Background: an optimization exercise with open tools, aiming at small area. Do not read the settings as production practice. RTL that was checked went through simulation tests only; none was proved equivalent to the original. Some runs may be left out. An edit can pass the tests and still lose a function that they never use. No functional check of the RTL was part of runs 4 to 6. Power figures rest on the tool's default switching activity, not on a simulated workload.

==> run_1/cts_layout.png <==
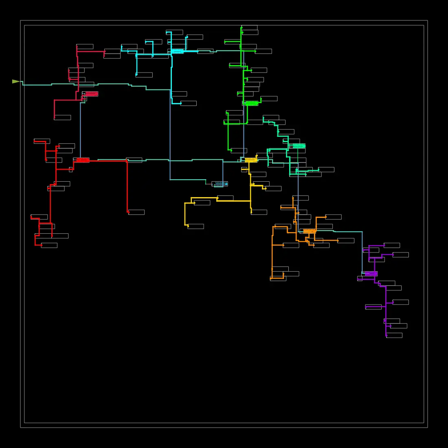
==> run_1/met1.png <==
The bar under the picture is 50 um long.
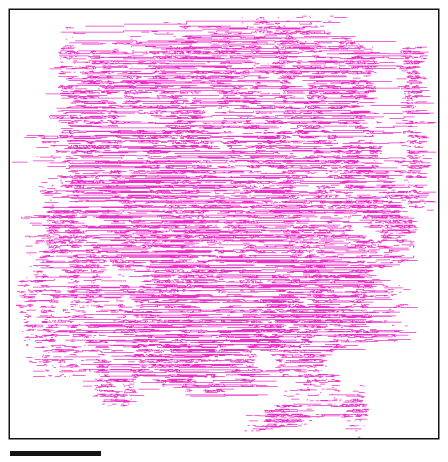
==> run_1/met2.png <==
The bar under the picture is 50 um long. Cells faint in the background.
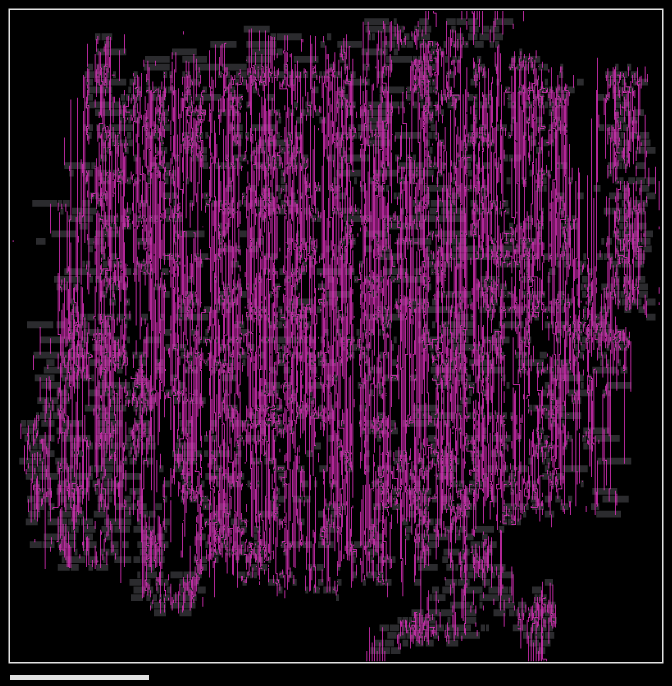
===== design/flow/design.v =====
`timescale 1ns / 1ps
module catTrap(Clk, Reset, Down_b, hCount, vCount, rgb, bright, Block_col, Block_row);
	input	Clk, Reset, Down_b;
	input [7:0] Block_col, Block_row;
	reg btn_flag;
	integer i, j;
	reg [6:0] state;
	input [9:0] hCount, vCount;
	reg [83:0] board_map;    
	output reg [11:0] rgb;
	input bright;
	reg [1:0] cat_flag;
	reg [2:0] block_col;
  reg [2:0] block_row;
	reg [2:0] cat_col;
	reg [2:0] cat_row;
	localparam
		START =    7'b1000000,
		PLAY =   7'b0100000,
		GAMEOVER =   7'b0010000,
		GAMEWIN =  7'b0001000,
	WHITE = 12'b1111_1111_1111;
	parameter GRAY = 12'b1010_1010_1010;
	parameter BLACK = 12'b0000_0000_0000;
	parameter RED = 12'b1111_0000_0000;
	parameter ORANGE = 12'b1111_1000_0000;
	parameter GREEN = 12'b0000_1111_0000;
	wire [11:0] color [0:3];
	wire inbound;
	wire box00, box01, box02, box03, box04, box05, box06;
	wire box10, box11, box12, box13, box14, box15, box16;
	wire box20, box21, box22, box23, box24, box25, box26;
	wire box30, box31, box32, box33, box34, box35, box36;
	wire box40, box41, box42, box43, box44, box45, box46;
	wire box50, box51, box52, box53, box54, box55, box56;
	assign color[0] = WHITE;
	assign color[1] = GRAY;
	assign color[2] = ORANGE;
	assign color[3] = BLACK;
	always@ (*)
	begin
    	if(~bright )	 
			rgb = BLACK;
		else if (inbound)
		begin
			if(box00)
				rgb = color[board_map[70 +: 2]];
			else if (box01)
				rgb = color[board_map[72 +: 2]];
			else if (box02)
				rgb = color[board_map[74 +: 2]];
			else if (box03)
				rgb = color[board_map[76 +: 2]];
			else if (box04)
				rgb = color[board_map[78 +: 2]];
			else if (box05)
				rgb = color[board_map[80 +: 2]];
			else if (box06)
				rgb = color[board_map[82 +: 2]];
			else if (box10)
				rgb = color[board_map[56 +: 2]];
			else if (box11)
				rgb = color[board_map[58 +: 2]];
			else if (box12)
				rgb = color[board_map[60 +: 2]];
			else if (box13)
				rgb = color[board_map[62 +: 2]];
			else if (box14)
				rgb = color[board_map[64 +: 2]];
			else if (box15)
				rgb = color[board_map[66 +: 2]];
			else if (box16)
				rgb = color[board_map[68 +: 2]];
			else if (box20)
				rgb = color[board_map[42 +: 2]];
			else if (box21)
				rgb = color[board_map[44 +: 2]];
			else if (box22)
				rgb = color[board_map[46 +: 2]];
			else if (box23)
				rgb = color[board_map[48 +: 2]];
			else if (box24)
				rgb = color[board_map[50 +: 2]];
			else if (box25)
				rgb = color[board_map[52 +: 2]];
			else if (box26)
				rgb = color[board_map[54 +: 2]];
			else if (box30)
				rgb = color[board_map[28 +: 2]];
			else if (box31)
				rgb = color[board_map[30 +: 2]];
			else if (box32)
				rgb = color[board_map[32 +: 2]];
			else if (box33)
				rgb = color[board_map[34 +: 2]];
			else if (box34)
				rgb = color[board_map[36 +: 2]];
			else if (box35)
				rgb = color[board_map[38 +: 2]];
			else if (box36)
				rgb = color[board_map[40 +: 2]];
			else if (box40)
				rgb = color[board_map[14 +: 2]];
			else if (box41)
				rgb = color[board_map[16 +: 2]];
			else if (box42)
				rgb = color[board_map[18 +: 2]];
			else if (box43)
				rgb = color[board_map[20 +: 2]];
			else if (box44)
				rgb = color[board_map[22 +: 2]];
			else if (box45)
				rgb = color[board_map[24 +: 2]];
			else if (box46)
				rgb = color[board_map[26 +: 2]];
			else if (box50)
				rgb = color[board_map[0 +: 2]];
			else if (box51)
				rgb = color[board_map[2 +: 2]];
			else if (box52)
				rgb = color[board_map[4 +: 2]];
			else if (box53)
				rgb = color[board_map[6 +: 2]];
			else if (box54)
				rgb = color[board_map[8 +: 2]];
			else if (box55)
				rgb = color[board_map[10 +: 2]];
			else if (box56)
				rgb = color[board_map[12 +: 2]];
			else
				rgb = 12'b0000_0111_1111;
		end
		else
		begin
			if (state == GAMEOVER)
				rgb = RED;
			else if (state == GAMEWIN)
				rgb = GREEN;
			else if (state == START)
			     rgb = ORANGE;
			else
				rgb = 12'b1010_1111_1111;
	     end
	end
	assign inbound = ((hCount >= 190)&&(hCount <= 550)&&(vCount >= 140)&&(vCount <= 450));
	assign box00 = ((hCount >= 200)&&(hCount <= 250)&&(vCount >= 150)&&(vCount <= 200));
	assign box01 = ((hCount >= 250)&&(hCount <= 300)&&(vCount >= 150)&&(vCount <= 200));
	assign box02 = ((hCount >= 300)&&(hCount <= 350)&&(vCount >= 150)&&(vCount <= 200));
	assign box03 = ((hCount >= 350)&&(hCount <= 400)&&(vCount >= 150)&&(vCount <= 200));
	assign box04 = ((hCount >= 400)&&(hCount <= 450)&&(vCount >= 150)&&(vCount <= 200));
	assign box05 = ((hCount >= 450)&&(hCount <= 500)&&(vCount >= 150)&&(vCount <= 200));
	assign box06 = ((hCount >= 500)&&(hCount <= 550)&&(vCount >= 150)&&(vCount <= 200));
	assign box10 = ((hCount >= 200)&&(hCount <= 250)&&(vCount >= 200)&&(vCount <= 250));
	assign box11 = ((hCount >= 250)&&(hCount <= 300)&&(vCount >= 200)&&(vCount <= 250));
	assign box12 = ((hCount >= 300)&&(hCount <= 350)&&(vCount >= 200)&&(vCount <= 250));
	assign box13 = ((hCount >= 350)&&(hCount <= 400)&&(vCount >= 200)&&(vCount <= 250));
	assign box14 = ((hCount >= 400)&&(hCount <= 450)&&(vCount >= 200)&&(vCount <= 250));
	assign box15 = ((hCount >= 450)&&(hCount <= 500)&&(vCount >= 200)&&(vCount <= 250));
	assign box16 = ((hCount >= 500)&&(hCount <= 550)&&(vCount >= 200)&&(vCount <= 250));
	assign box20 = ((hCount >= 200)&&(hCount <= 250)&&(vCount >= 250)&&(vCount <= 300));
	assign box21 = ((hCount >= 250)&&(hCount <= 300)&&(vCount >= 250)&&(vCount <= 300));
	assign box22 = ((hCount >= 300)&&(hCount <= 350)&&(vCount >= 250)&&(vCount <= 300));
	assign box23 = ((hCount >= 350)&&(hCount <= 400)&&(vCount >= 250)&&(vCount <= 300));
	assign box24 = ((hCount >= 400)&&(hCount <= 450)&&(vCount >= 250)&&(vCount <= 300));
	assign box25 = ((hCount >= 450)&&(hCount <= 500)&&(vCount >= 250)&&(vCount <= 300));
	assign box26 = ((hCount >= 500)&&(hCount <= 550)&&(vCount >= 250)&&(vCount <= 300));
	assign box30 = ((hCount >= 200)&&(hCount <= 250)&&(vCount >= 300)&&(vCount <= 350));
	assign box31 = ((hCount >= 250)&&(hCount <= 300)&&(vCount >= 300)&&(vCount <= 350));
	assign box32 = ((hCount >= 300)&&(hCount <= 350)&&(vCount >= 300)&&(vCount <= 350));
	assign box33 = ((hCount >= 350)&&(hCount <= 400)&&(vCount >= 300)&&(vCount <= 350));
	assign box34 = ((hCount >= 400)&&(hCount <= 450)&&(vCount >= 300)&&(vCount <= 350));
	assign box35 = ((hCount >= 450)&&(hCount <= 500)&&(vCount >= 300)&&(vCount <= 350));
	assign box36 = ((hCount >= 500)&&(hCount <= 550)&&(vCount >= 300)&&(vCount <= 350));
	assign box40 = ((hCount >= 200)&&(hCount <= 250)&&(vCount >= 350)&&(vCount <= 400));
	assign box41 = ((hCount >= 250)&&(hCount <= 300)&&(vCount >= 350)&&(vCount <= 400));
	assign box42 = ((hCount >= 300)&&(hCount <= 350)&&(vCount >= 350)&&(vCount <= 400));
	assign box43 = ((hCount >= 350)&&(hCount <= 400)&&(vCount >= 350)&&(vCount <= 400));
	assign box44 = ((hCount >= 400)&&(hCount <= 450)&&(vCount >= 350)&&(vCount <= 400));
	assign box45 = ((hCount >= 450)&&(hCount <= 500)&&(vCount >= 350)&&(vCount <= 400));
	assign box46 = ((hCount >= 500)&&(hCount <= 550)&&(vCount >= 350)&&(vCount <= 400));
	assign box50 = ((hCount >= 200)&&(hCount <= 250)&&(vCount >= 400)&&(vCount <= 450));
	assign box51 = ((hCount >= 250)&&(hCount <= 300)&&(vCount >= 400)&&(vCount <= 450));
	assign box52 = ((hCount >= 300)&&(hCount <= 350)&&(vCount >= 400)&&(vCount <= 450));
	assign box53 = ((hCount >= 350)&&(hCount <= 400)&&(vCount >= 400)&&(vCount <= 450));
	assign box54 = ((hCount >= 400)&&(hCount <= 450)&&(vCount >= 400)&&(vCount <= 450));
	assign box55 = ((hCount >= 450)&&(hCount <= 500)&&(vCount >= 400)&&(vCount <= 450));
	assign box56 = ((hCount >= 500)&&(hCount <= 550)&&(vCount >= 400)&&(vCount <= 450));
	reg [83:0] next_map;
	reg [6:0] next_state;
	reg [2:0] next_cat_col;
	reg [2:0] next_cat_row;
	always @ (*)
	begin
		next_state = state;
		next_cat_col = cat_col;
		next_cat_row = cat_row;
		block_row = 3'b000;
		block_col = 3'b000;
		cat_flag = 1;
		for (i = 0; i < 6; i = i + 1)
			for (j = 0; j < 7; j = j + 1)
				next_map[2*((i)*7+(j)) +: 2] = board_map[2*((i)*7+(j)) +: 2];
			case(state)
				START:
				begin
						if (Down_b)
							begin
								 next_state = PLAY;
							end
				end
				PLAY:
				begin
	        if (Down_b)
	            begin
	            case(Block_row)
	               8'b00000000: block_row = 3'b000;
	               8'b00000001: block_row = 3'b001;
	               8'b00000010: block_row = 3'b010;
	               8'b00000100: block_row = 3'b011;
	               8'b00001000: block_row = 3'b100;
	               8'b00010000: block_row = 3'b101;
	               8'b00100000: block_row = 3'b110;
	               8'b01000000: block_row = 3'b111;
	               default: block_row = 3'b000;
	              endcase
	              case(Block_col)
	               8'b00000000: block_col = 3'b000;
	               8'b00000001: block_col = 3'b001;
	               8'b00000010: block_col = 3'b010;
	               8'b00000100: block_col = 3'b011;
	               8'b00001000: block_col = 3'b100;
	               8'b00010000: block_col = 3'b101;
	               8'b00100000: block_col = 3'b110;
	               8'b01000000: block_col = 3'b111;
	               default: block_col = 3'b000;
	              endcase
                    if ((block_row <= 3'd5)&&(block_col <= 3'd6))
                      next_map[2*((block_row)*7+(block_col)) +: 2] = 3;
                    cat_flag = 1;
                    if ((next_map[2*((next_cat_row+1)*7+(next_cat_col)) +: 2] != 3)&&(cat_flag==1))
                      begin
                        next_map[2*((next_cat_row+1)*7+(next_cat_col)) +: 2] = 2;
                        next_map[2*((next_cat_row)*7+(next_cat_col)) +: 2] = 0;
                        next_cat_row = next_cat_row + 1;
                        cat_flag = 0;
                      end
                    else if ((next_map[2*((next_cat_row)*7+(next_cat_col+1)) +: 2] != 3)&&(cat_flag==1))
                      begin
                        next_map[2*((next_cat_row)*7+(next_cat_col+1)) +: 2] = 2;
                        next_map[2*((next_cat_row)*7+(next_cat_col)) +: 2] = 0;
                        next_cat_col = next_cat_col + 1;
                        cat_flag = 0;
                      end
                    else if ((next_map[2*((next_cat_row-1)*7+(next_cat_col)) +: 2] != 3)&&(cat_flag==1))
                      begin
                        next_map[2*((next_cat_row-1)*7+(next_cat_col)) +: 2] = 2;
                        next_map[2*((next_cat_row)*7+(next_cat_col)) +: 2] = 0;
                        next_cat_row = next_cat_row - 1;
                        cat_flag = 0;
                      end
                    else if ((next_map[2*((next_cat_row)*7+(next_cat_col-1)) +: 2] != 3)&&(cat_flag==1))
                      begin
                        next_map[2*((next_cat_row)*7+(next_cat_col-1)) +: 2] = 2;
                        next_map[2*((next_cat_row)*7+(next_cat_col)) +: 2] = 0;
                        next_cat_col = next_cat_col - 1;
                        cat_flag = 0;
                      end
                    else
                      next_state = GAMEWIN;
	            end
								 if ((next_cat_row > 4)||(next_cat_col > 5)||(next_cat_col < 1)||(next_cat_row < 1))
									 next_state = GAMEOVER;
	           end
				GAMEOVER:
				begin
	      end
				GAMEWIN:
				begin
	      end
				default: ;
		  endcase
	end
	always @ (posedge Clk, posedge Reset)
	begin
		if(Reset)
		begin
			state <= START;
			cat_col <= 3'd3;
			cat_row <= 3'd3;
			for (i = 0; i < 6; i = i + 1)
				for (j = 0; j < 7; j = j + 1)
					board_map[2*((i)*7+(j)) +: 2] <= ((i + j) % 2 == 1) ? 2'd1 : 2'd0;
			board_map[48 +: 2] <= 2;  
		end
		else
		begin
			state <= next_state;
			cat_col <= next_cat_col;
			cat_row <= next_cat_row;
			for (i = 0; i < 6; i = i + 1)
				for (j = 0; j < 7; j = j + 1)
					board_map[2*((i)*7+(j)) +: 2] <= next_map[2*((i)*7+(j)) +: 2];
	   end 
    end
endmodule

===== design/flow/run.sh =====
#!/bin/bash
# synth_recipe.tcl (not shown) runs the flow's synth.tcl, then flattens the netlist and writes it again
# the make line also repeats each setting of config.mk as NAME=value (left out here)
make -C /OpenROAD-flow-scripts/flow DESIGN_CONFIG=/design/flow/config.mk WORK_HOME=/design/flow/orfs CLKGATE_MAP_FILE= SYNTH_SCRIPT=/design/flow/synth_recipe.tcl finish

===== design/flow/config.mk =====
export PLATFORM = sky130hd
export DESIGN_NAME = catTrap
export DESIGN_NICKNAME = catTrap
export VERILOG_FILES = /design/flow/design.v
export SDC_FILE = /design/flow/constraint.sdc
export NUM_CORES = 4
export LEC_CHECK = 0
export CAP_MARGIN = 20
export CORE_MARGIN = 2
export CORE_UTILIZATION = 30
export SLEW_MARGIN = 20

===== design/flow/constraint.sdc =====
create_clock -name core_clock -period 10.0 [get_ports {Clk}]
set_input_delay 2.0000 -clock core_clock [delete_from_list [all_inputs] [get_ports {Clk}]]
set_output_delay 2.0000 -clock core_clock [all_outputs]
set_load 0.01 [all_outputs]

==> flow_summary.json, run 1 <==
{
  "period_share_pct": 93.6,
  "area_growth_pct": 12.5,
  "use_met3_pct": 7.87,
  "start_kind": "input port",
  "yosys.area_share.simple_pct": 29.9,
  "cts_resized": 0,
  "synthAdderAreaFrac_pct": 7.74,
  "netlist_instances": 2371,
  "syn-num-nets": 2499,
  "antenna_found_initial": 1,
  "start_util_pct": 30.3,
  "nNonClkInverters": 51,
  "wl_per_cell_um": 31.0,
  "power.total_uw": 947,
  "netlist_area_mm2": 0.0159,
  "reg2reg_setup_slack_ps": 2120,
  "largest_class": "multi-input gates",
  "reg2regPathDepth": 23,
  "peakVddDrop_uv": 61.8,
  "rows": 84,
  "yosysTopAreaCellShare_pct": 10.6,
  "worst_pin_slew_ps": 1220,
  "drc_errors": 0,
  "synth_mux_area_share_pct": 1.36,
  "crit_fanout": 17,
  "finalSetupTns_ps": 0,
  "grt_max_degree": 62,
  "syn_area_per_cell_um2": 6.69,
  "nNetsFinal": 2524,
  "design.core.area_mm2": 0.0524,
  "crit_end": "board_map[47]$_DFFE_PP0P_",
  "setup_viol": 0,
  "portBuffers": 51,
  "cts_hold_buf": 0,
  "ant_nets": 0,
  "fill_cells": 5678,
  "antenna_cells": 1,
  "worstPathRequired_ps": 10280,
  "wl_met1_um": 38900,
  "period_needed_ps": 9360,
  "multi_input_area_share_pct": 70.5,
  "ys_top_cells_by_area": "dfrtp_1 (11%), a21oi_1 (9.9%), nand2_1 (6.6%), nor2_1 (6.4%), ha_1 (5.6%)",
  "io_pins": 52,
  "ys_ff_latch": 94,
  "die_h_um": 234,
  "clk_latency_ps": 400,
  "n_clock_buffer": 10,
  "die_w_um": 234,
  "power_density_mw_per_mm2": 53.0,
  "yosys.cell_types.count": 107,
  "fin_area_mm2": 0.0179,
  "skew_ps": 10.9,
  "place_ws_ps": 446,
  "synthArstFlopShare_pct": 100,
  "dr.first_iter.drc_count": 2952,
  "crit_type": "in -> reg",
  "outcome": "timing/DRC/antenna clean",
  "cts_setup_buffers": 0,
  "max-slew-margin-rel_pct": 18.3,
  "rsz0062_at_grt": "false",
  "gp_congestion": 1.10,
  "drive_above_1_share_pct": 9.45,
  "cp-startpoint": "Block_row[5]",
  "sh_seq_area_pct": 13.4,
  "ys_seq_area_share_pct": 15.0,
  "p_leak_uw": 0.00661,
  "grt_pass1_vias": 19403,
  "max_cap_violations": 0,
  "cts_tree": "yes",
  "max_freq_ghz": 0.107,
  "synth_top_area_cell": "dfrtp_1",
  "hold_violations": 0,
  "use_met2_pct": 51.4,
  "grt_use_total_pct": 34.4,
  "critPathCaptureType": "register",
  "grt.met1_usage_pct": 45.1,
  "regArea_mm2": 0.00239,
  "utilization_pct": 34.1,
  "placed_area_mm2": 0.0175,
  "dieArea_mm2": 0.0548,
  "hold_depth": 2,
  "synth_common_cells": "a21oi_1 (313), nand2_1 (277), nor2_1 (271)",
  "grt-busiest-layer": "met2",
  "grt_remaining_overflow": 0,
  "critPathArrivalTime_ps": 9640,
  "routed-wl-met2_um": 40100,
  "multi_input_area_mm2": 0.0126,
  "buffer_area_share_pct": 8.38,
  "grt_first_pass_wirelength_um": 137000,
  "multi_input_gates": 2064,
  "clk_pin_slew_ps": 70,
  "n_all_buffers": 176,
  "routed.top_layer": "met4",
  "dp.final_hpwl_um": 75000,
  "ys.flop_type": "dfrtp_1",
  "hold_class": "reg -> reg",
  "synth_top_family_by_area": "compound AO/OA/AOI/OAI gates",
  "met3WireLength_um": 10200,
  "synth_edf_count": 0,
  "post_drt_via_cell_ratio": 6.69,
  "dp_cells": 3072,
  "holdWs_ps": 536,
  "worstReg2RegStart": "cat_row[0]$_DFFE_PP1P_",
  "taps": 688,
  "worst_slack_ps": 639,
  "synth-xor-area-share_pct": 3.08,
  "min_to": "board_map[30]$_DFFE_PP1P_",
  "yosys_warnings": 1,
  "hp-start": "board_map[30]$_DFFE_PP1P_",
  "synthMostInstantiatedCell": "a21oi_1",
  "clock_cell_area_share_pct": 1.84,
  "report.final.slew_viol_count": 0,
  "synth_compound_area_share_pct": 36.9,
  "r2r_end": "board_map[78]$_DFFE_PP1P_",
  "first_pass_iters": 6,
  "finalNonFillerCells": 3090,
  "cts_buffer_depth": 2
}
Back to the opening pictures, cts_layout.png:
CTS buffer count: 9
num sequential: 94
H-Tree Depth: 3
clk root buf: clkbuf_16
Sink Count: 94

Back to the opening pictures, met1.png:
longest straight run: 66.2 um
main direction: horizontal
wire length on this layer: 38.9 mm
nets with wire on the layer: 2376
share of all routed wire: 41%

Back to the opening pictures, met2.png:
share of all routed wire: 42%
nets with wire on the layer: 2064
wire length on this layer: 40.1 mm
routed vias: 20684
Total Wirelength: 95700 um

-- run 1: state kept, by name (all words and copies together) (netlist names) --
register   flops
state          4
board_map     84
cat_col        3
cat_row        3
-- run 1: worst max-delay path, cell delays in order --
cell	delay, ps
clkdlybuf4s50_1	510
or2_2	350
a211o_1	300
a211o_1	300
inv_1	200
fa_1	470
fa_1	520
fa_1	500
nand2b_1	180
a21oi_1	300
xnor2_2	220
nor3_1	110
buf_4	190
a31oi_1	490
nor4b_1	120
or4_1	480
or4_4	610
and2_2	350
nand2_1	230
nor2b_2	130
a222oi_1	700
a21oi_1	160
o22a_1	200
-- run 1: report_power, final --
group | internal [uW] | total, uW | switching (uW)
clock | 227 | 404 | 177
combinational | 59.6 | 162 | 103
sequential | 380 | 380 | 0
total | 667 | 947 | 280
-- run 1: cells in the final DEF, fill, tap and decap left out, types with 34 or more instances in the layout --
cell / instances
o22ai_1: 34
buf_4: 120
a21oi_1: 313
nor2_1: 269
ha_1: 70
o211ai_1: 38
nand2_1: 277
dfrtp_1: 67
o21ai_0: 131
nand3_1: 100
a211oi_1: 35
clkdlybuf4s50_1: 51
a31oi_1: 64
nor3_1: 112
inv_1: 49
--- run 2 (changed files replaced; the others as in run 1) ---
removed: design/flow/run.sh
==> design/flow/design.v <==
`timescale 1ns / 1ps
module catTrap(Clk, Reset, Down_b, hCount, vCount, rgb, bright, Block_col, Block_row);
	input	Clk, Reset, Down_b;
	input [7:0] Block_col, Block_row;
	input [9:0] hCount, vCount;
	input bright;
	output reg [11:0] rgb;
	localparam S_START = 2'd0, S_PLAY = 2'd1, S_LOST = 2'd2, S_WON = 2'd3;
	integer r, c, i;
	function gtk(input [9:0] x, input [9:0] K);
		reg g;
		begin
			g = 1'b0;
			for (i = 0; i < 10; i = i + 1)
				g = K[i] ? (x[i] & g) : (x[i] | g);
			gtk = g;
		end
	endfunction
	reg [1:0] state;
	reg [2:0] cr, cc;           
	reg [41:0] blk;             
	reg [41:0] vis_r;
	wire start = ~state[1] & ~state[0];
	wire go = ~state[1] & state[0] & Down_b;
	function is_vsq(input integer k);
		is_vsq = (k / 7 >= 1) && (k / 7 <= 4) && (k % 7 >= 1) && (k % 7 <= 5) && (((k / 7) + (k % 7)) % 2 == 1);
	endfunction
	wire [41:0] vis;
	genvar g;
	generate
		for (g = 0; g < 42; g = g + 1) begin : vmask
			if (is_vsq(g)) begin : v
				assign vis[g] = vis_r[g];
			end else begin : n
				assign vis[g] = 1'b0;
			end
		end
	endgenerate
	function [7:0] dec1h(input [7:0] code);
		reg [7:0] s;
		begin
			for (i = 1; i < 8; i = i + 1)
				s[i] = (code == (8'd1 << (i - 1)));
			s[0] = ~|s[7:1];
			dec1h = s;
		end
	endfunction
	wire [7:0] rsel = dec1h(Block_row);
	wire [7:0] csel = dec1h(Block_col);
	wire bvalid = go & ~rsel[6] & ~rsel[7] & ~csel[7];
	reg [5:0] crh;
	reg [6:0] cch;
	always @(*) begin
		for (r = 0; r < 6; r = r + 1) crh[r] = (cr == r);
		for (c = 0; c < 7; c = c + 1) cch[c] = (cc == c);
	end
	reg [6:0] colD, colU, colM;
	reg b_dn, b_up, b_rt, b_lt;
	always @(*) begin
		for (c = 0; c < 7; c = c + 1) begin
			colD[c] = 1'b0; colU[c] = 1'b0; colM[c] = 1'b0;
			for (r = 1; r < 5; r = r + 1) begin
				colD[c] = colD[c] | (crh[r] & blk[(r+1)*7+c]);
				colU[c] = colU[c] | (crh[r] & blk[(r-1)*7+c]);
				colM[c] = colM[c] | (crh[r] & blk[r*7+c]);
			end
		end
		b_dn = 1'b0; b_up = 1'b0; b_rt = 1'b0; b_lt = 1'b0;
		for (c = 1; c < 6; c = c + 1) begin
			b_dn = b_dn | (cch[c] & colD[c]);
			b_up = b_up | (cch[c] & colU[c]);
			b_rt = b_rt | (cch[c] & colM[c+1]);
			b_lt = b_lt | (cch[c] & colM[c-1]);
		end
	end
	reg m_r0, m_rp, m_rm, m_c0, m_cp, m_cm;
	always @(*) begin
		m_r0 = 1'b0; m_rp = 1'b0; m_rm = 1'b0;
		for (r = 1; r < 5; r = r + 1) begin
			m_r0 = m_r0 | (crh[r] & rsel[r]);
			m_rp = m_rp | (crh[r] & rsel[r+1]);
			m_rm = m_rm | (crh[r] & rsel[r-1]);
		end
		m_c0 = 1'b0; m_cp = 1'b0; m_cm = 1'b0;
		for (c = 1; c < 6; c = c + 1) begin
			m_c0 = m_c0 | (cch[c] & csel[c]);
			m_cp = m_cp | (cch[c] & csel[c+1]);
			m_cm = m_cm | (cch[c] & csel[c-1]);
		end
	end
	wire n_dn = b_dn | (bvalid & m_rp & m_c0);
	wire n_rt = b_rt | (bvalid & m_r0 & m_cp);
	wire n_up = b_up | (bvalid & m_rm & m_c0);
	wire n_lt = b_lt | (bvalid & m_r0 & m_cm);
	wire trapped = n_dn & n_rt & n_up & n_lt;
	wire moved = go & ~trapped;
	wire mv_dn = ~n_dn;
	wire mv_rt = n_dn & ~n_rt;
	wire mv_up = n_dn & n_rt & ~n_up;
	wire mv_lt = n_dn & n_rt & n_up & ~n_lt;
	reg [2:0] ncr, ncc;
	always @(*) begin
		case (cr)
			3'd1: ncr = mv_dn ? 3'd2 : mv_up ? 3'd0 : 3'd1;
			3'd2: ncr = mv_dn ? 3'd3 : mv_up ? 3'd1 : 3'd2;
			3'd3: ncr = mv_dn ? 3'd4 : mv_up ? 3'd2 : 3'd3;
			3'd4: ncr = mv_dn ? 3'd5 : mv_up ? 3'd3 : 3'd4;
			default: ncr = cr;
		endcase
		case (cc)
			3'd1: ncc = mv_rt ? 3'd2 : mv_lt ? 3'd0 : 3'd1;
			3'd2: ncc = mv_rt ? 3'd3 : mv_lt ? 3'd1 : 3'd2;
			3'd3: ncc = mv_rt ? 3'd4 : mv_lt ? 3'd2 : 3'd3;
			3'd4: ncc = mv_rt ? 3'd5 : mv_lt ? 3'd3 : 3'd4;
			3'd5: ncc = mv_rt ? 3'd6 : mv_lt ? 3'd4 : 3'd5;
			default: ncc = cc;
		endcase
	end
	wire edge_hit = (mv_dn & crh[4]) | (mv_up & crh[1]) | (mv_rt & cch[5]) | (mv_lt & cch[1]);
	reg [41:0] blk_n, vis_n;
	reg [5:0] rs, rk;
	reg [6:0] ck;
	always @(*) begin
		for (r = 0; r < 6; r = r + 1) begin
			rs[r] = bvalid & rsel[r];
			rk[r] = start | (moved & crh[r]);
		end
		for (c = 0; c < 7; c = c + 1)
			ck[c] = start | cch[c];
		for (r = 0; r < 6; r = r + 1)
			for (c = 0; c < 7; c = c + 1) begin
				blk_n[r*7+c] = (blk[r*7+c] | (rs[r] & csel[c])) & ~(rk[r] & ck[c]);
				vis_n[r*7+c] = (vis[r*7+c] & ~start) | (moved & crh[r] & cch[c]);
			end
	end
	always @(posedge Clk) begin
		blk <= blk_n;
		vis_r <= vis_n;
	end
	always @(posedge Clk, posedge Reset) begin
		if (Reset) begin
			state <= S_START;
			cr <= 3'd3;
			cc <= 3'd3;
		end else begin
			if (start) begin
				if (Down_b) state <= S_PLAY;
			end else if (go) begin
				if (moved) begin
					cr <= ncr;
					cc <= ncc;
					if (edge_hit) state <= S_LOST;
				end else
					state <= S_WON;
			end
		end
	end
	wire h_frame = gtk(hCount, 10'd189) & ~gtk(hCount, 10'd550);
	wire v_frame = gtk(vCount, 10'd139) & ~gtk(vCount, 10'd450);
	wire in_sq = gtk(hCount, 10'd199) & gtk(vCount, 10'd149);
	wire [6:0] hgt;
	wire [5:0] vgt;
	assign hgt[0] = 1'b0;
	assign hgt[1] = gtk(hCount, 10'd250);
	assign hgt[2] = gtk(hCount, 10'd300);
	assign hgt[3] = gtk(hCount, 10'd350);
	assign hgt[4] = gtk(hCount, 10'd400);
	assign hgt[5] = gtk(hCount, 10'd450);
	assign hgt[6] = gtk(hCount, 10'd500);
	assign vgt[0] = 1'b0;
	assign vgt[1] = gtk(vCount, 10'd200);
	assign vgt[2] = gtk(vCount, 10'd250);
	assign vgt[3] = gtk(vCount, 10'd300);
	assign vgt[4] = gtk(vCount, 10'd350);
	assign vgt[5] = gtk(vCount, 10'd400);
	reg [6:0] pch;
	reg [5:0] prh;
	always @(*) begin
		for (c = 0; c < 6; c = c + 1) pch[c] = ~hgt[c+1] & hgt[c] | (c == 0 && ~hgt[1]);
		pch[6] = hgt[6];
		for (r = 0; r < 5; r = r + 1) prh[5-r] = ~vgt[r+1] & vgt[r] | (r == 0 && ~vgt[1]);
		prh[0] = vgt[5];
	end
	reg p_blk, p_vis, p_odd;
	reg [6:0] pb_col, pv_col;
	always @(*) begin
		for (c = 0; c < 7; c = c + 1) begin
			pb_col[c] = 1'b0; pv_col[c] = 1'b0;
			for (r = 0; r < 6; r = r + 1) begin
				pb_col[c] = pb_col[c] | (prh[r] & blk[r*7+c]);
				pv_col[c] = pv_col[c] | (prh[r] & vis[r*7+c]);
			end
		end
		p_blk = 1'b0; p_vis = 1'b0;
		for (c = 0; c < 7; c = c + 1) begin
			p_blk = p_blk | (pch[c] & pb_col[c]);
			p_vis = p_vis | (pch[c] & pv_col[c]);
		end
		p_odd = (prh[1] | prh[3] | prh[5]) ^ (pch[1] | pch[3] | pch[5]);
	end
	wire p_cat = |(prh & crh) & |(pch & cch);
	always @(*) begin
		if (!bright)
			rgb = 12'h000;
		else if (h_frame && v_frame) begin
			if (!in_sq)
				rgb = 12'h07F;
			else if (p_blk & ~start)
				rgb = 12'h000;
			else if (p_cat)
				rgb = 12'hF80;
			else if (p_odd && !(p_vis & ~start))
				rgb = 12'hAAA;
			else
				rgb = 12'hFFF;
		end else begin
			case (state)
				S_LOST: rgb = 12'hF00;
				S_WON: rgb = 12'h0F0;
				S_START: rgb = 12'hF80;
				default: rgb = 12'hAFF;
			endcase
		end
	end
endmodule
==> design/flow/flow/run.sh <==
#!/bin/bash
# The standard layout (standard.sh), with two changes:
#  - synthesis maps the logic with an area-oriented ABC script (flow/area.abc)
#    instead of ORFS's abc_area.script; everything else in the synthesis
#    script (synth_recipe.tcl) is unchanged, so the registers are the same;
#  - ports are buffered with sky130_fd_sc_hd__buf_1 cells.
set -euo pipefail
W=$(pwd)
export MY_ABC_SCRIPT=$W/flow/area.abc
{
  echo 'proc abc {args} {'
  echo '  set i [lsearch -exact $args -script]'
  echo '  if { $i >= 0 } { lset args [expr {$i + 1}] $::env(MY_ABC_SCRIPT) }'
  echo '  yosys abc {*}$args'
  echo '}'
  cat "$W/synth_recipe.tcl"
} > "$W/flow_synth.tcl"
bash "$W/standard.sh" SYNTH_SCRIPT="$W/flow_synth.tcl" \
  "BUFFER_PORTS_ARGS=-buffer_cell sky130_fd_sc_hd__buf_1" finish > "$W/standard.log" 2>&1
==> design/flow/flow/area.abc <==
&get -n
&st
&dch -f
&nf -R 1000 -p -C 32 -F 10 -A 10
&put
==> design/flow/standard.sh <==
#!/bin/bash
# synth_recipe.tcl (not shown) runs the flow's synth.tcl, then flattens the netlist and writes it again
# the make line also repeats each setting of config.mk as NAME=value (left out here)
make -C /OpenROAD-flow-scripts/flow DESIGN_CONFIG=/design/flow/config.mk WORK_HOME=/design/flow/orfs CLKGATE_MAP_FILE= SYNTH_SCRIPT=/design/flow/synth_recipe.tcl "${@:-finish}"
==> design/flow/config.mk <==
export PLATFORM = sky130hd
export DESIGN_NAME = catTrap
export DESIGN_NICKNAME = catTrap
export VERILOG_FILES = /design/flow/design.v
export SDC_FILE = /design/flow/constraint.sdc
export NUM_CORES = 4
export LEC_CHECK = 0
export ABC_AREA = 1
export CAP_MARGIN = 20
export CORE_MARGIN = 2
export CORE_UTILIZATION = 60
export PLACE_DENSITY = 0.75
export SLEW_MARGIN = 20
==> run 2 against run 1 <==
  * Highest routed layer unchanged
  * Non-clock buffer count decreased by 115
  * Sequential cell count decreased by 34
  * Largest power group is now registers
  * Register-to-register slack improved by 3800 ps
  * Still clean on timing, DRC and antenna
==> flow_summary.json, run 2 <==
{
  "outcome": "timing/DRC/antenna clean",
  "hold_class": "reg -> reg",
  "comb_power_uw": 59.9,
  "drc_errors": 0,
  "ant_nets": 0,
  "clk_pin_slew_ps": 80,
  "place_ws_ps": 2910,
  "cts_resized": 0,
  "reg2reg_setup_slack_ps": 5970,
  "finalNonFillerCells": 663,
  "hold_violations": 0,
  "clk_latency_ps": 360,
  "grt_remaining_overflow": 0,
  "grt_pass1_vias": 4367,
  "cts_buffer_depth": 2,
  "period_needed_ps": 7200,
  "hp-start": "vis_r[29]$_DFF_P_",
  "antenna_found_initial": 0,
  "rsz0062_at_grt": "false",
  "p_leak_uw": 0.00152,
  "netlist_area_mm2": 0.00385,
  "multi_input_area_mm2": 0.00253,
  "start_util_pct": 61.4,
  "first_pass_iters": 11,
  "cts_tree": "yes",
  "gp_congestion": 0.964,
  "nNetsFinal": 621,
  "worst_slack_ps": 2800,
  "skew_ps": 12.3,
  "crit_type": "in -> out",
  "final_common_cell": "a21oi_1",
  "max_cap_violations": 0,
  "crit_end": "rgb[2]",
  "syn-num-nets": 554,
  "grt_use_total_pct": 37.8,
  "final_cell_mix": "a21oi_1 (121), nand2_1 (79), dfxtp_1 (52), buf_1 (51), nor2_1 (39)",
  "reg2regPathDepth": 12,
  "power_frac_clock_pct": 41.7,
  "fin_area_mm2": 0.00438,
  "min_to": "vis_r[29]$_DFF_P_",
  "period_share_pct": 72.0,
  "intPower_uw": 392,
  "ys_ff_latch": 60,
  "synth_edf_count": 0,
  "swShare_pct": 27.6,
  "cp-startpoint": "vCount[7]",
  "grt_first_pass_wirelength_um": 21500,
  "start_kind": "input port",
  "ys.flop_type": "dfxtp_1",
  "dr.first_iter.drc_count": 982,
  "critPathCaptureType": "primary output",
  "worstPathRequired_ps": 8000,
  "yosys.cell_types.count": 54,
  "rows": 29,
  "max-slew-margin-rel_pct": 28.0,
  "die_h_um": 84.1,
  "pg_seq_uw": 255,
  "ys_top_cells_by_area": "dfxtp_1 (27%), a21oi_1 (16%), a222oi_1 (9.9%), nand2_1 (7.7%), nor2_1 (3.8%)",
  "largest_reg_flops": 42,
  "worst_pin_slew_ps": 1070,
  "worstReg2RegStart": "cr[2]$_DFFE_PP0P_",
  "clk-power_uw": 225,
  "post_drt_via_cell_ratio": 7.22,
  "yosysTopAreaCellShare_pct": 27.0,
  "power_density_mw_per_mm2": 123,
  "placed_area_mm2": 0.00418,
  "area_growth_pct": 13.8,
  "critPathArrivalTime_ps": 5200,
  "fill_cells": 552,
  "cts_setup_buffers": 0,
  "pwr-share-comb_pct": 11.1,
  "dp_cells": 647,
  "setup_viol": 0,
  "htree_levels": 3,
  "netlist_instances": 514,
  "power.total_uw": 541,
  "regArea_mm2": 0.00125,
  "antenna_cells": 0,
  "max_freq_ghz": 0.139,
  "cts_made_buffers": 9,
  "hold_depth": 2,
  "power_switching_uw": 149,
  "wl_per_cell_um": 20.2,
  "seqPwrFrac_pct": 47.2,
  "peakVddDrop_uv": 186,
  "finalSetupTns_ps": 0,
  "synth_top_area_cell": "dfxtp_1",
  "syn_area_per_cell_um2": 7.49,
  "cts_hold_buf": 0,
  "synth_common_cells": "a21oi_1 (121), nand2_1 (79), dfxtp_1 (52)",
  "ys_seq_area_share_pct": 32.4,
  "dieArea_mm2": 0.00708,
  "drive_above_1_share_pct": 5.29,
  "yosys_warnings": 1,
  "io_pins": 52,
  "r2r_end": "blk[30]$_DFF_P_",
  "wirelength_um": 13400,
  "num_vias": 4784,
  "registers.top_by_ff_count": "blk",
  "synthMostInstantiatedCell": "a21oi_1",
  "crit_fanout": 11,
  "synthArstFlopShare_pct": 13.3,
  "die_w_um": 84.1,
  "top_power_group": "registers",
  "design.core.area_mm2": 0.00628,
  "portBuffers": 51,
  "report.final.slew_viol_count": 0,
  "dp.final_hpwl_um": 9560,
  "grt_max_degree": 26
}
==> run 2: cell families after synthesis <==
family | synth area share [%]
AO/OA/AOI/OAI | 40.4
XOR/XNOR | 0.682
buffers and inverters | 2.05
flip-flops | 32.4
AND/OR/NAND/NOR | 24.5
==> run 2: routing by layer <==
metal  vias up  GRT usage, %  wire length, um
met1      2170          48.8             5210
met2       371          56.4             5790
met4         0          24.2              584
met3        60          9.20             1790
met5         -             0                0
li1       2183             -                -
==> run 2: cell type report <==
cell class / instances / share of cell area [%]
clock inverter: 6 / 1.46
sequential: 60 / 28.4
inverter: 11 / 0.942
multi-input combinational: 438 / 57.8
timing repair buffer: 61 / 6.08
clock buffer: 10 / 3.14
tap: 77 / 2.20
==> run 2: critical path: stages <==
cell	delay [ps]
buf_1	240
nand2_1	120
o31a_1	290
and2_0	370
a222oi_1	480
a21oi_1	120
or4_1	520
o21ai_0	330
nand2_1	90
nand3_1	120
o211a_1	190
nor2b_1	160
buf_1	160
==> run 2: metrics by stage <==
step | util, % | hold WS, ps
after global placement | 66.6 | 440
after detailed placement | 66.6 | 454
after floorplan | - | 425
final | 69.8 | 473
after CTS | 69.8 | 474
after global routing | 69.8 | 497
==> run_2/cts_layout.png <==
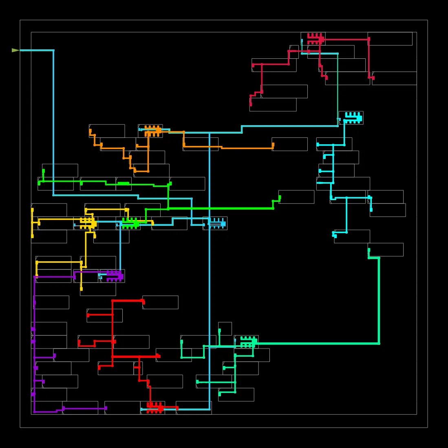
num sequential: 60
clk root buf: clkbuf_8
Sink Count: 60

==> run_2/met1.png <==
The bar under the picture is 20 um long.
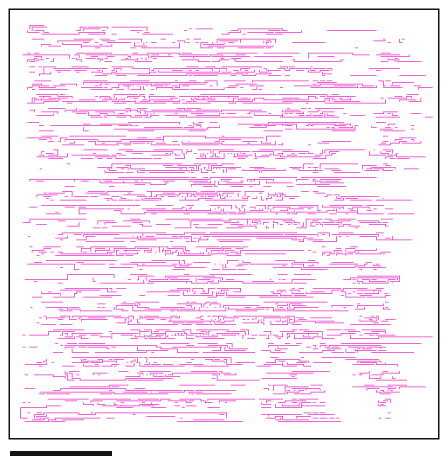
wire length on this layer: 5210 um
share of all routed wire: 39%

## Run 3: what changed since run 2
==> design/flow/run.sh (new file) <==
#!/bin/bash
# synth_recipe.tcl (not shown) runs the flow's synth.tcl, then flattens the netlist and writes it again
# the make line also repeats each setting of config.mk as NAME=value (left out here)
make -C /OpenROAD-flow-scripts/flow DESIGN_CONFIG=/design/flow/config.mk WORK_HOME=/design/flow/orfs CLKGATE_MAP_FILE= SYNTH_SCRIPT=/design/flow/synth_recipe.tcl finish
removed: design/flow/flow/run.sh
removed: design/flow/flow/area.abc
removed: design/flow/standard.sh
==> run 3 against run 2 <==
  * Power rose by 0.31%
  * Register-to-register slack got worse by 90 ps
  * Clock power barely moved
  * Largest cell class unchanged
  * First-iteration DRC count rose by 3.7%
  * Non-clock buffer count fell by 9
  * Highest routed layer unchanged
  * Sequential cell count did not move
  * Clock skew rose by 0.68 ps
==> flow_summary.json, run 3 <==
{
  "cts_setup_buffers": 0,
  "crit_fanout": 13,
  "critPathMostFrequentCell": "nand2_1",
  "root_buffer": "clkbuf_8",
  "synth_top_area_cell": "dfxtp_1",
  "swShare_pct": 28.6,
  "synthMostInstantiatedCell": "nand2_1",
  "fin_area_mm2": 0.00578,
  "skew_ps": 13.0,
  "max-slew-margin-rel_pct": 28.2,
  "use_met2_pct": 65.5,
  "finalSetupTns_ps": 0,
  "crit_chain": "clkdlybuf4s50_1 > nor2_1 > a21oi_1 > nand2_1 > nand2_1 > nand2_1 > nor2_1 > nor2_1 > nand2_1 > nand2_1 > nand2_1 > nor2_1 > nand2_1 > nand2_1 > nand2_1 > nand2_1 > nand2_1 > nor2_1 > clkdlybuf4s50_1",
  "routed-wl-met2_um": 8310,
  "cts_buffer_depth": 2,
  "pg_seq_uw": 239,
  "antenna_found_initial": 0,
  "power_switching_uw": 155,
  "cp_top_family": "simple AND/OR/NAND/NOR gates",
  "power_frac_clock_pct": 42.0,
  "power.total_uw": 542,
  "post_drt_via_cell_ratio": 6.25,
  "netlist_instances": 905,
  "registers.top_by_ff_count": "blk",
  "synthArstFlopShare_pct": 13.3,
  "worst_pin_slew_ps": 1070,
  "place_ws_ps": 3010,
  "syn_area_per_cell_um2": 5.61,
  "clk-power_uw": 228,
  "grt.met1_usage_pct": 52.6,
  "dr.first_iter.drc_count": 1018,
  "intPower_uw": 387,
  "setup_viol": 0,
  "netlist_area_mm2": 0.00508,
  "period_needed_ps": 7050,
  "outcome": "timing/DRC/antenna clean",
  "grt_max_degree": 25,
  "grt_remaining_overflow": 0,
  "start_util_pct": 61.8,
  "worstPathRequired_ps": 8000,
  "grt_pass1_vias": 6030,
  "critPathCaptureType": "primary output",
  "final_common_cell": "nand2_1",
  "met3WireLength_um": 2830,
  "wl_per_cell_um": 18.5,
  "rsz0062_at_grt": "false",
  "hold_class": "reg -> reg",
  "cts_resized": 0,
  "critPathArrivalTime_ps": 5050,
  "hold_depth": 2,
  "start_kind": "input port",
  "peakVddDrop_uv": 118,
  "cp.depth": 19,
  "first_pass_iters": 7,
  "dieArea_mm2": 0.00922,
  "ant_nets": 0,
  "cts_tree": "yes",
  "design.core.area_mm2": 0.00822,
  "drc_errors": 0,
  "power_density_mw_per_mm2": 93.9,
  "yosysTopAreaCellShare_pct": 20.5,
  "final_cell_mix": "nand2_1 (241), inv_1 (131), nor2_1 (118), nand3_1 (101), o21ai_0 (90)",
  "reg2regPathDepth": 13,
  "comb_power_uw": 75.2,
  "worst_slack_ps": 2950,
  "finalNonFillerCells": 1050,
  "reg2reg_setup_slack_ps": 5880,
  "htree_levels": 3,
  "max_cap_violations": 0,
  "wl_met1_um": 7090,
  "seqPwrFrac_pct": 44.1,
  "grt_first_pass_wirelength_um": 29700,
  "yosys.cell_types.count": 39,
  "dp.final_hpwl_um": 14300,
  "die_h_um": 96.0,
  "pwr-share-comb_pct": 13.9,
  "yosys_warnings": 1,
  "clk_latency_ps": 360,
  "min_to": "vis_r[31]$_DFF_P_",
  "grt_use_total_pct": 42.8,
  "r2r_end": "blk[41]$_DFF_P_",
  "synth_common_cells": "nand2_1 (241), inv_1 (131), nor2_1 (118)",
  "drive_above_1_share_pct": 4.34,
  "hold_violations": 0,
  "placed_area_mm2": 0.00558,
  "clock_sinks": 60,
  "p_leak_uw": 0.00295,
  "use_met3_pct": 12.5,
  "hp-start": "vis_r[31]$_DFF_P_",
  "io_pins": 52,
  "clk_pin_slew_ps": 70,
  "nNetsFinal": 980,
  "area_growth_pct": 13.7,
  "gp_congestion": 1.16,
  "cp_slowest_cell": "clkdlybuf4s50_1",
  "synth_edf_count": 0,
  "cp.buffers_inverters": 2,
  "report.final.slew_viol_count": 0,
  "syn-num-nets": 945,
  "top_power_group": "registers",
  "max_stage_delay_ps": 570,
  "wirelength_um": 19400,
  "fill_cells": 707,
  "period_share_pct": 70.5,
  "rows": 33,
  "portBuffers": 51,
  "crit_type": "in -> out",
  "ys_ff_latch": 60,
  "ys_seq_area_share_pct": 24.5,
  "ys.flop_type": "dfxtp_1",
  "max_freq_ghz": 0.142,
  "grt-busiest-layer": "met2"
}
==> run 3: per-stage QoR <==
step / utilization, % / hold WS [ps]
2_1_floorplan: - / 451
3_3_place_gp: 67.9 / 466
3_5_place_dp: 67.9 / 480
5_1_grt: 70.3 / 501
4_1_cts: 70.3 / 490
6_report: 70.3 / 500
==> run 3: area by class of cell <==
cell class                      count  area (um^2)  share of cell area (%)
Clock buffer                       11          131                    2.27
Clock inverter                      5         61.3                    1.06
Inverter                          135          507                    8.77
Multi-Input combinational cell    682         3180                    55.1
Sequential cell                    60         1250                    21.6
Tap cell                          105          131                    2.27
Timing Repair Buffer               52          518                    8.97
==> run 3: cells by family (layout without fill, tap and decap cells) <==
family	after synthesis	count (layout)	share of synthesized area (%)
flops	60	60	24.5
buf+inv	163	203	13.1
simple gates	499	499	41.4
compound gates	182	182	20.9
xor+xnor	1	1	0.172
==> run 3: worst max path at each step <==
stage / endpoint / startpoint / slack (ps)
global placement: rgb[11] / vCount[5] / 3140
detailed placement: rgb[10] / vCount[5] / 3010
floorplan: rgb[11] / vCount[4] / 4250
global route: rgb[10] / vCount[5] / 2660
finish: rgb[10] / vCount[5] / 2950
CTS: rgb[10] / vCount[5] / 2990
==> run_3/met2.png <==
The bar under the picture is 20 um long. Cells faint in the background.
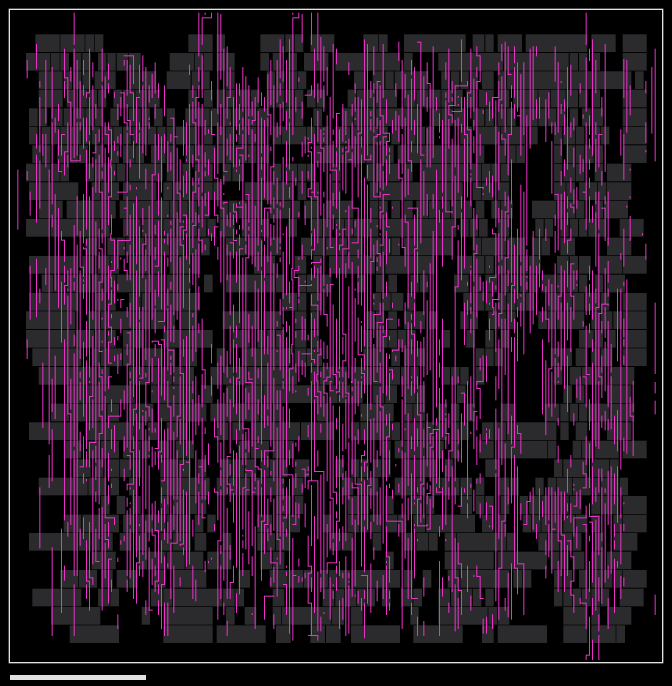
longest straight run: 48.6 um
share of all routed wire: 43%
nets with wire on the layer: 790
wire length on this layer: 8310 um

==> run_3/cts_layout.png <==
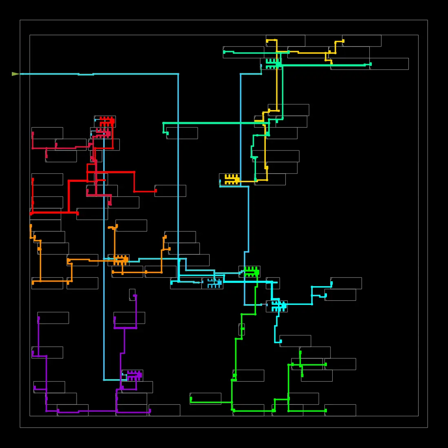

## Run 4: files that changed since run 3, shown whole
removed: design/flow/run.sh
==> design/flow/design.v <==
`timescale 1ns / 1ps
module catTrap(Clk, Reset, Down_b, hCount, vCount, rgb, bright, Block_col, Block_row);
	input	Clk, Reset, Down_b;
	input [7:0] Block_col, Block_row;
	input [9:0] hCount, vCount;
	input bright;
	output reg [11:0] rgb;
	reg started;
	reg [2:0] cr, cc;
	reg [41:0] blk;
	reg [41:0] vis_r;
	wire [41:0] vis;
	function gtk(input [9:0] x, input [9:0] K);
		integer i;
		reg g;
		begin
			g = 1'b0;
			for (i = 0; i < 10; i = i + 1)
				g = K[i] ? (x[i] & g) : (x[i] | g);
			gtk = g;
		end
	endfunction
	function [7:0] dec1h(input [7:0] code);
		integer i;
		reg [7:0] s;
		begin
			for (i = 1; i < 8; i = i + 1)
				s[i] = (code == (8'd1 << (i - 1)));
			s[0] = ~|s[7:1];
			dec1h = s;
		end
	endfunction
	function is_vsq(input integer k);
		is_vsq = (k / 7 >= 1) && (k / 7 <= 4) && (k % 7 >= 1) && (k % 7 <= 5) && (((k / 7) + (k % 7)) % 2 == 1);
	endfunction
	wire [5:0] crh;
	wire [6:0] cch;
	genvar gr, gc;
	generate
		for (gr = 0; gr < 6; gr = gr + 1) begin : crdec
			assign crh[gr] = (cr == gr);
		end
		for (gc = 0; gc < 7; gc = gc + 1) begin : ccdec
			assign cch[gc] = (cc == gc);
		end
	endgenerate
	reg [5:0] rowC, rowL, rowR;
	reg b_dn, b_up, b_rt, b_lt;
	always @(*) begin : nbr
		integer r, c;
		for (r = 0; r < 6; r = r + 1) begin
			rowC[r] = 1'b0; rowL[r] = 1'b0; rowR[r] = 1'b0;
			for (c = 1; c < 6; c = c + 1) begin
				rowC[r] = rowC[r] | (cch[c] & blk[r*7+c]);
				rowL[r] = rowL[r] | (cch[c] & blk[r*7+c-1]);
				rowR[r] = rowR[r] | (cch[c] & blk[r*7+c+1]);
			end
		end
		b_dn = 1'b0; b_up = 1'b0; b_rt = 1'b0; b_lt = 1'b0;
		for (r = 1; r < 5; r = r + 1) begin
			b_dn = b_dn | (crh[r] & rowC[r+1]);
			b_up = b_up | (crh[r] & rowC[r-1]);
			b_rt = b_rt | (crh[r] & rowR[r]);
			b_lt = b_lt | (crh[r] & rowL[r]);
		end
	end
	wire on_edge = crh[0] | crh[5] | cch[0] | cch[6];
	wire trapped = b_dn & b_rt & b_up & b_lt;
	wire start = ~started;
	wire lost = started & on_edge;
	wire won = started & trapped;
	wire go = started & ~on_edge & ~trapped & Down_b;
	wire [7:0] rsel = dec1h(Block_row);
	wire [7:0] csel = dec1h(Block_col);
	wire bvalid = go & ~rsel[6] & ~rsel[7] & ~csel[7];
	reg m_r0, m_rp, m_rm, m_c0, m_cp, m_cm;
	always @(*) begin : match
		integer r, c;
		m_r0 = 1'b0; m_rp = 1'b0; m_rm = 1'b0;
		for (r = 1; r < 5; r = r + 1) begin
			m_r0 = m_r0 | (crh[r] & rsel[r]);
			m_rp = m_rp | (crh[r] & rsel[r+1]);
			m_rm = m_rm | (crh[r] & rsel[r-1]);
		end
		m_c0 = 1'b0; m_cp = 1'b0; m_cm = 1'b0;
		for (c = 1; c < 6; c = c + 1) begin
			m_c0 = m_c0 | (cch[c] & csel[c]);
			m_cp = m_cp | (cch[c] & csel[c+1]);
			m_cm = m_cm | (cch[c] & csel[c-1]);
		end
	end
	wire n_dn = b_dn | (bvalid & m_rp & m_c0);
	wire n_rt = b_rt | (bvalid & m_r0 & m_cp);
	wire n_up = b_up | (bvalid & m_rm & m_c0);
	wire n_lt = b_lt | (bvalid & m_r0 & m_cm);
	wire moved = go & ~(n_dn & n_rt & n_up & n_lt);
	wire mv_dn = ~n_dn;
	wire mv_rt = n_dn & ~n_rt;
	wire mv_up = n_dn & n_rt & ~n_up;
	wire mv_lt = n_dn & n_rt & n_up & ~n_lt;
	reg [2:0] ncr, ncc;
	always @(*) begin
		case (cr)
			3'd1: ncr = mv_dn ? 3'd2 : mv_up ? 3'd0 : 3'd1;
			3'd2: ncr = mv_dn ? 3'd3 : mv_up ? 3'd1 : 3'd2;
			3'd3: ncr = mv_dn ? 3'd4 : mv_up ? 3'd2 : 3'd3;
			3'd4: ncr = mv_dn ? 3'd5 : mv_up ? 3'd3 : 3'd4;
			default: ncr = cr;
		endcase
		case (cc)
			3'd1: ncc = mv_rt ? 3'd2 : mv_lt ? 3'd0 : 3'd1;
			3'd2: ncc = mv_rt ? 3'd3 : mv_lt ? 3'd1 : 3'd2;
			3'd3: ncc = mv_rt ? 3'd4 : mv_lt ? 3'd2 : 3'd3;
			3'd4: ncc = mv_rt ? 3'd5 : mv_lt ? 3'd3 : 3'd4;
			3'd5: ncc = mv_rt ? 3'd6 : mv_lt ? 3'd4 : 3'd5;
			default: ncc = cc;
		endcase
	end
	wire [5:0] rs, rk, mk;
	wire [6:0] ck;
	generate
		for (gr = 0; gr < 6; gr = gr + 1) begin : rowsig
			assign rs[gr] = bvalid & rsel[gr];
			assign mk[gr] = moved & crh[gr];
			assign rk[gr] = start | mk[gr];
		end
		for (gc = 0; gc < 7; gc = gc + 1) begin : colsig
			assign ck[gc] = start | cch[gc];
		end
		for (gr = 0; gr < 6; gr = gr + 1) begin : sqr
			for (gc = 0; gc < 7; gc = gc + 1) begin : sqc
				always @(posedge Clk)
					blk[gr*7+gc] <= (blk[gr*7+gc] | (rs[gr] & csel[gc])) & ~(rk[gr] & ck[gc]);
				if (is_vsq(gr*7+gc)) begin : v
					always @(posedge Clk)
						vis_r[gr*7+gc] <= (vis_r[gr*7+gc] & started) | (mk[gr] & cch[gc]);
					assign vis[gr*7+gc] = vis_r[gr*7+gc];
				end else begin : nv
					assign vis[gr*7+gc] = 1'b0;
				end
			end
		end
	endgenerate
	always @(posedge Clk, posedge Reset) begin
		if (Reset) begin
			started <= 1'b0;
			cr <= 3'd3;
			cc <= 3'd3;
		end else begin
			if (Down_b) started <= 1'b1;
			if (moved) begin
				cr <= ncr;
				cc <= ncc;
			end
		end
	end
	wire h_frame = gtk(hCount, 10'd189) & ~gtk(hCount, 10'd550);
	wire v_frame = gtk(vCount, 10'd139) & ~gtk(vCount, 10'd450);
	wire in_sq = gtk(hCount, 10'd199) & gtk(vCount, 10'd149);
	wire [6:0] hgt;
	wire [5:0] vgt;
	assign hgt[0] = 1'b1;
	assign hgt[1] = gtk(hCount, 10'd250);
	assign hgt[2] = gtk(hCount, 10'd300);
	assign hgt[3] = gtk(hCount, 10'd350);
	assign hgt[4] = gtk(hCount, 10'd400);
	assign hgt[5] = gtk(hCount, 10'd450);
	assign hgt[6] = gtk(hCount, 10'd500);
	assign vgt[0] = 1'b0;
	assign vgt[1] = gtk(vCount, 10'd200);
	assign vgt[2] = gtk(vCount, 10'd250);
	assign vgt[3] = gtk(vCount, 10'd300);
	assign vgt[4] = gtk(vCount, 10'd350);
	assign vgt[5] = gtk(vCount, 10'd400);
	wire [6:0] pch = {hgt[6], hgt[5:0] & ~hgt[6:1]};
	wire [5:0] prh = {~vgt[1], vgt[1] & ~vgt[2], vgt[2] & ~vgt[3], vgt[3] & ~vgt[4], vgt[4] & ~vgt[5], vgt[5]};
	reg p_blk, p_vis;
	reg [6:0] pb_col, pv_col;
	always @(*) begin : dmux
		integer r, c;
		for (c = 0; c < 7; c = c + 1) begin
			pb_col[c] = 1'b0; pv_col[c] = 1'b0;
			for (r = 0; r < 6; r = r + 1) begin
				pb_col[c] = pb_col[c] | (prh[r] & blk[r*7+c]);
				pv_col[c] = pv_col[c] | (prh[r] & vis[r*7+c]);
			end
		end
		p_blk = 1'b0; p_vis = 1'b0;
		for (c = 0; c < 7; c = c + 1) begin
			p_blk = p_blk | (pch[c] & pb_col[c]);
			p_vis = p_vis | (pch[c] & pv_col[c]);
		end
	end
	wire p_odd = (prh[1] | prh[3] | prh[5]) ^ (pch[1] | pch[3] | pch[5]);
	wire p_cat = |(prh & crh) & |(pch & cch);
	always @(*) begin
		if (!bright)
			rgb = 12'h000;
		else if (h_frame && v_frame) begin
			if (!in_sq)
				rgb = 12'h07F;
			else if (p_blk & started)
				rgb = 12'h000;
			else if (p_cat)
				rgb = 12'hF80;
			else if (p_odd && !(p_vis & started))
				rgb = 12'hAAA;
			else
				rgb = 12'hFFF;
		end else if (start)
			rgb = 12'hF80;
		else if (lost)
			rgb = 12'hF00;
		else if (won)
			rgb = 12'h0F0;
		else
			rgb = 12'hAFF;
	end
endmodule
==> design/flow/flow/run.sh <==
#!/bin/bash
# The standard layout (standard.sh), with two changes:
#  - synthesis maps the logic with an area-oriented ABC script (flow/area.abc)
#    instead of ORFS's abc_area.script; everything else in the synthesis
#    script (synth_recipe.tcl) is unchanged, so the registers are the same;
#  - ports are buffered with sky130_fd_sc_hd__buf_1 cells.
set -euo pipefail
W=$(pwd)
export MY_ABC_SCRIPT=$W/flow/area.abc
{
  echo 'proc abc {args} {'
  echo '  set i [lsearch -exact $args -script]'
  echo '  if { $i >= 0 } { lset args [expr {$i + 1}] $::env(MY_ABC_SCRIPT) }'
  echo '  yosys abc {*}$args'
  echo '}'
  cat "$W/synth_recipe.tcl"
} > "$W/flow_synth.tcl"
bash "$W/standard.sh" SYNTH_SCRIPT="$W/flow_synth.tcl" \
  "BUFFER_PORTS_ARGS=-buffer_cell sky130_fd_sc_hd__buf_1" finish > "$W/standard.log" 2>&1
==> design/flow/flow/area.abc <==
&get -n
&st
&dch -f
&nf -R 1000 -p -C 32 -F 10 -A 10
&put
==> design/flow/standard.sh <==
#!/bin/bash
# synth_recipe.tcl (not shown) runs the flow's synth.tcl, then flattens the netlist and writes it again
# the make line also repeats each setting of config.mk as NAME=value (left out here)
make -C /OpenROAD-flow-scripts/flow DESIGN_CONFIG=/design/flow/config.mk WORK_HOME=/design/flow/orfs CLKGATE_MAP_FILE= SYNTH_SCRIPT=/design/flow/synth_recipe.tcl "${@:-finish}"
==> design/flow/config.mk <==
export PLATFORM = sky130hd
export DESIGN_NAME = catTrap
export DESIGN_NICKNAME = catTrap
export VERILOG_FILES = /design/flow/design.v
export SDC_FILE = /design/flow/constraint.sdc
export NUM_CORES = 4
export LEC_CHECK = 0
export ABC_AREA = 1
export CAP_MARGIN = 20
export CORE_MARGIN = 2
export CORE_UTILIZATION = 40
export CTS_BUF_LIST = sky130_fd_sc_hd__clkbuf_4
export CTS_CLUSTER_DIAMETER = 60
export CTS_CLUSTER_SIZE = 20
export PLACE_DENSITY = 0.6
export SLEW_MARGIN = 20
==> run 4 against run 3 <==
  * Still clean
  * Sequential power hardly changed
  * Via count is 32% lower
  * Synthesized cell count is 44% lower
  * Maximum frequency is 6.7% lower
  * Final area is 24% lower
  * Non-clock buffer count is 4 higher
  * Critical path depth is 6 lower
  * Setup slack worse by 500 ps
  * Cell count is 33% lower
  * Die area is 13% higher
  * Sequential cell count is 1 lower
  * Largest power group unchanged
  * Highest routed layer unchanged
==> flow_summary.json, run 4 <==
{
  "outcome": "timing/DRC/antenna clean",
  "start_kind": "input port",
  "ys_seq_area_share_pct": 31.7,
  "synth_edf_count": 0,
  "fill_cells": 981,
  "top_power_group": "registers",
  "root_buffer": "clkbuf_4",
  "placed_area_mm2": 0.00422,
  "yosys_warnings": 1,
  "seqPwrFrac_pct": 49.5,
  "ys_top_cells_by_area": "dfxtp_1 (27%), a222oi_1 (11%), a21oi_1 (8.8%), nand2_1 (8.2%), nor2b_1 (4.9%)",
  "max_cap_violations": 0,
  "routed-wl-met2_um": 5840,
  "drive_above_1_share_pct": 4.74,
  "grt.met1_usage_pct": 34.7,
  "multi_input_area_mm2": 0.00259,
  "finalNonFillerCells": 699,
  "largest_class": "multi-input gates",
  "final_common_cell": "nand2_1",
  "critPathCaptureType": "primary output",
  "area_growth_pct": 13.8,
  "regArea_mm2": 0.00122,
  "grt_use_total_pct": 26.3,
  "worst_pin_slew_ps": 1120,
  "use_met2_pct": 41.3,
  "peakVddDrop_uv": 79.2,
  "critPathMostFrequentCell": "buf_1",
  "syn-num-nets": 543,
  "skew_ps": 20.7,
  "period_share_pct": 75.5,
  "wl_met1_um": 5780,
  "cp_top_family": "simple AND/OR/NAND/NOR gates",
  "synth_top_area_cell": "dfxtp_1",
  "cp.depth": 13,
  "synthMostInstantiatedCell": "nand2_1",
  "max-slew-margin-rel_pct": 24.8,
  "cp.buffers_inverters": 2,
  "cts_hold_buf": 0,
  "taps": 129,
  "crit_end": "rgb[2]",
  "design.core.area_mm2": 0.00928,
  "dieArea_mm2": 0.0104,
  "intPower_uw": 356,
  "max_stage_delay_ps": 640,
  "clock_cell_area_share_pct": 3.65,
  "use_met3_pct": 5.54,
  "cts_setup_buffers": 0,
  "die_w_um": 102,
  "drc_errors": 0,
  "reg2reg_setup_slack_ps": 4940,
  "finalSetupTns_ps": 0,
  "seq_cell_count": 59,
  "pg_seq_uw": 241,
  "first_pass_iters": 13,
  "registers.top_by_ff_count": "blk",
  "die_h_um": 102,
  "sh_seq_area_pct": 27.9,
  "power_frac_clock_pct": 40.6,
  "period_needed_ps": 7550,
  "grt-busiest-layer": "met2",
  "antenna_found_initial": 0,
  "ys.flop_type": "dfxtp_1",
  "met3WireLength_um": 1270,
  "clk_latency_ps": 420,
  "worst_slack_ps": 2450,
  "cts_buffer_depth": 2,
  "htree_levels": 3,
  "holdWs_ps": 464,
  "largest_reg_flops": 42,
  "cts_tree": "yes",
  "p_leak_uw": 0.00155,
  "power_switching_uw": 130,
  "ant_nets": 0,
  "r2r_end": "blk[32]$_DFF_P_",
  "utilization_pct": 47.2,
  "routed.top_layer": "met4",
  "comb_power_uw": 48.2,
  "gp_congestion": 1.03,
  "dr.first_iter.drc_count": 884,
  "grt_pass1_vias": 4131,
  "report.final.slew_viol_count": 0,
  "n_clock_buffer": 9,
  "syn_area_per_cell_um2": 7.65,
  "clk-power_uw": 197,
  "wl_per_cell_um": 19.1,
  "worstPathRequired_ps": 8000,
  "power_density_mw_per_mm2": 111,
  "dp.final_hpwl_um": 9800,
  "crit_fanout": 11,
  "wirelength_um": 13300,
  "swShare_pct": 26.8,
  "grt_max_degree": 49,
  "netlist_area_mm2": 0.00385,
  "buffer_area_share_pct": 5.22,
  "hold_class": "reg -> reg",
  "grt_first_pass_wirelength_um": 21400,
  "yosysTopAreaCellShare_pct": 27.0,
  "dp_cells": 683,
  "synthArstFlopShare_pct": 11.9,
  "worstReg2RegStart": "cc[1]$_DFFE_PP1P_",
  "nNonClkInverters": 5,
  "clk_pin_slew_ps": 90,
  "antenna_cells": 0
}
-- run 4: cell count changes after synthesis, sizes merged, moves of 17 or more --
cell and change:
nor2b +30, nor2 -82, inv -135, a222oi +41
nand3 -95, nand2 -159, o21ai -64, a21oi +35
a22oi +17, a21boi -19
-- run 4: cell families (layout without fill, tap and decap cells) --
kind of cell,after synthesis,count (layout),synth area share [%]
DFF,59,59,31.7
buffers and inverters,10,77,1.46
and+or+nand+nor,222,222,28.6
xor gates and xnor gates,4,4,0.910
AOI/OAI and AO/OA,208,208,37.3
-- run 4: worst min-delay path by stage --
stage	from	end	cells after the start	slack [ps]
after floorplan	vis[11]$_DFF_P_	vis[11]$_DFF_P_	2	430
after global placement	vis[33]$_DFF_P_	vis[33]$_DFF_P_	2	440
after detailed placement	vis[15]$_DFF_P_	vis[15]$_DFF_P_	2	450
after CTS	vis[15]$_DFF_P_	vis[15]$_DFF_P_	2	470
after global routing	vis[19]$_DFF_P_	vis[19]$_DFF_P_	2	510
final	vis[15]$_DFF_P_	vis[15]$_DFF_P_	2	460
==> run_4/port_nets.png <==
The bar under the picture is 20 um long.
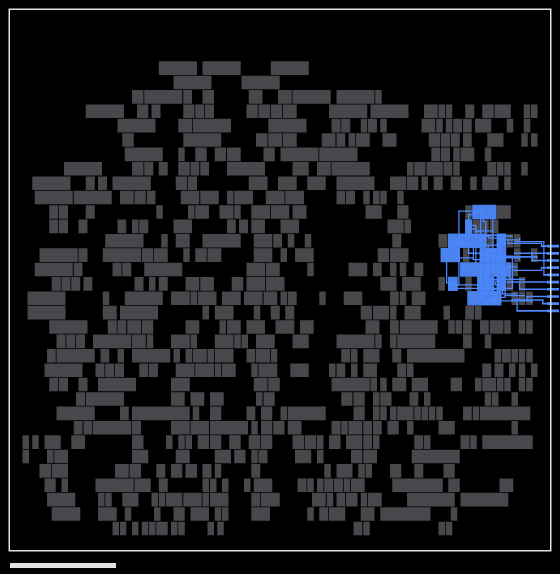
legend:
  blue:
    port: vCount
    direction: input
    edge: right
    end_cells: 20
    wire: 362 um
# IOs: 52
number of port buffers: 51

==> run_4/met2.png <==
The bar under the picture is 20 um long. Cells faint in the background.
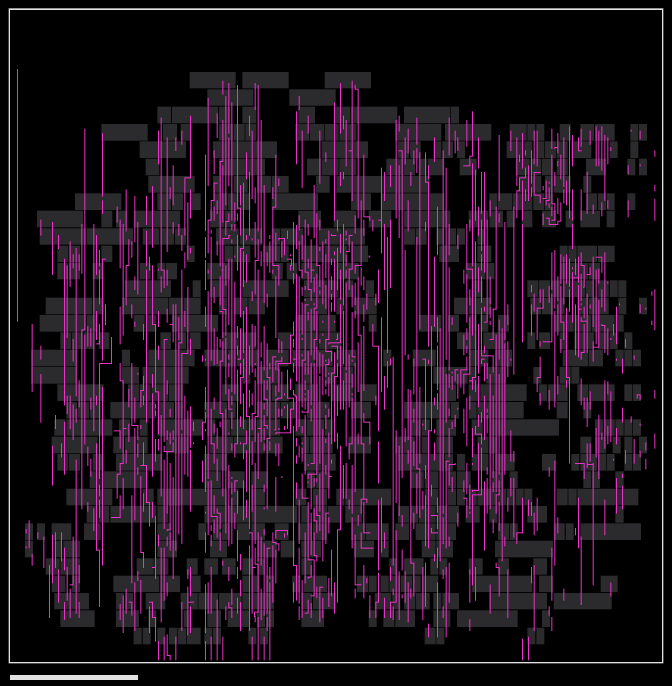
wire length on this layer: 5840 um
nets with wire on the layer: 504
main direction: vertical

## Run 5: what changed since run 4
--- a/design/flow/config.mk
+++ b/design/flow/config.mk
@@ -9,8 +9,5 @@
 export CAP_MARGIN = 20
 export CORE_MARGIN = 2
 export CORE_UTILIZATION = 40
-export CTS_BUF_LIST = sky130_fd_sc_hd__clkbuf_4
-export CTS_CLUSTER_DIAMETER = 60
-export CTS_CLUSTER_SIZE = 20
 export PLACE_DENSITY = 0.6
 export SLEW_MARGIN = 20
==> run 5 against run 4 <==
  * Critical endpoint unchanged
  * Hold slack worse by 1.2 ps
  * Wire length increased by 0.56%
  * Highest routed layer unchanged
  * Synthesized area is the same
==> flow_summary.json, run 5 <==
{
  "outcome": "timing/DRC/antenna clean",
  "wirelength_um": 13400,
  "critPathMostFrequentCell": "buf_1",
  "finalSetupTns_ps": 0,
  "die_w_um": 102,
  "skew_ps": 12.3,
  "yosys_warnings": 1,
  "synthArstFlopShare_pct": 11.9,
  "hp-start": "vis[33]$_DFF_P_",
  "post_drt_via_cell_ratio": 6.47,
  "cp-startpoint": "vCount[2]",
  "start_util_pct": 41.5,
  "cp.depth": 13,
  "finalNonFillerCells": 699,
  "cts_buffer_depth": 2,
  "clk_latency_ps": 350,
  "ant_nets": 0,
  "grt_first_pass_wirelength_um": 21400,
  "cts_made_buffers": 9,
  "rows": 35,
  "worstPathRequired_ps": 8000,
  "met3WireLength_um": 1350,
  "hold_depth": 2,
  "registers.top_by_ff_count": "blk",
  "cp.buffers_inverters": 2,
  "power.total_uw": 547,
  "max_stage_delay_ps": 640,
  "holdWs_ps": 463,
  "start_kind": "input port",
  "worst_pin_slew_ps": 1140,
  "ys_ff_latch": 59,
  "cts_hold_buf": 0,
  "clk_pin_slew_ps": 70,
  "syn_area_per_cell_um2": 7.65,
  "drive_above_1_share_pct": 5.09,
  "yosysTopAreaCellShare_pct": 27.0,
  "io_pins": 52,
  "critPathArrivalTime_ps": 5550,
  "period_needed_ps": 7550,
  "netlist_area_mm2": 0.00385,
  "root_buffer": "clkbuf_8",
  "final_common_cell": "nand2_1",
  "max-slew-margin-rel_pct": 23.7,
  "report.final.slew_viol_count": 0,
  "antenna_found_initial": 0,
  "first_pass_iters": 11,
  "dieArea_mm2": 0.0104,
  "power_density_mw_per_mm2": 123,
  "crit_fanout": 11,
  "p_leak_uw": 0.00159,
  "r2r_end": "blk[32]$_DFF_P_",
  "use_met3_pct": 5.88,
  "ys_seq_area_share_pct": 31.7,
  "drc_errors": 0,
  "netlist_instances": 503,
  "peakVddDrop_uv": 82.2,
  "setup_viol": 0,
  "utilization_pct": 48.0,
  "cts_resized": 0,
  "max_cap_violations": 0,
  "cp_top_family": "simple AND/OR/NAND/NOR gates",
  "cts_tree": "yes",
  "synth_top_area_cell": "dfxtp_1",
  "crit_chain": "buf_1 > or3_1 > or4_1 > a31o_1 > nor3_2 > a222oi_1 > a21oi_1 > a2111oi_0 > a21boi_0 > nor2_1 > o21ai_0 > nor3_1 > buf_1",
  "routed-wl-met2_um": 5770,
  "dp_cells": 683,
  "largest_reg_flops": 42,
  "hold_violations": 0,
  "max_freq_ghz": 0.132,
  "grt_remaining_overflow": 0,
  "ys.flop_type": "dfxtp_1",
  "nNetsFinal": 605,
  "use_met2_pct": 41.9,
  "crit_type": "in -> out",
  "htree_levels": 3,
  "syn-num-nets": 543,
  "wl_met1_um": 5830,
  "yosys.cell_types.count": 50,
  "die_h_um": 102,
  "crit_end": "rgb[2]",
  "grt_pass1_vias": 4137,
  "critPathCaptureType": "primary output",
  "grt_use_total_pct": 26.2,
  "synthMostInstantiatedCell": "nand2_1",
  "dr.first_iter.drc_count": 809,
  "hold_class": "reg -> reg",
  "rsz0062_at_grt": "false",
  "placed_area_mm2": 0.00422,
  "grt_max_degree": 49,
  "area_growth_pct": 15.8,
  "min_to": "vis[33]$_DFF_P_",
  "gp_congestion": 1.03,
  "fin_area_mm2": 0.00446,
  "antenna_cells": 0,
  "reg2regPathDepth": 17,
  "synth_common_cells": "nand2_1 (84), a21oi_1 (68), dfxtp_1 (52)",
  "wl_per_cell_um": 19.2,
  "cts_setup_buffers": 0,
  "num_vias": 4522,
  "period_share_pct": 75.5,
  "routed.top_layer": "met4",
  "cp_slowest_cell": "nor3_2",
  "reg2reg_setup_slack_ps": 4920,
  "grt.met1_usage_pct": 34.3,
  "ys_top_cells_by_area": "dfxtp_1 (27%), a222oi_1 (11%), a21oi_1 (8.8%), nand2_1 (8.2%), nor2b_1 (4.9%)",
  "portBuffers": 51,
  "worstReg2RegStart": "cc[1]$_DFFE_PP1P_",
  "place_ws_ps": 2210,
  "fill_cells": 976,
  "final_cell_mix": "nand2_1 (84), a21oi_1 (68), dfxtp_1 (52), buf_1 (51), a222oi_1 (41)",
  "synth_edf_count": 0,
  "worst_slack_ps": 2450,
  "design.core.area_mm2": 0.00928,
  "grt-busiest-layer": "met2",
  "dp.final_hpwl_um": 9800
}
[run 5: cell counts after synthesis]
Identical to the previous run, type by type.
[run 5: layout make-up]
type | count | area, um^2 | share of cell area [%]
clock inverters | 5 | 85.1 | 1.91
well taps | 129 | 161 | 3.62
multi-input cells | 434 | 2590 | 58.1
flip-flops and latches | 59 | 1220 | 27.4
repair buffers | 56 | 229 | 5.13
inverters | 5 | 18.8 | 0.421
clock buffers | 11 | 151 | 3.40
[run 5: worst reg2reg max path: cells and delay by family, from the launching register on]
family	cells	cell delay [ps]
AOI/OAI and AO/OA	5	1660
DFF	1	640
and+or+nand+nor	12	2720
[run 5: where the power goes]
| part | switching, uW | internal (uW) | total [uW] |
|---|---|---|---|
| Clock | 104 | 155 | 258 |
| Sequential | 1.81 | 239 | 241 |
| Combinational | 31.8 | 16.5 | 48.4 |
| Total | 137 | 410 | 547 |
[run 5: cells by family (layout without fill, tap and decap cells)]
logic type	count (synthesis)	after routing	synth area share, %
DFF	59	59	31.7
and+or+nand+nor	222	222	28.6
xor gates and xnor gates	4	4	0.910
AOI/OAI and AO/OA	208	208	37.3
buffers and inverters	10	77	1.46
==> run_5/met2.png <==
The bar under the picture is 20 um long. Cells faint in the background.
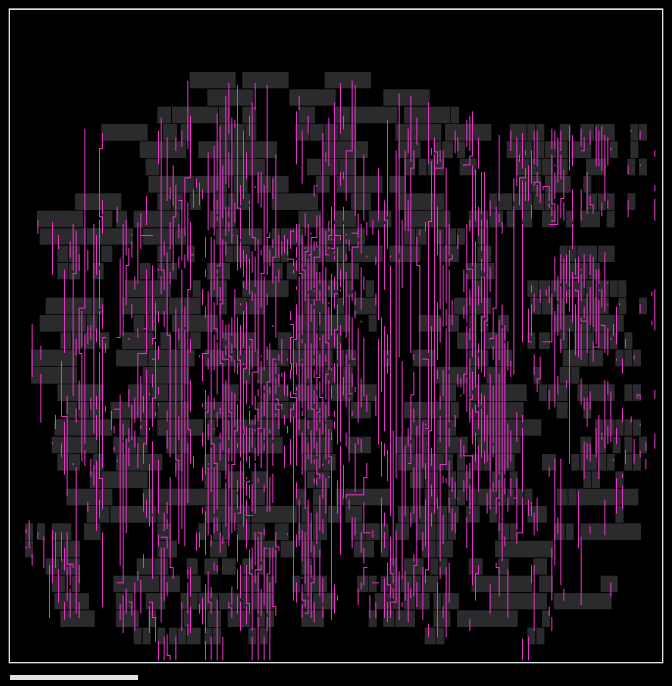
nets with wire on the layer: 502
longest straight run: 56.1 um
share of all routed wire: 43%

==> run_5/cts_layout.png <==
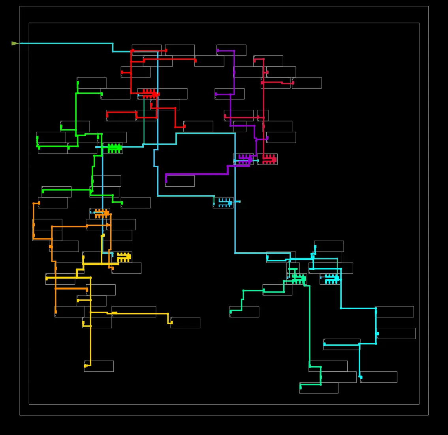
Sink Count: 59
num sequential: 59

--- run 6 (changed files replaced; the others as in run 5) ---
==> design/flow/design.v <==
`timescale 1ns / 1ps
module catTrap(Clk, Reset, Down_b, hCount, vCount, rgb, bright, Block_col, Block_row);
	input	Clk, Reset, Down_b;
	input [7:0] Block_col, Block_row;
	input [9:0] hCount, vCount;
	input bright;
	output reg [11:0] rgb;
	reg started;
	reg won;
	reg [2:0] cr, cc;
	reg [41:0] blk;
	reg [41:0] vis_r;
	wire [41:0] vis;
	function gtk(input [9:0] x, input [9:0] K);
		integer i;
		reg g;
		begin
			g = 1'b0;
			for (i = 0; i < 10; i = i + 1)
				g = K[i] ? (x[i] & g) : (x[i] | g);
			gtk = g;
		end
	endfunction
	function [7:0] dec1h(input [7:0] code);
		integer i;
		reg [7:0] s;
		begin
			for (i = 1; i < 8; i = i + 1)
				s[i] = (code == (8'd1 << (i - 1)));
			s[0] = ~|s[7:1];
			dec1h = s;
		end
	endfunction
	function is_vsq(input integer k);
		is_vsq = (k / 7 >= 1) && (k / 7 <= 4) && (k % 7 >= 1) && (k % 7 <= 5) && (((k / 7) + (k % 7)) % 2 == 1);
	endfunction
	assign crh[0] = cr[2] & cr[0];
	assign crh[1] = cr[1] & ~cr[0];
	assign crh[2] = cr[2] & ~cr[1];
	assign crh[3] = ~cr[2] & ~cr[0];
	assign crh[4] = cr[0] & ~cr[1];
	assign crh[5] = cr[1] & ~cr[2];
	wire [5:0] crh;
	wire [6:0] cch;
	genvar gr, gc;
	generate
		for (gc = 0; gc < 7; gc = gc + 1) begin : ccdec
			assign cch[gc] = (cc == gc);
		end
	endgenerate
	wire [7:0] rsel = dec1h(Block_row);
	wire [7:0] csel = dec1h(Block_col);
	wire bvalid = go & ~rsel[6] & ~rsel[7] & ~csel[7];
	wire [41:0] bs;
	generate
		for (gr = 0; gr < 6; gr = gr + 1) begin : bsr
			for (gc = 0; gc < 7; gc = gc + 1) begin : bsc
				assign bs[gr*7+gc] = blk[gr*7+gc] | (bvalid & rsel[gr] & csel[gc]);
			end
		end
	endgenerate
	reg [5:0] colv;
	reg [6:0] rowv;
	reg b_dn, b_up, b_rt, b_lt;
	always @(*) begin : nbr
		integer r, c;
		for (r = 0; r < 6; r = r + 1) begin
			colv[r] = 1'b0;
			for (c = 1; c < 6; c = c + 1)
				colv[r] = colv[r] | (cch[c] & bs[r*7+c]);
		end
		for (c = 0; c < 7; c = c + 1) begin
			rowv[c] = 1'b0;
			for (r = 1; r < 5; r = r + 1)
				rowv[c] = rowv[c] | (crh[r] & bs[r*7+c]);
		end
		b_dn = 1'b0; b_up = 1'b0; b_rt = 1'b0; b_lt = 1'b0;
		for (r = 1; r < 5; r = r + 1) begin
			b_dn = b_dn | (crh[r] & colv[r+1]);
			b_up = b_up | (crh[r] & colv[r-1]);
		end
		for (c = 1; c < 6; c = c + 1) begin
			b_rt = b_rt | (cch[c] & rowv[c+1]);
			b_lt = b_lt | (cch[c] & rowv[c-1]);
		end
	end
	wire on_edge = crh[0] | crh[5] | cch[0] | cch[6];
	wire start = ~started;
	wire lost = started & on_edge;
	wire go = started & ~on_edge & ~won & Down_b;
	wire n_dn = b_dn;
	wire n_rt = b_rt;
	wire n_up = b_up;
	wire n_lt = b_lt;
	wire moved = go & ~(n_dn & n_rt & n_up & n_lt);
	wire mv_dn = ~n_dn;
	wire mv_rt = n_dn & ~n_rt;
	wire mv_up = n_dn & n_rt & ~n_up;
	wire mv_lt = n_dn & n_rt & n_up & ~n_lt;
	reg [2:0] ncr, ncc;
	always @(*) begin
		ncr = mv_dn ? {cr[1:0], ~cr[2]} : mv_up ? {~cr[0], cr[2:1]} : cr;
		case (cc)
			3'd1: ncc = mv_rt ? 3'd2 : mv_lt ? 3'd0 : 3'd1;
			3'd2: ncc = mv_rt ? 3'd3 : mv_lt ? 3'd1 : 3'd2;
			3'd3: ncc = mv_rt ? 3'd4 : mv_lt ? 3'd2 : 3'd3;
			3'd4: ncc = mv_rt ? 3'd5 : mv_lt ? 3'd3 : 3'd4;
			3'd5: ncc = mv_rt ? 3'd6 : mv_lt ? 3'd4 : 3'd5;
			default: ncc = cc;
		endcase
	end
	wire [5:0] rs, rk, mk;
	wire [6:0] ck;
	generate
		for (gr = 0; gr < 6; gr = gr + 1) begin : rowsig
			assign rs[gr] = bvalid & rsel[gr];
			assign mk[gr] = (gr == 0 || gr == 5) ? 1'b0 : moved & crh[gr];
			assign rk[gr] = start | mk[gr];
		end
		for (gc = 0; gc < 7; gc = gc + 1) begin : colsig
			assign ck[gc] = (gc == 0 || gc == 6) ? start : start | cch[gc];
		end
		for (gr = 0; gr < 6; gr = gr + 1) begin : sqr
			for (gc = 0; gc < 7; gc = gc + 1) begin : sqc
				always @(posedge Clk)
					blk[gr*7+gc] <= bs[gr*7+gc] & ~(rk[gr] & ck[gc]);
				if (is_vsq(gr*7+gc)) begin : v
					always @(posedge Clk)
						vis_r[gr*7+gc] <= (vis_r[gr*7+gc] & started) | (mk[gr] & cch[gc]);
					assign vis[gr*7+gc] = vis_r[gr*7+gc];
				end else begin : nv
					assign vis[gr*7+gc] = 1'b0;
				end
			end
		end
	endgenerate
	always @(posedge Clk, posedge Reset) begin
		if (Reset) begin
			started <= 1'b0;
			won <= 1'b0;
			cr <= 3'b000;
			cc <= 3'd3;
		end else begin
			if (Down_b) started <= 1'b1;
			if (go & ~moved) won <= 1'b1;
			if (moved) begin
				cr <= ncr;
				cc <= ncc;
			end
		end
	end
	wire h_frame = gtk(hCount, 10'd189) & ~gtk(hCount, 10'd550);
	wire v_frame = gtk(vCount, 10'd139) & ~gtk(vCount, 10'd450);
	wire in_sq = gtk(hCount, 10'd199) & gtk(vCount, 10'd149);
	wire [6:0] hgt;
	wire [5:0] vgt;
	assign hgt[0] = 1'b1;
	assign hgt[1] = gtk(hCount, 10'd250);
	assign hgt[2] = gtk(hCount, 10'd300);
	assign hgt[3] = gtk(hCount, 10'd350);
	assign hgt[4] = gtk(hCount, 10'd400);
	assign hgt[5] = gtk(hCount, 10'd450);
	assign hgt[6] = gtk(hCount, 10'd500);
	assign vgt[0] = 1'b0;
	assign vgt[1] = gtk(vCount, 10'd200);
	assign vgt[2] = gtk(vCount, 10'd250);
	assign vgt[3] = gtk(vCount, 10'd300);
	assign vgt[4] = gtk(vCount, 10'd350);
	assign vgt[5] = gtk(vCount, 10'd400);
	wire [6:0] pch = {hgt[6], hgt[5:0] & ~hgt[6:1]};
	wire [5:0] prh = {~vgt[1], vgt[1] & ~vgt[2], vgt[2] & ~vgt[3], vgt[3] & ~vgt[4], vgt[4] & ~vgt[5], vgt[5]};
	reg p_blk, p_vis;
	reg [6:0] pb_col, pv_col;
	always @(*) begin : dmux
		integer r, c;
		for (c = 0; c < 7; c = c + 1) begin
			pb_col[c] = 1'b0; pv_col[c] = 1'b0;
			for (r = 0; r < 6; r = r + 1) begin
				pb_col[c] = pb_col[c] | (prh[r] & blk[r*7+c]);
				pv_col[c] = pv_col[c] | (prh[r] & vis[r*7+c]);
			end
		end
		p_blk = 1'b0; p_vis = 1'b0;
		for (c = 0; c < 7; c = c + 1) begin
			p_blk = p_blk | (pch[c] & pb_col[c]);
			p_vis = p_vis | (pch[c] & pv_col[c]);
		end
	end
	wire p_odd = (prh[1] | prh[3] | prh[5]) ^ (pch[1] | pch[3] | pch[5]);
	wire p_cat = |(prh & crh) & |(pch & cch);
	always @(*) begin
		if (!bright)
			rgb = 12'h000;
		else if (h_frame && v_frame) begin
			if (!in_sq)
				rgb = 12'h07F;
			else if (p_blk & started)
				rgb = 12'h000;
			else if (p_cat)
				rgb = 12'hF80;
			else if (p_odd && !(p_vis & started))
				rgb = 12'hAAA;
			else
				rgb = 12'hFFF;
		end else if (start)
			rgb = 12'hF80;
		else if (lost)
			rgb = 12'hF00;
		else if (won)
			rgb = 12'h0F0;
		else
			rgb = 12'hAFF;
	end
endmodule
==> design/flow/config.mk <==
export PLATFORM = sky130hd
export DESIGN_NAME = catTrap
export DESIGN_NICKNAME = catTrap
export VERILOG_FILES = /design/flow/design.v
export SDC_FILE = /design/flow/constraint.sdc
export NUM_CORES = 4
export LEC_CHECK = 0
export ABC_AREA = 1
export CAP_MARGIN = 20
export CORE_MARGIN = 2
export CORE_UTILIZATION = 40
export CTS_BUF_LIST = sky130_fd_sc_hd__clkbuf_4
export CTS_CLUSTER_DIAMETER = 150
export CTS_CLUSTER_SIZE = 30
export PLACE_DENSITY = 0.6
export SLEW_MARGIN = 20
==> run 6 against run 5 <==
  * Still clean
  * Maximum frequency increased by 8.3%
  * Final area decreased by 8.1%
  * Die area decreased by 5.3%
  * Count of clock-buffer cells in the layout decreased by 2
  * Power decreased by 15%
==> flow_summary.json, run 6 <==
{
  "syn_area_per_cell_um2": 7.68,
  "cts_tree": "yes",
  "yosys.area_share.simple_pct": 27.2,
  "hold_depth": 2,
  "final_cell_mix": "a21oi_1 (73), nand2_1 (59), dfxtp_1 (52), buf_1 (51), nor2_1 (41)",
  "cts_buffer_depth": 2,
  "synth_common_cells": "a21oi_1 (73), nand2_1 (59), dfxtp_1 (52)",
  "wirelength_um": 12300,
  "finalNonFillerCells": 649,
  "use_met2_pct": 38.5,
  "antenna_found_initial": 0,
  "clock_cell_area_share_pct": 3.30,
  "power.total_uw": 464,
  "grt_pass1_vias": 3938,
  "wl_met1_um": 5030,
  "placed_area_mm2": 0.00397,
  "cts_hold_buf": 0,
  "die_h_um": 99.4,
  "holdWs_ps": 472,
  "yosys_warnings": 1,
  "dieArea_mm2": 0.00988,
  "grt-busiest-layer": "met2",
  "crit_fanout": 11,
  "finalSetupTns_ps": 0,
  "n_clock_buffer": 9,
  "dr.first_iter.drc_count": 654,
  "cts_setup_buffers": 0,
  "ys_seq_area_share_pct": 34.2,
  "area_growth_pct": 12.7,
  "hold_class": "reg -> reg",
  "fin_area_mm2": 0.00410,
  "worstReg2RegStart": "cc[0]$_DFFE_PP1P_",
  "routed-wl-met2_um": 5420,
  "critPathArrivalTime_ps": 4970,
  "synth_edf_count": 0,
  "rsz0062_at_grt": "false",
  "grt_use_total_pct": 24.7,
  "cts_made_buffers": 9,
  "grt_first_pass_wirelength_um": 19300,
  "crit_type": "in -> out",
  "reg2regPathDepth": 20,
  "htree_levels": 3,
  "critPathCaptureType": "primary output",
  "antenna_cells": 0,
  "io_pins": 52,
  "start_kind": "input port",
  "n_all_buffers": 56,
  "setup_viol": 0,
  "ys.flop_type": "dfxtp_1",
  "root_buffer": "clkbuf_4",
  "p_leak_uw": 0.00148,
  "synth_top_family_by_area": "compound AO/OA/AOI/OAI gates",
  "use_met3_pct": 7.24,
  "yosys.cell_types.count": 50,
  "met3WireLength_um": 1370,
  "cts_resized": 0,
  "r2r_end": "blk[31]$_DFF_P_",
  "grt_max_degree": 47,
  "peakVddDrop_uv": 78.7,
  "yosysTopAreaCellShare_pct": 28.6,
  "clk_latency_ps": 430,
  "largest_class": "multi-input gates",
  "max-slew-margin-rel_pct": 29.9,
  "dp.final_hpwl_um": 9010,
  "hold_violations": 0,
  "synthMostInstantiatedCell": "a21oi_1",
  "reg2reg_setup_slack_ps": 4590,
  "report.final.slew_viol_count": 0,
  "power_density_mw_per_mm2": 113,
  "ys_top_cells_by_area": "dfxtp_1 (29%), a21oi_1 (10%), nand2_1 (6.1%), a222oi_1 (4.7%), o22ai_1 (4.6%)",
  "drc_errors": 0,
  "buffer_area_share_pct": 5.58,
  "largest_reg_flops": 42,
  "netlist_instances": 474,
  "sh_seq_area_pct": 30.3,
  "ant_nets": 0,
  "seq_cell_count": 60,
  "final_common_cell": "a21oi_1",
  "synth_compound_area_share_pct": 35.4,
  "synth_top_area_cell": "dfxtp_1",
  "syn-num-nets": 514,
  "multi_input_area_share_pct": 56.9,
  "period_needed_ps": 6970,
  "ys_ff_latch": 60,
  "grt_remaining_overflow": 0,
  "drive_above_1_share_pct": 4.07,
  "skew_ps": 17.6,
  "nNetsFinal": 576,
  "min_to": "vis[11]$_DFF_P_",
  "max_freq_ghz": 0.143,
  "synth_mux_area_share_pct": 1.20,
  "clk_pin_slew_ps": 110,
  "multi_input_area_mm2": 0.00233,
  "wl_per_cell_um": 18.9,
  "crit_end": "rgb[0]",
  "taps": 108,
  "first_pass_iters": 6,
  "nNonClkInverters": 7,
  "synthAdderAreaFrac_pct": 0,
  "outcome": "timing/DRC/antenna clean",
  "design.core.area_mm2": 0.00876,
  "worst_pin_slew_ps": 1040,
  "routed.top_layer": "met4",
  "multi_input_gates": 402,
  "place_ws_ps": 3130,
  "regArea_mm2": 0.00124,
  "worst_slack_ps": 3030,
  "dp_cells": 633,
  "post_drt_via_cell_ratio": 6.67,
  "max_cap_violations": 0,
  "hp-start": "vis[11]$_DFF_P_",
  "registers.top_by_ff_count": "blk",
  "cp-startpoint": "vCount[6]",
  "fill_cells": 899,
  "netlist_area_mm2": 0.00364,
  "die_w_um": 99.4,
  "synth-xor-area-share_pct": 0.241,
  "utilization_pct": 46.8
}
[run 6: cell count changes in the layout (fill, tap and decap cells not counted), sizes merged, moves of 4 or more]
cell    change
o21a       -12
a22o        +4
nand2      -25
a22oi      -16
clkinv      +4
o22ai      +26
a222oi     -24
o21ai       -4
nor2b       -8
a21oi       +5
o211ai      +5
a21o        +8
[run 6: cells by family (layout without fill, tap and decap cells)]
group / count (synthesis) / in the layout
xor+xnor: 1 / 1
simple gates: 196 / 196
compound gates: 201 / 201
buf+inv: 12 / 79
mux: 4 / 4
flops: 60 / 60
[run 6: worst max-delay path, cell delays in order]
cell and delay [ps]:
buf_1 150, or3_1 440, a41o_1 370, nor2b_1 730
a222oi_1 200, a21oi_1 220, a21oi_1 60, nand3_1 130
nand2_1 80, nand2_1 90, nand2_1 50, nand2_1 90
a21oi_1 60, and2_0 160, buf_1 130
[run 6: power breakdown]
group	switching (uW)	internal [uW]	leakage, uW
Clock	97.1	74.7	0.0000693
Combinational	31.0	16.2	0.000891
Sequential	1.86	243	0.000521
Total	130	334	0.00148
==> run_6/met1.png <==
The bar under the picture is 20 um long.
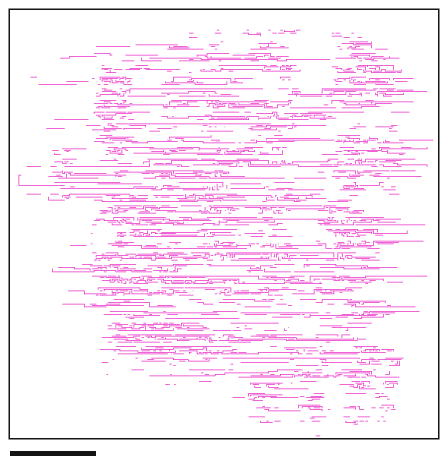
nets with wire on the layer: 541
wire length on this layer: 5030 um

==> run_6/port_nets.png <==
The bar under the picture is 20 um long.
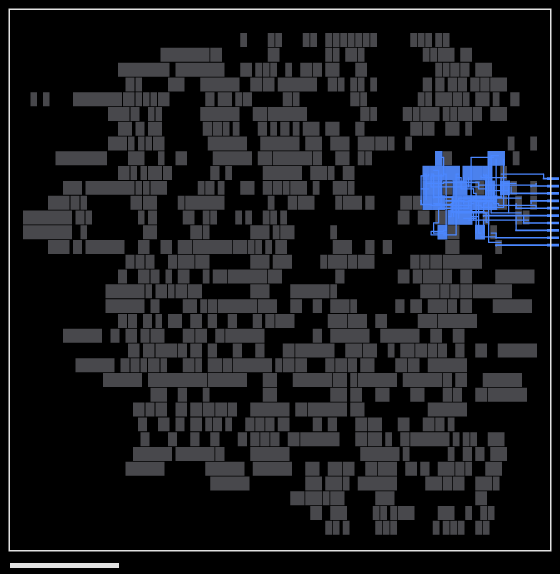
legend:
  blue:
    port: vCount
    direction: input
    edge: right
    end_cells: 22
    wire: 427 um

## Run 7: what changed since run 6
--- a/design/flow/design.v
+++ b/design/flow/design.v
@@ -21,14 +21,14 @@
 			gtk = g;
 		end
 	endfunction
-	function [7:0] dec1h(input [7:0] code);
-		integer i;
-		reg [7:0] s;
+	function [7:0] dec1h(input [7:0] b);
+		reg m_lo, m_hi, multi;
 		begin
-			for (i = 1; i < 8; i = i + 1)
-				s[i] = (code == (8'd1 << (i - 1)));
-			s[0] = ~|s[7:1];
-			dec1h = s;
+			m_lo = (b[0] & b[1]) | (b[2] & b[3]) | ((b[0] | b[1]) & (b[2] | b[3]));
+			m_hi = (b[4] & b[5]) | (b[6] & b[7]) | ((b[4] | b[5]) & (b[6] | b[7]));
+			multi = m_lo | m_hi | (|b[3:0] & |b[7:4]);
+			dec1h[7:1] = b[6:0] & {7{~multi}};
+			dec1h[0] = ~|b[6:0] | multi;
 		end
 	endfunction
 	function is_vsq(input integer k);
@@ -51,28 +51,29 @@
 	wire [7:0] rsel = dec1h(Block_row);
 	wire [7:0] csel = dec1h(Block_col);
 	wire bvalid = go & ~rsel[6] & ~rsel[7] & ~csel[7];
-	wire [41:0] bs;
+	wire [5:0] rs;
+	wire [41:0] fr;       
 	generate
 		for (gr = 0; gr < 6; gr = gr + 1) begin : bsr
 			for (gc = 0; gc < 7; gc = gc + 1) begin : bsc
-				assign bs[gr*7+gc] = blk[gr*7+gc] | (bvalid & rsel[gr] & csel[gc]);
+				assign fr[gr*7+gc] = ~(blk[gr*7+gc] | (rs[gr] & csel[gc]));
 			end
 		end
 	endgenerate
 	reg [5:0] colv;
 	reg [6:0] rowv;
-	reg b_dn, b_up, b_rt, b_lt;
+	reg b_dn, b_up, b_rt, b_lt;    
 	always @(*) begin : nbr
 		integer r, c;
 		for (r = 0; r < 6; r = r + 1) begin
 			colv[r] = 1'b0;
 			for (c = 1; c < 6; c = c + 1)
-				colv[r] = colv[r] | (cch[c] & bs[r*7+c]);
+				colv[r] = colv[r] | (cch[c] & fr[r*7+c]);
 		end
 		for (c = 0; c < 7; c = c + 1) begin
 			rowv[c] = 1'b0;
 			for (r = 1; r < 5; r = r + 1)
-				rowv[c] = rowv[c] | (crh[r] & bs[r*7+c]);
+				rowv[c] = rowv[c] | (crh[r] & fr[r*7+c]);
 		end
 		b_dn = 1'b0; b_up = 1'b0; b_rt = 1'b0; b_lt = 1'b0;
 		for (r = 1; r < 5; r = r + 1) begin
@@ -88,10 +89,10 @@
 	wire start = ~started;
 	wire lost = started & on_edge;
 	wire go = started & ~on_edge & ~won & Down_b;
-	wire n_dn = b_dn;
-	wire n_rt = b_rt;
-	wire n_up = b_up;
-	wire n_lt = b_lt;
+	wire n_dn = ~b_dn;
+	wire n_rt = ~b_rt;
+	wire n_up = ~b_up;
+	wire n_lt = ~b_lt;
 	wire moved = go & ~(n_dn & n_rt & n_up & n_lt);
 	wire mv_dn = ~n_dn;
 	wire mv_rt = n_dn & ~n_rt;
@@ -109,7 +110,7 @@
 			default: ncc = cc;
 		endcase
 	end
-	wire [5:0] rs, rk, mk;
+	wire [5:0] rk, mk;
 	wire [6:0] ck;
 	generate
 		for (gr = 0; gr < 6; gr = gr + 1) begin : rowsig
@@ -123,7 +124,7 @@
 		for (gr = 0; gr < 6; gr = gr + 1) begin : sqr
 			for (gc = 0; gc < 7; gc = gc + 1) begin : sqc
 				always @(posedge Clk)
-					blk[gr*7+gc] <= bs[gr*7+gc] & ~(rk[gr] & ck[gc]);
+					blk[gr*7+gc] <= ~(fr[gr*7+gc] | (rk[gr] & ck[gc]));
 				if (is_vsq(gr*7+gc)) begin : v
 					always @(posedge Clk)
 						vis_r[gr*7+gc] <= (vis_r[gr*7+gc] & started) | (mk[gr] & cch[gc]);
--- a/design/flow/config.mk
+++ b/design/flow/config.mk
@@ -9,8 +9,5 @@
 export CAP_MARGIN = 20
 export CORE_MARGIN = 2
 export CORE_UTILIZATION = 40
-export CTS_BUF_LIST = sky130_fd_sc_hd__clkbuf_4
-export CTS_CLUSTER_DIAMETER = 150
-export CTS_CLUSTER_SIZE = 30
 export PLACE_DENSITY = 0.6
 export SLEW_MARGIN = 20
==> run 7 against run 6 <==
  * Sequential share of layout area shrank 0.23 points
  * Core utilization grew 0.59 points
  * Critical path depth shrank 3
  * Clock power grew 31%
  * Power grew 12%
  * Setup slack lost 570 ps
  * Hold slack lost 4.0 ps
  * Clock skew shrank 3.0 ps
  * Wire length grew 2.1%
  * Combinational power grew 4.2%
  * Count of clock-buffer cells in the layout is the same
==> flow_summary.json, run 7 <==
{
  "outcome": "timing/DRC/antenna clean",
  "finalNonFillerCells": 640,
  "start_util_pct": 41.4,
  "routed.top_layer": "met4",
  "synth_mux_area_share_pct": 1.53,
  "p_leak_uw": 0.00153,
  "start_kind": "input port",
  "period_share_pct": 75.5,
  "gp_congestion": 0.963,
  "cp_top_family": "compound AO/OA/AOI/OAI gates",
  "ant_nets": 0,
  "synthArstFlopShare_pct": 13.3,
  "hold_class": "reg -> reg",
  "grt-busiest-layer": "met2",
  "period_needed_ps": 7550,
  "critPathCaptureType": "primary output",
  "clk_pin_slew_ps": 70,
  "antenna_cells": 0,
  "fin_area_mm2": 0.00413,
  "dp_cells": 624,
  "syn-num-nets": 506,
  "worst_pin_slew_ps": 983,
  "final_common_cell": "a21oi_1",
  "design.core.area_mm2": 0.00872,
  "crit_fanout": 11,
  "synth_top_family_by_area": "compound AO/OA/AOI/OAI gates",
  "power_density_mw_per_mm2": 126,
  "grt_first_pass_wirelength_um": 20200,
  "max_stage_delay_ps": 810,
  "wl_per_cell_um": 19.6,
  "hold_violations": 0,
  "synth_compound_area_share_pct": 36.7,
  "registers.top_by_ff_count": "blk",
  "largest_reg_flops": 42,
  "skew_ps": 14.6,
  "hp-start": "vis[9]$_DFF_P_",
  "reg2regPathDepth": 20,
  "area_growth_pct": 14.5,
  "ys_top_cells_by_area": "dfxtp_1 (29%), a21oi_1 (11%), a222oi_1 (7.2%), nand2_1 (6.2%), nor2b_1 (5.5%)",
  "drive_above_1_share_pct": 4.32,
  "use_met3_pct": 6.74,
  "worstPathRequired_ps": 8000,
  "place_ws_ps": 2550,
  "synth-xor-area-share_pct": 0.485,
  "synth_common_cells": "a21oi_1 (80), nand2_1 (60), dfxtp_1 (52)",
  "dieArea_mm2": 0.00980,
  "critPathArrivalTime_ps": 5550,
  "placed_area_mm2": 0.00393,
  "dr.first_iter.drc_count": 618,
  "die_h_um": 99.0,
  "met3WireLength_um": 1250,
  "finalSetupTns_ps": 0,
  "die_w_um": 99.0,
  "crit_type": "in -> out",
  "hold_depth": 2,
  "wirelength_um": 12500,
  "ys_ff_latch": 60,
  "yosys.area_share.simple_pct": 25.1,
  "grt.met1_usage_pct": 36.8,
  "worst_slack_ps": 2450,
  "min_to": "vis[9]$_DFF_P_",
  "syn_area_per_cell_um2": 7.74,
  "nNetsFinal": 567,
  "netlist_area_mm2": 0.00361,
  "utilization_pct": 47.4,
  "antenna_found_initial": 0,
  "root_buffer": "clkbuf_8",
  "peakVddDrop_uv": 50.7,
  "clock_sinks": 60,
  "cts_made_buffers": 9,
  "ys.flop_type": "dfxtp_1",
  "holdWs_ps": 468,
  "crit_chain": "buf_1 > or3_1 > a41o_1 > nor2b_1 > a222oi_1 > a21oi_1 > a2111oi_0 > a21boi_0 > nor2b_1 > o21ai_0 > nor3_1 > buf_1",
  "crit_end": "rgb[2]",
  "fill_cells": 929,
  "synthMostInstantiatedCell": "a21oi_1",
  "grt_use_total_pct": 26.1,
  "synth_top_area_cell": "dfxtp_1",
  "cp.buffers_inverters": 2,
  "ys_seq_area_share_pct": 34.5,
  "regArea_mm2": 0.00124,
  "synth_edf_count": 0,
  "portBuffers": 51,
  "cp-startpoint": "vCount[6]",
  "use_met2_pct": 38.9,
  "grt_pass1_vias": 3796,
  "worstReg2RegStart": "cc[0]$_DFFE_PP1P_",
  "io_pins": 52,
  "yosys_warnings": 1,
  "first_pass_iters": 10,
  "max_freq_ghz": 0.132,
  "routed-wl-met2_um": 5440,
  "cts_setup_buffers": 0,
  "yosys.cell_types.count": 49,
  "grt_remaining_overflow": 0,
  "rows": 34,
  "r2r_end": "blk[19]$_DFF_P_",
  "drc_errors": 0,
  "netlist_instances": 466,
  "final_cell_mix": "a21oi_1 (80), nand2_1 (60), dfxtp_1 (52), buf_1 (51)",
  "cts_tree": "yes",
  "wl_met1_um": 5500,
  "post_drt_via_cell_ratio": 6.47,
  "cp.depth": 12,
  "cts_hold_buf": 0
}
==> run 7: cell types whose count changed after synthesis, moves of 5 or more <==
cell / change
nor4_1: +5
a22oi_1: +11
o22ai_1: -21
a21oi_1: +7
nor4b_1: -7
a222oi_1: +9
nor2b_1: +10
nand4b_1: -6
a21o_1: -5
nor2_1: -9
and2_0: -5
==> run 7: power by group <==
group / switching [uW] / total (uW) / internal [uW] / leakage, uW
Clock: 108 / 225 / 116 / 0.000100
Sequential: 1.91 / 245 / 243 / 0.000521
Combinational: 33.4 / 49.2 / 15.8 / 0.000905
Total: 144 / 519 / 375 / 0.00153
==> run 7: kinds of logic after synthesis <==
kind of cell / count (synthesis)
compound gates: 201
simple gates: 186
flops: 60
buf+inv: 12
mux: 5
xor+xnor: 2
==> run 7: area by class of cell <==
class / count / share of cell area, %
clock inverters: 7 / 1.82
flip-flops and latches: 60 / 30.1
inverters: 7 / 0.636
repair buffers: 55 / 5.36
well taps: 108 / 3.27
multi-input cells: 394 / 55.8
clock buffers: 9 / 3.00
==> run 7: worst min-delay path, cell delays in order, from the launching register on <==
cell and delay (ps):
dfxtp_1 330, nand2_1 50, o21ai_0 50
==> run_7/met2.png <==
The bar under the picture is 20 um long. Cells faint in the background.
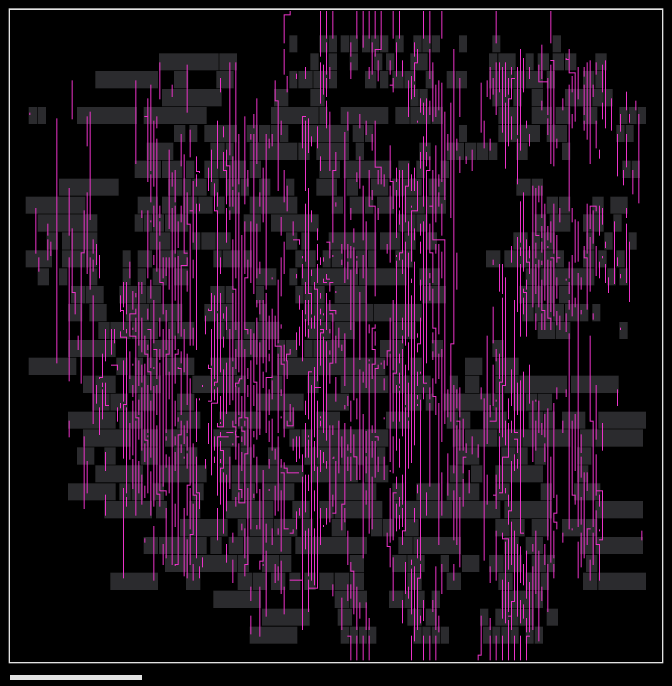
main direction: vertical
nets with wire on the layer: 497
share of all routed wire: 43%

==> run_7/clock_map.png <==
The bar under the picture is 20 um long.
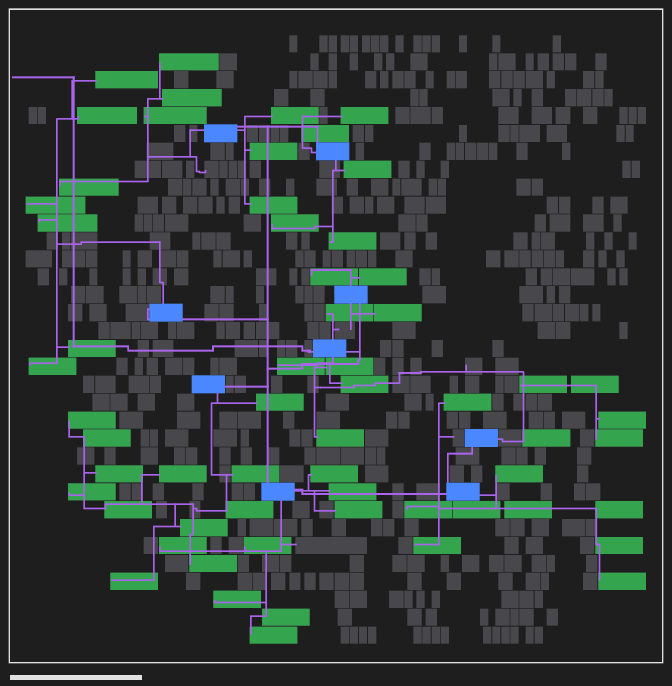
legend:
  blue:
    item: cells driving clock nets
    count: 9
  purple:
    item: clock wires
    length: 878 um
  green:
    item: flip-flops
    count: 60
flops lie: all over the die
routed clock nets: 10
Clock Power: 225 uW
part of the power in the clock network: 43.3%
worst-skew pair later-pin latency: 360 ps

## Run 8: what changed since run 7
==> design/flow/flow/run.sh (replaced) <==
#!/bin/bash
# The standard layout (standard.sh), with these changes:
#  - synthesis maps the logic with an area-oriented ABC script (flow/area.abc)
#    instead of ORFS's abc_area.script; everything else in the synthesis
#    script (synth_recipe.tcl) is unchanged, so the registers are the same;
#  - ports, and the outputs that share a driver, are buffered with
#    sky130_fd_sc_hd__buf_1 cells;
#  - clock tree: clkbuf_4 buffers, larger sink clusters, no dummy loads.
set -euo pipefail
W=$(pwd)
export MY_ABC_SCRIPT=$W/flow/area.abc
{
  echo 'proc abc {args} {'
  echo '  set i [lsearch -exact $args -script]'
  echo '  if { $i >= 0 } { lset args [expr {$i + 1}] $::env(MY_ABC_SCRIPT) }'
  echo '  yosys abc {*}$args'
  echo '}'
  cat "$W/synth_recipe.tcl"
} > "$W/flow_synth.tcl"
bash "$W/standard.sh" SYNTH_SCRIPT="$W/flow_synth.tcl" \
  "BUFFER_PORTS_ARGS=-buffer_cell sky130_fd_sc_hd__buf_1" \
  "MIN_BUF_CELL_AND_PORTS=sky130_fd_sc_hd__buf_1 A X" \
  "CTS_ARGS=-sink_clustering_enable -repair_clock_nets -dont_use_dummy_load -buf_list sky130_fd_sc_hd__clkbuf_4 -sink_clustering_size 15 -sink_clustering_max_diameter 300" \
  finish > "$W/standard.log" 2>&1
==> run 8 against run 7 <==
  * Power is 20% lower
  * Wire length is 0.44% lower
  * Count of clock-buffer cells in the layout unchanged
  * Clock skew increased by 27 ps
  * Hold slack improved by 6.6 ps
  * Via count rose by 0.39%
  * Global-route usage fell by 0.61 points
  * Final area shrank 2.9%
  * Clock power down 47%
  * Synthesized cell count unchanged
  * Critical path type unchanged
==> flow_summary.json, run 8 <==
{
  "outcome": "timing/DRC/antenna clean",
  "post_drt_via_cell_ratio": 6.55,
  "finalSetupTns_ps": 0,
  "critPathCaptureType": "primary output",
  "hp-start": "vis[15]$_DFF_P_",
  "syn-num-nets": 506,
  "area_growth_pct": 11.8,
  "buffer_area_share_pct": 5.83,
  "seq_cell_count": 60,
  "reg2reg_setup_slack_ps": 4010,
  "sh_seq_area_pct": 31.0,
  "final_common_cell": "a21oi_1",
  "gp_congestion": 0.983,
  "cts_resized": 0,
  "p_leak_uw": 0.00148,
  "hold_class": "reg -> reg",
  "yosys.cell_types.count": 49,
  "cts_tree": "yes",
  "power_frac_clock_pct": 29.0,
  "max-slew-margin-rel_pct": 33.8,
  "largest_class": "multi-input gates",
  "cts_made_buffers": 9,
  "clock_sinks": 60,
  "grt_remaining_overflow": 0,
  "peakVddDrop_uv": 56.0,
  "synth_top_family_by_area": "compound AO/OA/AOI/OAI gates",
  "nNonClkInverters": 7,
  "cts_setup_buffers": 0,
  "design.core.area_mm2": 0.00872,
  "n_clock_buffer": 9,
  "ys_top_cells_by_area": "dfxtp_1 (29%), a21oi_1 (11%), a222oi_1 (7.2%), nand2_1 (6.3%), nor2b_1 (5.6%)",
  "clk_latency_ps": 420,
  "antenna_found_initial": 0,
  "final_cell_mix": "a21oi_1 (80), nand2_1 (60), dfxtp_1 (52), buf_1 (51)",
  "power_density_mw_per_mm2": 103,
  "antenna_cells": 0,
  "regArea_mm2": 0.00124,
  "nNetsFinal": 569,
  "crit_end": "rgb[2]",
  "rsz0062_at_grt": "false",
  "max_freq_ghz": 0.133,
  "first_pass_iters": 8,
  "yosys.area_share.simple_pct": 25.2,
  "cts_buffer_depth": 2,
  "wl_per_cell_um": 19.6,
  "dieArea_mm2": 0.00975,
  "met3WireLength_um": 1120,
  "setup_viol": 0,
  "start_util_pct": 41.2,
  "use_met3_pct": 6.38,
  "drc_errors": 0,
  "min_to": "vis[15]$_DFF_P_",
  "intPower_uw": 300,
  "netlist_instances": 466,
  "wl_met1_um": 5300,
  "crit_fanout": 11,
  "routed.top_layer": "met4",
  "grt_use_total_pct": 25.5,
  "multi_input_area_share_pct": 57.5,
  "cp-startpoint": "vCount[6]",
  "cp_top_family": "compound AO/OA/AOI/OAI gates",
  "synthArstFlopShare_pct": 13.3,
  "fill_cells": 907,
  "ys_seq_area_share_pct": 34.6,
  "grt_max_degree": 46,
  "pwr-share-comb_pct": 11.8,
  "synthMostInstantiatedCell": "a21oi_1",
  "taps": 108,
  "report.final.slew_viol_count": 0,
  "critPathArrivalTime_ps": 5490,
  "die_h_um": 98.7,
  "max_stage_delay_ps": 830,
  "start_kind": "input port",
  "hold_depth": 2,
  "seqPwrFrac_pct": 59.3,
  "dp.final_hpwl_um": 9200,
  "grt_first_pass_wirelength_um": 19600,
  "yosysTopAreaCellShare_pct": 29.0,
  "place_ws_ps": 2650,
  "r2r_end": "blk[16]$_DFF_P_",
  "synth_top_area_cell": "dfxtp_1",
  "synth_compound_area_share_pct": 36.9,
  "multi_input_gates": 394,
  "hold_violations": 0,
  "cp.buffers_inverters": 2,
  "synth_mux_area_share_pct": 1.53,
  "grt_pass1_vias": 3782,
  "swShare_pct": 27.3,
  "cp.depth": 12,
  "root_buffer": "clkbuf_4"
}
[run 8: cell count changes in the layout (fill, tap and decap cells not counted), sizes merged]
cell | before | now
buf | 55 | 56
inv | 2 | 0
clkinv | 10 | 7
bufinv | 1 | 0
clkbuf | 9 | 10
clkinvlp | 1 | 0
[run 8: power by group through the flow]
stage	registers, uW	clock network, uW	logic [uW]
floorplan	249	0	26.5
global placement	250	0	47.0
detailed placement	250	0	48.0
CTS	244	122	48.2
global route	245	132	54.6
finish	245	120	48.6
[run 8: cell families after synthesis]
| group | Yosys count |
|---|---|
| AO/OA/AOI/OAI | 201 |
| AND/OR/NAND/NOR | 186 |
| flip-flops | 60 |
| buffers and inverters | 12 |
| multiplexers | 5 |
| XOR/XNOR | 2 |
[run 8: metrics by stage]
step / util [%] / hold slack (ps) / cells / area [um^2]
CTS: 46.0 / 473 / 634 / 4010
floorplan: - / 429 / 466 / 3590
global route: 46.0 / 496 / 635 / 4010
finish: 46.0 / 474 / 635 / 4010
detailed placement: 45.2 / 445 / 625 / 3940
global placement: 45.1 / 439 / 625 / 3940
==> run_8/met2.png <==
The bar under the picture is 20 um long. Cells faint in the background.
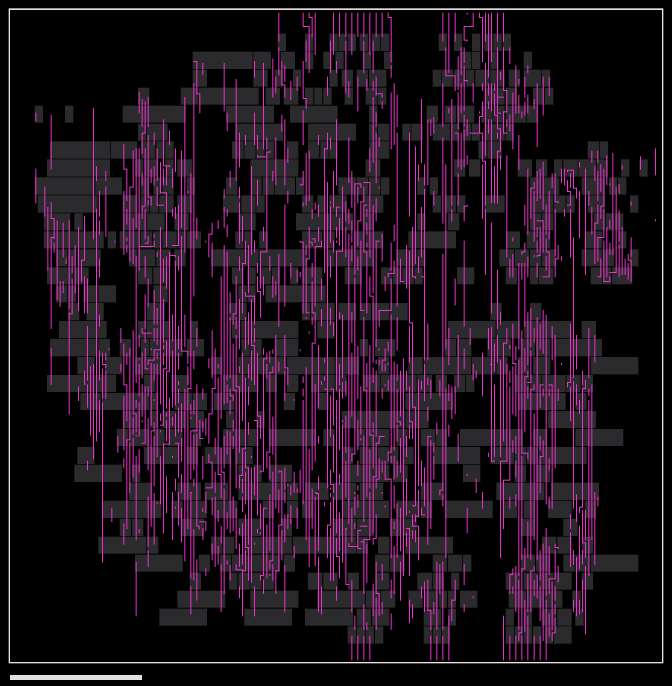
wire length on this layer: 5680 um
nets with wire on the layer: 501
share of all routed wire: 46%
routed vias: 4158
met2 Use GR: 40.8%
Total Wirelength: 12500 um

==> run_8/port_nets.png <==
The bar under the picture is 20 um long.
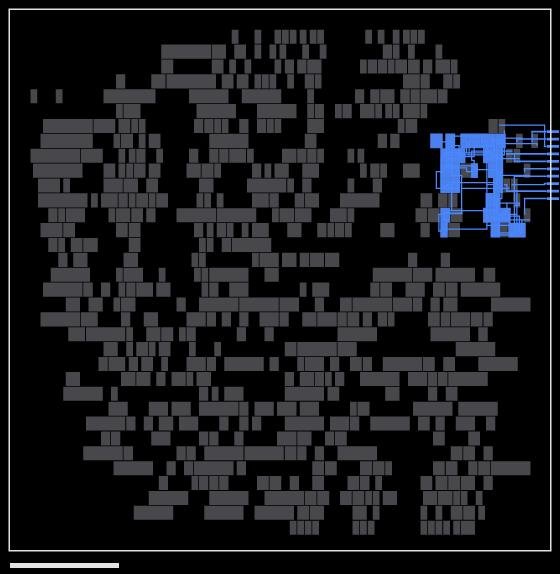
legend:
  blue:
    port: vCount
    direction: input
    edge: right
    end_cells: 22
    wire: 390 um

## Run 9: what changed since run 8
--- a/design/flow/flow/run.sh
+++ b/design/flow/flow/run.sh
@@ -20,5 +20,5 @@
 bash "$W/standard.sh" SYNTH_SCRIPT="$W/flow_synth.tcl" \
   "BUFFER_PORTS_ARGS=-buffer_cell sky130_fd_sc_hd__buf_1" \
   "MIN_BUF_CELL_AND_PORTS=sky130_fd_sc_hd__buf_1 A X" \
-  "CTS_ARGS=-sink_clustering_enable -repair_clock_nets -dont_use_dummy_load -buf_list sky130_fd_sc_hd__clkbuf_4 -sink_clustering_size 15 -sink_clustering_max_diameter 300" \
+  "CTS_ARGS=-sink_clustering_enable -repair_clock_nets -dont_use_dummy_load -buf_list sky130_fd_sc_hd__clkbuf_4 -sink_clustering_size 30 -sink_clustering_max_diameter 150" \
   finish > "$W/standard.log" 2>&1
--- a/design/flow/config.mk
+++ b/design/flow/config.mk
@@ -9,5 +9,6 @@
 export CAP_MARGIN = 20
 export CORE_MARGIN = 2
 export CORE_UTILIZATION = 40
+export GPL_TIMING_DRIVEN = 0
 export PLACE_DENSITY = 0.6
 export SLEW_MARGIN = 20
==> run 9 against run 8 <==
  * Maximum frequency fell by 3.2%
  * Clock power about the same
  * Die area stayed put
  * Count of clock-buffer cells in the layout unchanged
  * Wire length decreased by 4.5%
  * Critical path depth is 1 higher
  * Combinational power is 2% higher
  * Non-clock buffer count is 1 lower
  * Highest routed layer unchanged
==> flow_summary.json, run 9 <==
{
  "setup_viol": 0,
  "sh_seq_area_pct": 31.2,
  "synth_common_cells": "a21oi_1 (80), nand2_1 (60), dfxtp_1 (52)",
  "nNonClkInverters": 7,
  "wirelength_um": 11900,
  "ys_ff_latch": 60,
  "io_pins": 52,
  "clock_cell_area_share_pct": 1.69,
  "area_growth_pct": 11.2,
  "wl_met1_um": 5390,
  "p_leak_uw": 0.00145,
  "nNetsFinal": 568,
  "registers.top_by_ff_count": "blk",
  "design.core.area_mm2": 0.00872,
  "grt-busiest-layer": "met2",
  "n_clock_buffer": 9,
  "yosys_warnings": 1,
  "cp-startpoint": "vCount[6]",
  "yosysTopAreaCellShare_pct": 29.0,
  "use_met2_pct": 37.6,
  "netlist_instances": 466,
  "finalSetupTns_ps": 0,
  "r2r_end": "blk[32]$_DFF_P_",
  "period_share_pct": 77.4,
  "first_pass_iters": 6,
  "multi_input_area_share_pct": 57.8,
  "critPathMostFrequentCell": "buf_1",
  "drc_errors": 0,
  "synth-xor-area-share_pct": 0.488,
  "ys_seq_area_share_pct": 34.6,
  "outcome": "timing/DRC/antenna clean",
  "synth_top_area_cell": "dfxtp_1",
  "dp.final_hpwl_um": 8880,
  "grt_max_degree": 47,
  "cp_slowest_cell": "nor2b_1",
  "routed.top_layer": "met4",
  "dr.first_iter.drc_count": 416,
  "htree_levels": 3,
  "dieArea_mm2": 0.00975,
  "syn-num-nets": 506,
  "netlist_area_mm2": 0.00359,
  "ys.flop_type": "dfxtp_1",
  "final_cell_mix": "a21oi_1 (80), nand2_1 (60), buf_1 (56), dfxtp_1 (52)",
  "hold_depth": 2,
  "cts_tree": "yes",
  "largest_reg_flops": 42,
  "routed-wl-met2_um": 5380,
  "skew_ps": 32.8,
  "max_cap_violations": 0,
  "grt_remaining_overflow": 0,
  "num_vias": 4101,
  "max_stage_delay_ps": 910,
  "fill_cells": 900,
  "period_needed_ps": 7740,
  "crit_type": "in -> out",
  "portBuffers": 51,
  "cts_setup_buffers": 0,
  "crit_fanout": 11,
  "final_common_cell": "a21oi_1",
  "crit_chain": "buf_1 > or3_1 > a41o_1 > nor2b_1 > a222oi_1 > a21oi_1 > a2111oi_0 > a21boi_0 > nor2b_1 > o21ai_0 > nor3_1 > buf_1 > buf_1",
  "worst_pin_slew_ps": 1130,
  "regArea_mm2": 0.00124,
  "multi_input_area_mm2": 0.00231,
  "cts_hold_buf": 0,
  "yosys.cell_types.count": 49,
  "start_util_pct": 41.2,
  "worstPathRequired_ps": 8000,
  "cp_top_family": "compound AO/OA/AOI/OAI gates",
  "synth_compound_area_share_pct": 36.9,
  "die_h_um": 98.7,
  "largest_class": "multi-input gates",
  "critPathArrivalTime_ps": 5740,
  "antenna_cells": 0,
  "start_kind": "input port",
  "grt.met1_usage_pct": 33.4,
  "placed_area_mm2": 0.00392,
  "synthMostInstantiatedCell": "a21oi_1"
}
==> run 9: cell counts after synthesis <==
No cell type changed its count.
==> run 9: power breakdown <==
group	total [uW]	internal, uW	switching (uW)
combinational	49.8	16.2	33.6
clock	117	41.7	74.8
sequential	244	243	1.68
total	411	301	110
==> run 9: cells by family after synthesis <==
group / after synthesis
flip-flops: 60
multiplexers: 5
AND/OR/NAND/NOR: 186
AO/OA/AOI/OAI: 201
buffers and inverters: 12
XOR/XNOR: 2
==> run 9: worst register-to-register path, stage by stage (launching register included) <==
cell and delay (ps):
dfstp_2 650, nor3_1 90, a211oi_1 230, o21ai_0 150, nor2b_1 200, nor2b_1 200, nand2_1 230, a211oi_1 490
and3_1 460, a21oi_1 190, a22oi_1 240, o221ai_1 140, a21oi_1 180, clkinv_1 110, a222oi_1 490, a21boi_0 500
and3_1 290, a31oi_1 290, nand2_1 260, nand2_1 240, a21oi_1 230
==> run 9: per-stage QoR <==
stage,utilization (%),hold slack (ps),std cells,power (uW)
final,45.8,462,634,411
after global placement,44.9,441,625,298
after global routing,45.8,503,634,431
after CTS,45.8,465,634,413
after floorplan,-,429,466,276
after detailed placement,45.0,449,625,299
==> run_9/met2.png <==
The bar under the picture is 20 um long. Cells faint in the background.
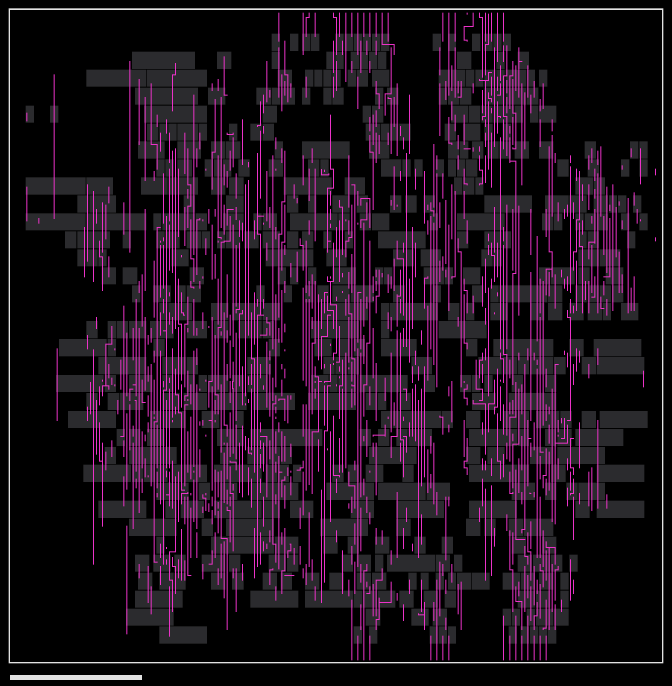
longest straight run: 38.1 um
wire length on this layer: 5380 um

==> run_9/cts_layout.png <==
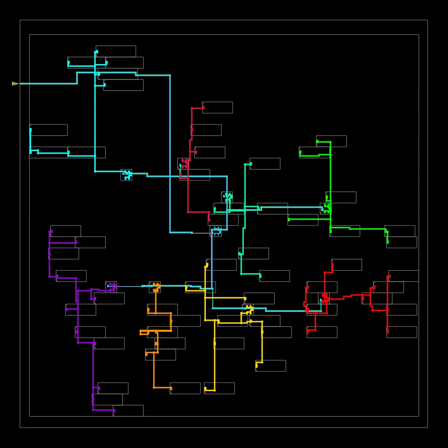
num sequential: 60
clk root buf: clkbuf_4
Sink Count: 60

## Run 10: what changed since run 9
--- a/design/flow/config.mk
+++ b/design/flow/config.mk
@@ -9,6 +9,5 @@
 export CAP_MARGIN = 20
 export CORE_MARGIN = 2
 export CORE_UTILIZATION = 40
-export GPL_TIMING_DRIVEN = 0
 export PLACE_DENSITY = 0.6
 export SLEW_MARGIN = 20
==> run 10 against run 9 <==
  * Still clean
  * Synthesized cell count unchanged
  * Hold slack better by 13 ps
  * Count of clock-buffer cells in the layout unchanged
  * Synthesized area unchanged
  * Setup slack better by 250 ps
  * Critical path type unchanged
  * Critical endpoint unchanged
  * Highest routed layer unchanged
==> flow_summary.json, run 10 <==
{
  "final_common_cell": "a21oi_1",
  "fin_area_mm2": 0.00401,
  "dp_cells": 625,
  "yosys.cell_types.count": 49,
  "dieArea_mm2": 0.00975,
  "synth_compound_area_share_pct": 36.9,
  "ant_nets": 0,
  "cts_made_buffers": 9,
  "worst_pin_slew_ps": 991,
  "multi_input_gates": 394,
  "critPathCaptureType": "primary output",
  "cts_resized": 0,
  "root_buffer": "clkbuf_4",
  "clock_sinks": 60,
  "synthMostInstantiatedCell": "a21oi_1",
  "setup_viol": 0,
  "report.final.slew_viol_count": 0,
  "cts_buffer_depth": 2,
  "synth_common_cells": "a21oi_1 (80), nand2_1 (60), dfxtp_1 (52)",
  "yosysTopAreaCellShare_pct": 29.0,
  "cp_top_family": "compound AO/OA/AOI/OAI gates",
  "reg2reg_setup_slack_ps": 4010,
  "buffer_area_share_pct": 5.83,
  "crit_type": "in -> out",
  "power_density_mw_per_mm2": 103,
  "max_cap_violations": 0,
  "power_switching_uw": 112,
  "syn_area_per_cell_um2": 7.70,
  "sh_seq_area_pct": 31.0,
  "cp_slowest_cell": "nor2b_1",
  "cts_tree": "yes",
  "cp-startpoint": "vCount[6]",
  "antenna_found_initial": 0,
  "grt_max_degree": 46,
  "htree_levels": 3,
  "period_needed_ps": 7490,
  "peakVddDrop_uv": 56.0,
  "fill_cells": 907,
  "grt_use_total_pct": 25.5,
  "r2r_end": "blk[16]$_DFF_P_",
  "placed_area_mm2": 0.00394,
  "synth_mux_area_share_pct": 1.53,
  "ys_seq_area_share_pct": 34.6,
  "worst_slack_ps": 2510,
  "max-slew-margin-rel_pct": 33.8,
  "finalNonFillerCells": 635,
  "cts_setup_buffers": 0,
  "syn-num-nets": 506,
  "outcome": "timing/DRC/antenna clean",
  "final_cell_mix": "a21oi_1 (80), nand2_1 (60), dfxtp_1 (52), buf_1 (51)",
  "io_pins": 52,
  "utilization_pct": 46.0,
  "n_all_buffers": 57,
  "portBuffers": 51,
  "synth-xor-area-share_pct": 0.488,
  "netlist_area_mm2": 0.00359,
  "intPower_uw": 300,
  "hp-start": "vis[15]$_DFF_P_",
  "wirelength_um": 12500,
  "regArea_mm2": 0.00124,
  "dp.final_hpwl_um": 9200,
  "hold_depth": 2,
  "nNetsFinal": 569,
  "design.core.area_mm2": 0.00872,
  "hold_violations": 0,
  "clk_pin_slew_ps": 110,
  "drive_above_1_share_pct": 3.42,
  "yosys.area_share.simple_pct": 25.2,
  "max_stage_delay_ps": 830,
  "grt_remaining_overflow": 0,
  "dr.first_iter.drc_count": 444,
  "grt_pass1_vias": 3782,
  "synthAdderAreaFrac_pct": 0,
  "worstReg2RegStart": "cc[0]$_DFFE_PP1P_",
  "first_pass_iters": 8,
  "ys_top_cells_by_area": "dfxtp_1 (29%), a21oi_1 (11%), a222oi_1 (7.2%), nand2_1 (6.3%), nor2b_1 (5.6%)",
  "worstPathRequired_ps": 8000,
  "n_clock_buffer": 9,
  "gp_congestion": 0.983,
  "synth_top_area_cell": "dfxtp_1",
  "cts_hold_buf": 0,
  "start_kind": "input port",
  "power.total_uw": 413,
  "cp.buffers_inverters": 2,
  "post_drt_via_cell_ratio": 6.55,
  "cp.depth": 12,
  "grt_first_pass_wirelength_um": 19600,
  "crit_end": "rgb[2]",
  "largest_reg_flops": 42,
  "antenna_cells": 0,
  "registers.top_by_ff_count": "blk",
  "p_leak_uw": 0.00148,
  "die_h_um": 98.7,
  "synth_edf_count": 0,
  "multi_input_area_mm2": 0.00231,
  "multi_input_area_share_pct": 57.5,
  "ys_ff_latch": 60,
  "taps": 108,
  "swShare_pct": 27.3
}
run 10: cell count changes in the layout (fill, tap and decap cells not counted), sizes merged:
cell | before | now
clkbuf | 9 | 10
run 10: worst register-to-register path, cell delays in order, from the launching register on:
cell and delay (ps):
dfstp_2 650, nor3_1 100, a211oi_1 200, o21ai_0 170
nor2b_1 230, nor2b_1 210, nand2_1 230, a211oi_1 510
and3_1 490, a21oi_1 200, a222oi_1 490, nand2_1 130
a222oi_1 580, a21boi_0 470, and3_1 280, a31oi_1 290
nand2_1 280, nand2_1 220, a21oi_1 210
run 10: metal layers:
layer  vias up  GRT usage (%)  routed length [um]
met5         -              0                   0
met4         0           9.27                 361
li1       1945              -                   -
met2       202           40.8                5680
met3        34           6.38                1120
met1      1977           33.5                5300
run 10: power by group through the flow:
stage	Clock, uW	Combinational, uW	Sequential [uW]
2_1_floorplan	0	26.5	249
3_3_place_gp	0	47.0	250
3_5_place_dp	0	48.0	250
4_1_cts	122	48.2	244
5_1_grt	132	54.6	245
6_report	120	48.6	245
==> run_10/met1.png <==
The bar under the picture is 20 um long.
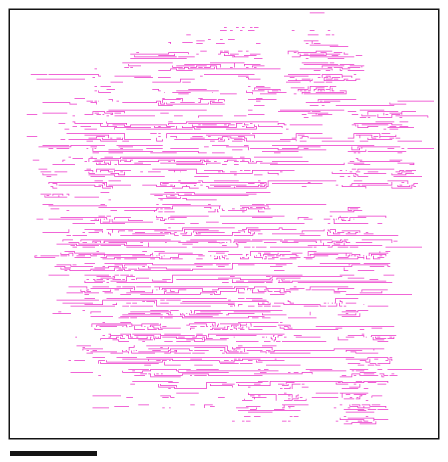
nets with wire on the layer: 522
share of all routed wire: 43%
longest straight run: 47.8 um
main direction: horizontal
wire length on this layer: 5300 um
met1 usage: 33.5%

==> run_10/clock_map.png <==
The bar under the picture is 20 um long.
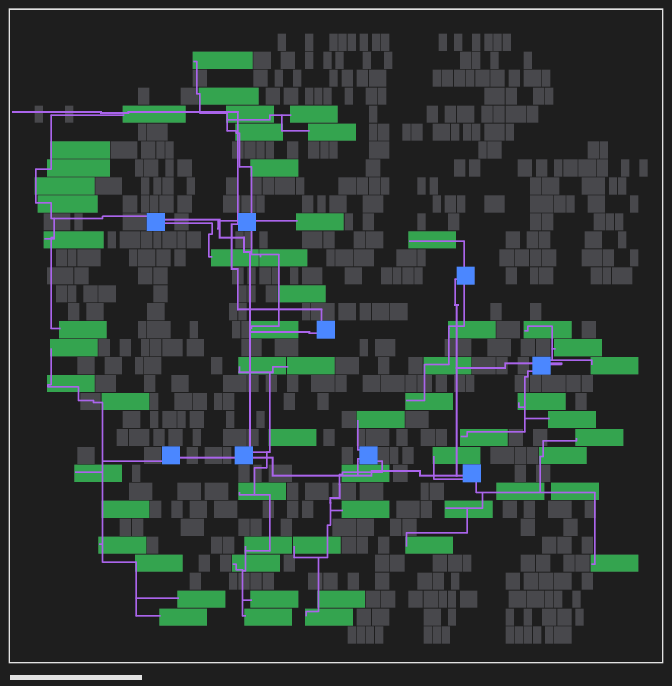
legend:
  blue:
    item: cells driving clock nets
    count: 9
  purple:
    item: clock wires
    length: 778 um
  green:
    item: flip-flops
    count: 60
flops lie: all over the die
routed clock nets: 10
part of the power in the clock network: 29.0%
final clock skew: 41.8 ps
Clock Power: 120 uW
worst-skew pair later-pin latency: 420 ps

-- afterwards: timing with drivers on the ports --
The flow's constraints put no driver on any port. The routed layouts listed below were extracted and timed again, unchanged, in two steps.
Step 1 (the two cells are an assumption about what drives the block):
set clk [get_ports {Clk}]
set_driving_cell -lib_cell sky130_fd_sc_hd__clkbuf_16 $clk
set_driving_cell -lib_cell sky130_fd_sc_hd__buf_2 [delete_from_list [all_inputs] $clk]
Step 2 also shifts input and output timing later by t, the mid clock arrival at the registers, as if the neighbouring blocks saw the same clock.
Three values: ideal ports, drivers, drivers and shift; two values: the first two.
| run | shift t [ns] | setup slack, ns | worst setup path at the end | worst data-port slew with drivers (ns) |
|---|---|---|---|---|
| run 1 | 0.446 | 0.639 / 0.668 / 0.222 | input to register | 0.04 |
| run 2 | 0.385 | 2.796 / 2.771 / 2.771 | input to output | 0.04 |
| run 3 | 0.394 | 2.955 / 2.933 / 2.933 | input to output | 0.04 |
| run 4 | 0.435 | 2.450 / 2.429 / 2.429 | input to output | 0.03 |
| run 5 | 0.374 | 2.448 / 2.427 / 2.427 | input to output | 0.03 |
| run 6 | 0.450 | 3.025 / 3.006 / 3.006 | input to output | 0.04 |
| run 7 | 0.383 | 2.452 / 2.427 / 2.427 | input to output | 0.03 |
| run 8 | 0.424 | 2.507 / 2.485 / 2.485 | input to output | 0.04 |
| run 9 | 0.414 | 2.261 / 2.239 / 2.239 | input to output | 0.04 |
| run 10 | 0.424 | 2.507 / 2.485 / 2.485 | input to output | 0.04 |
After both steps every run listed still meets setup and hold. For run 1, which loses most, drivers alone change the setup slack by +0.029 ns; drivers and shift together by -0.417 ns.
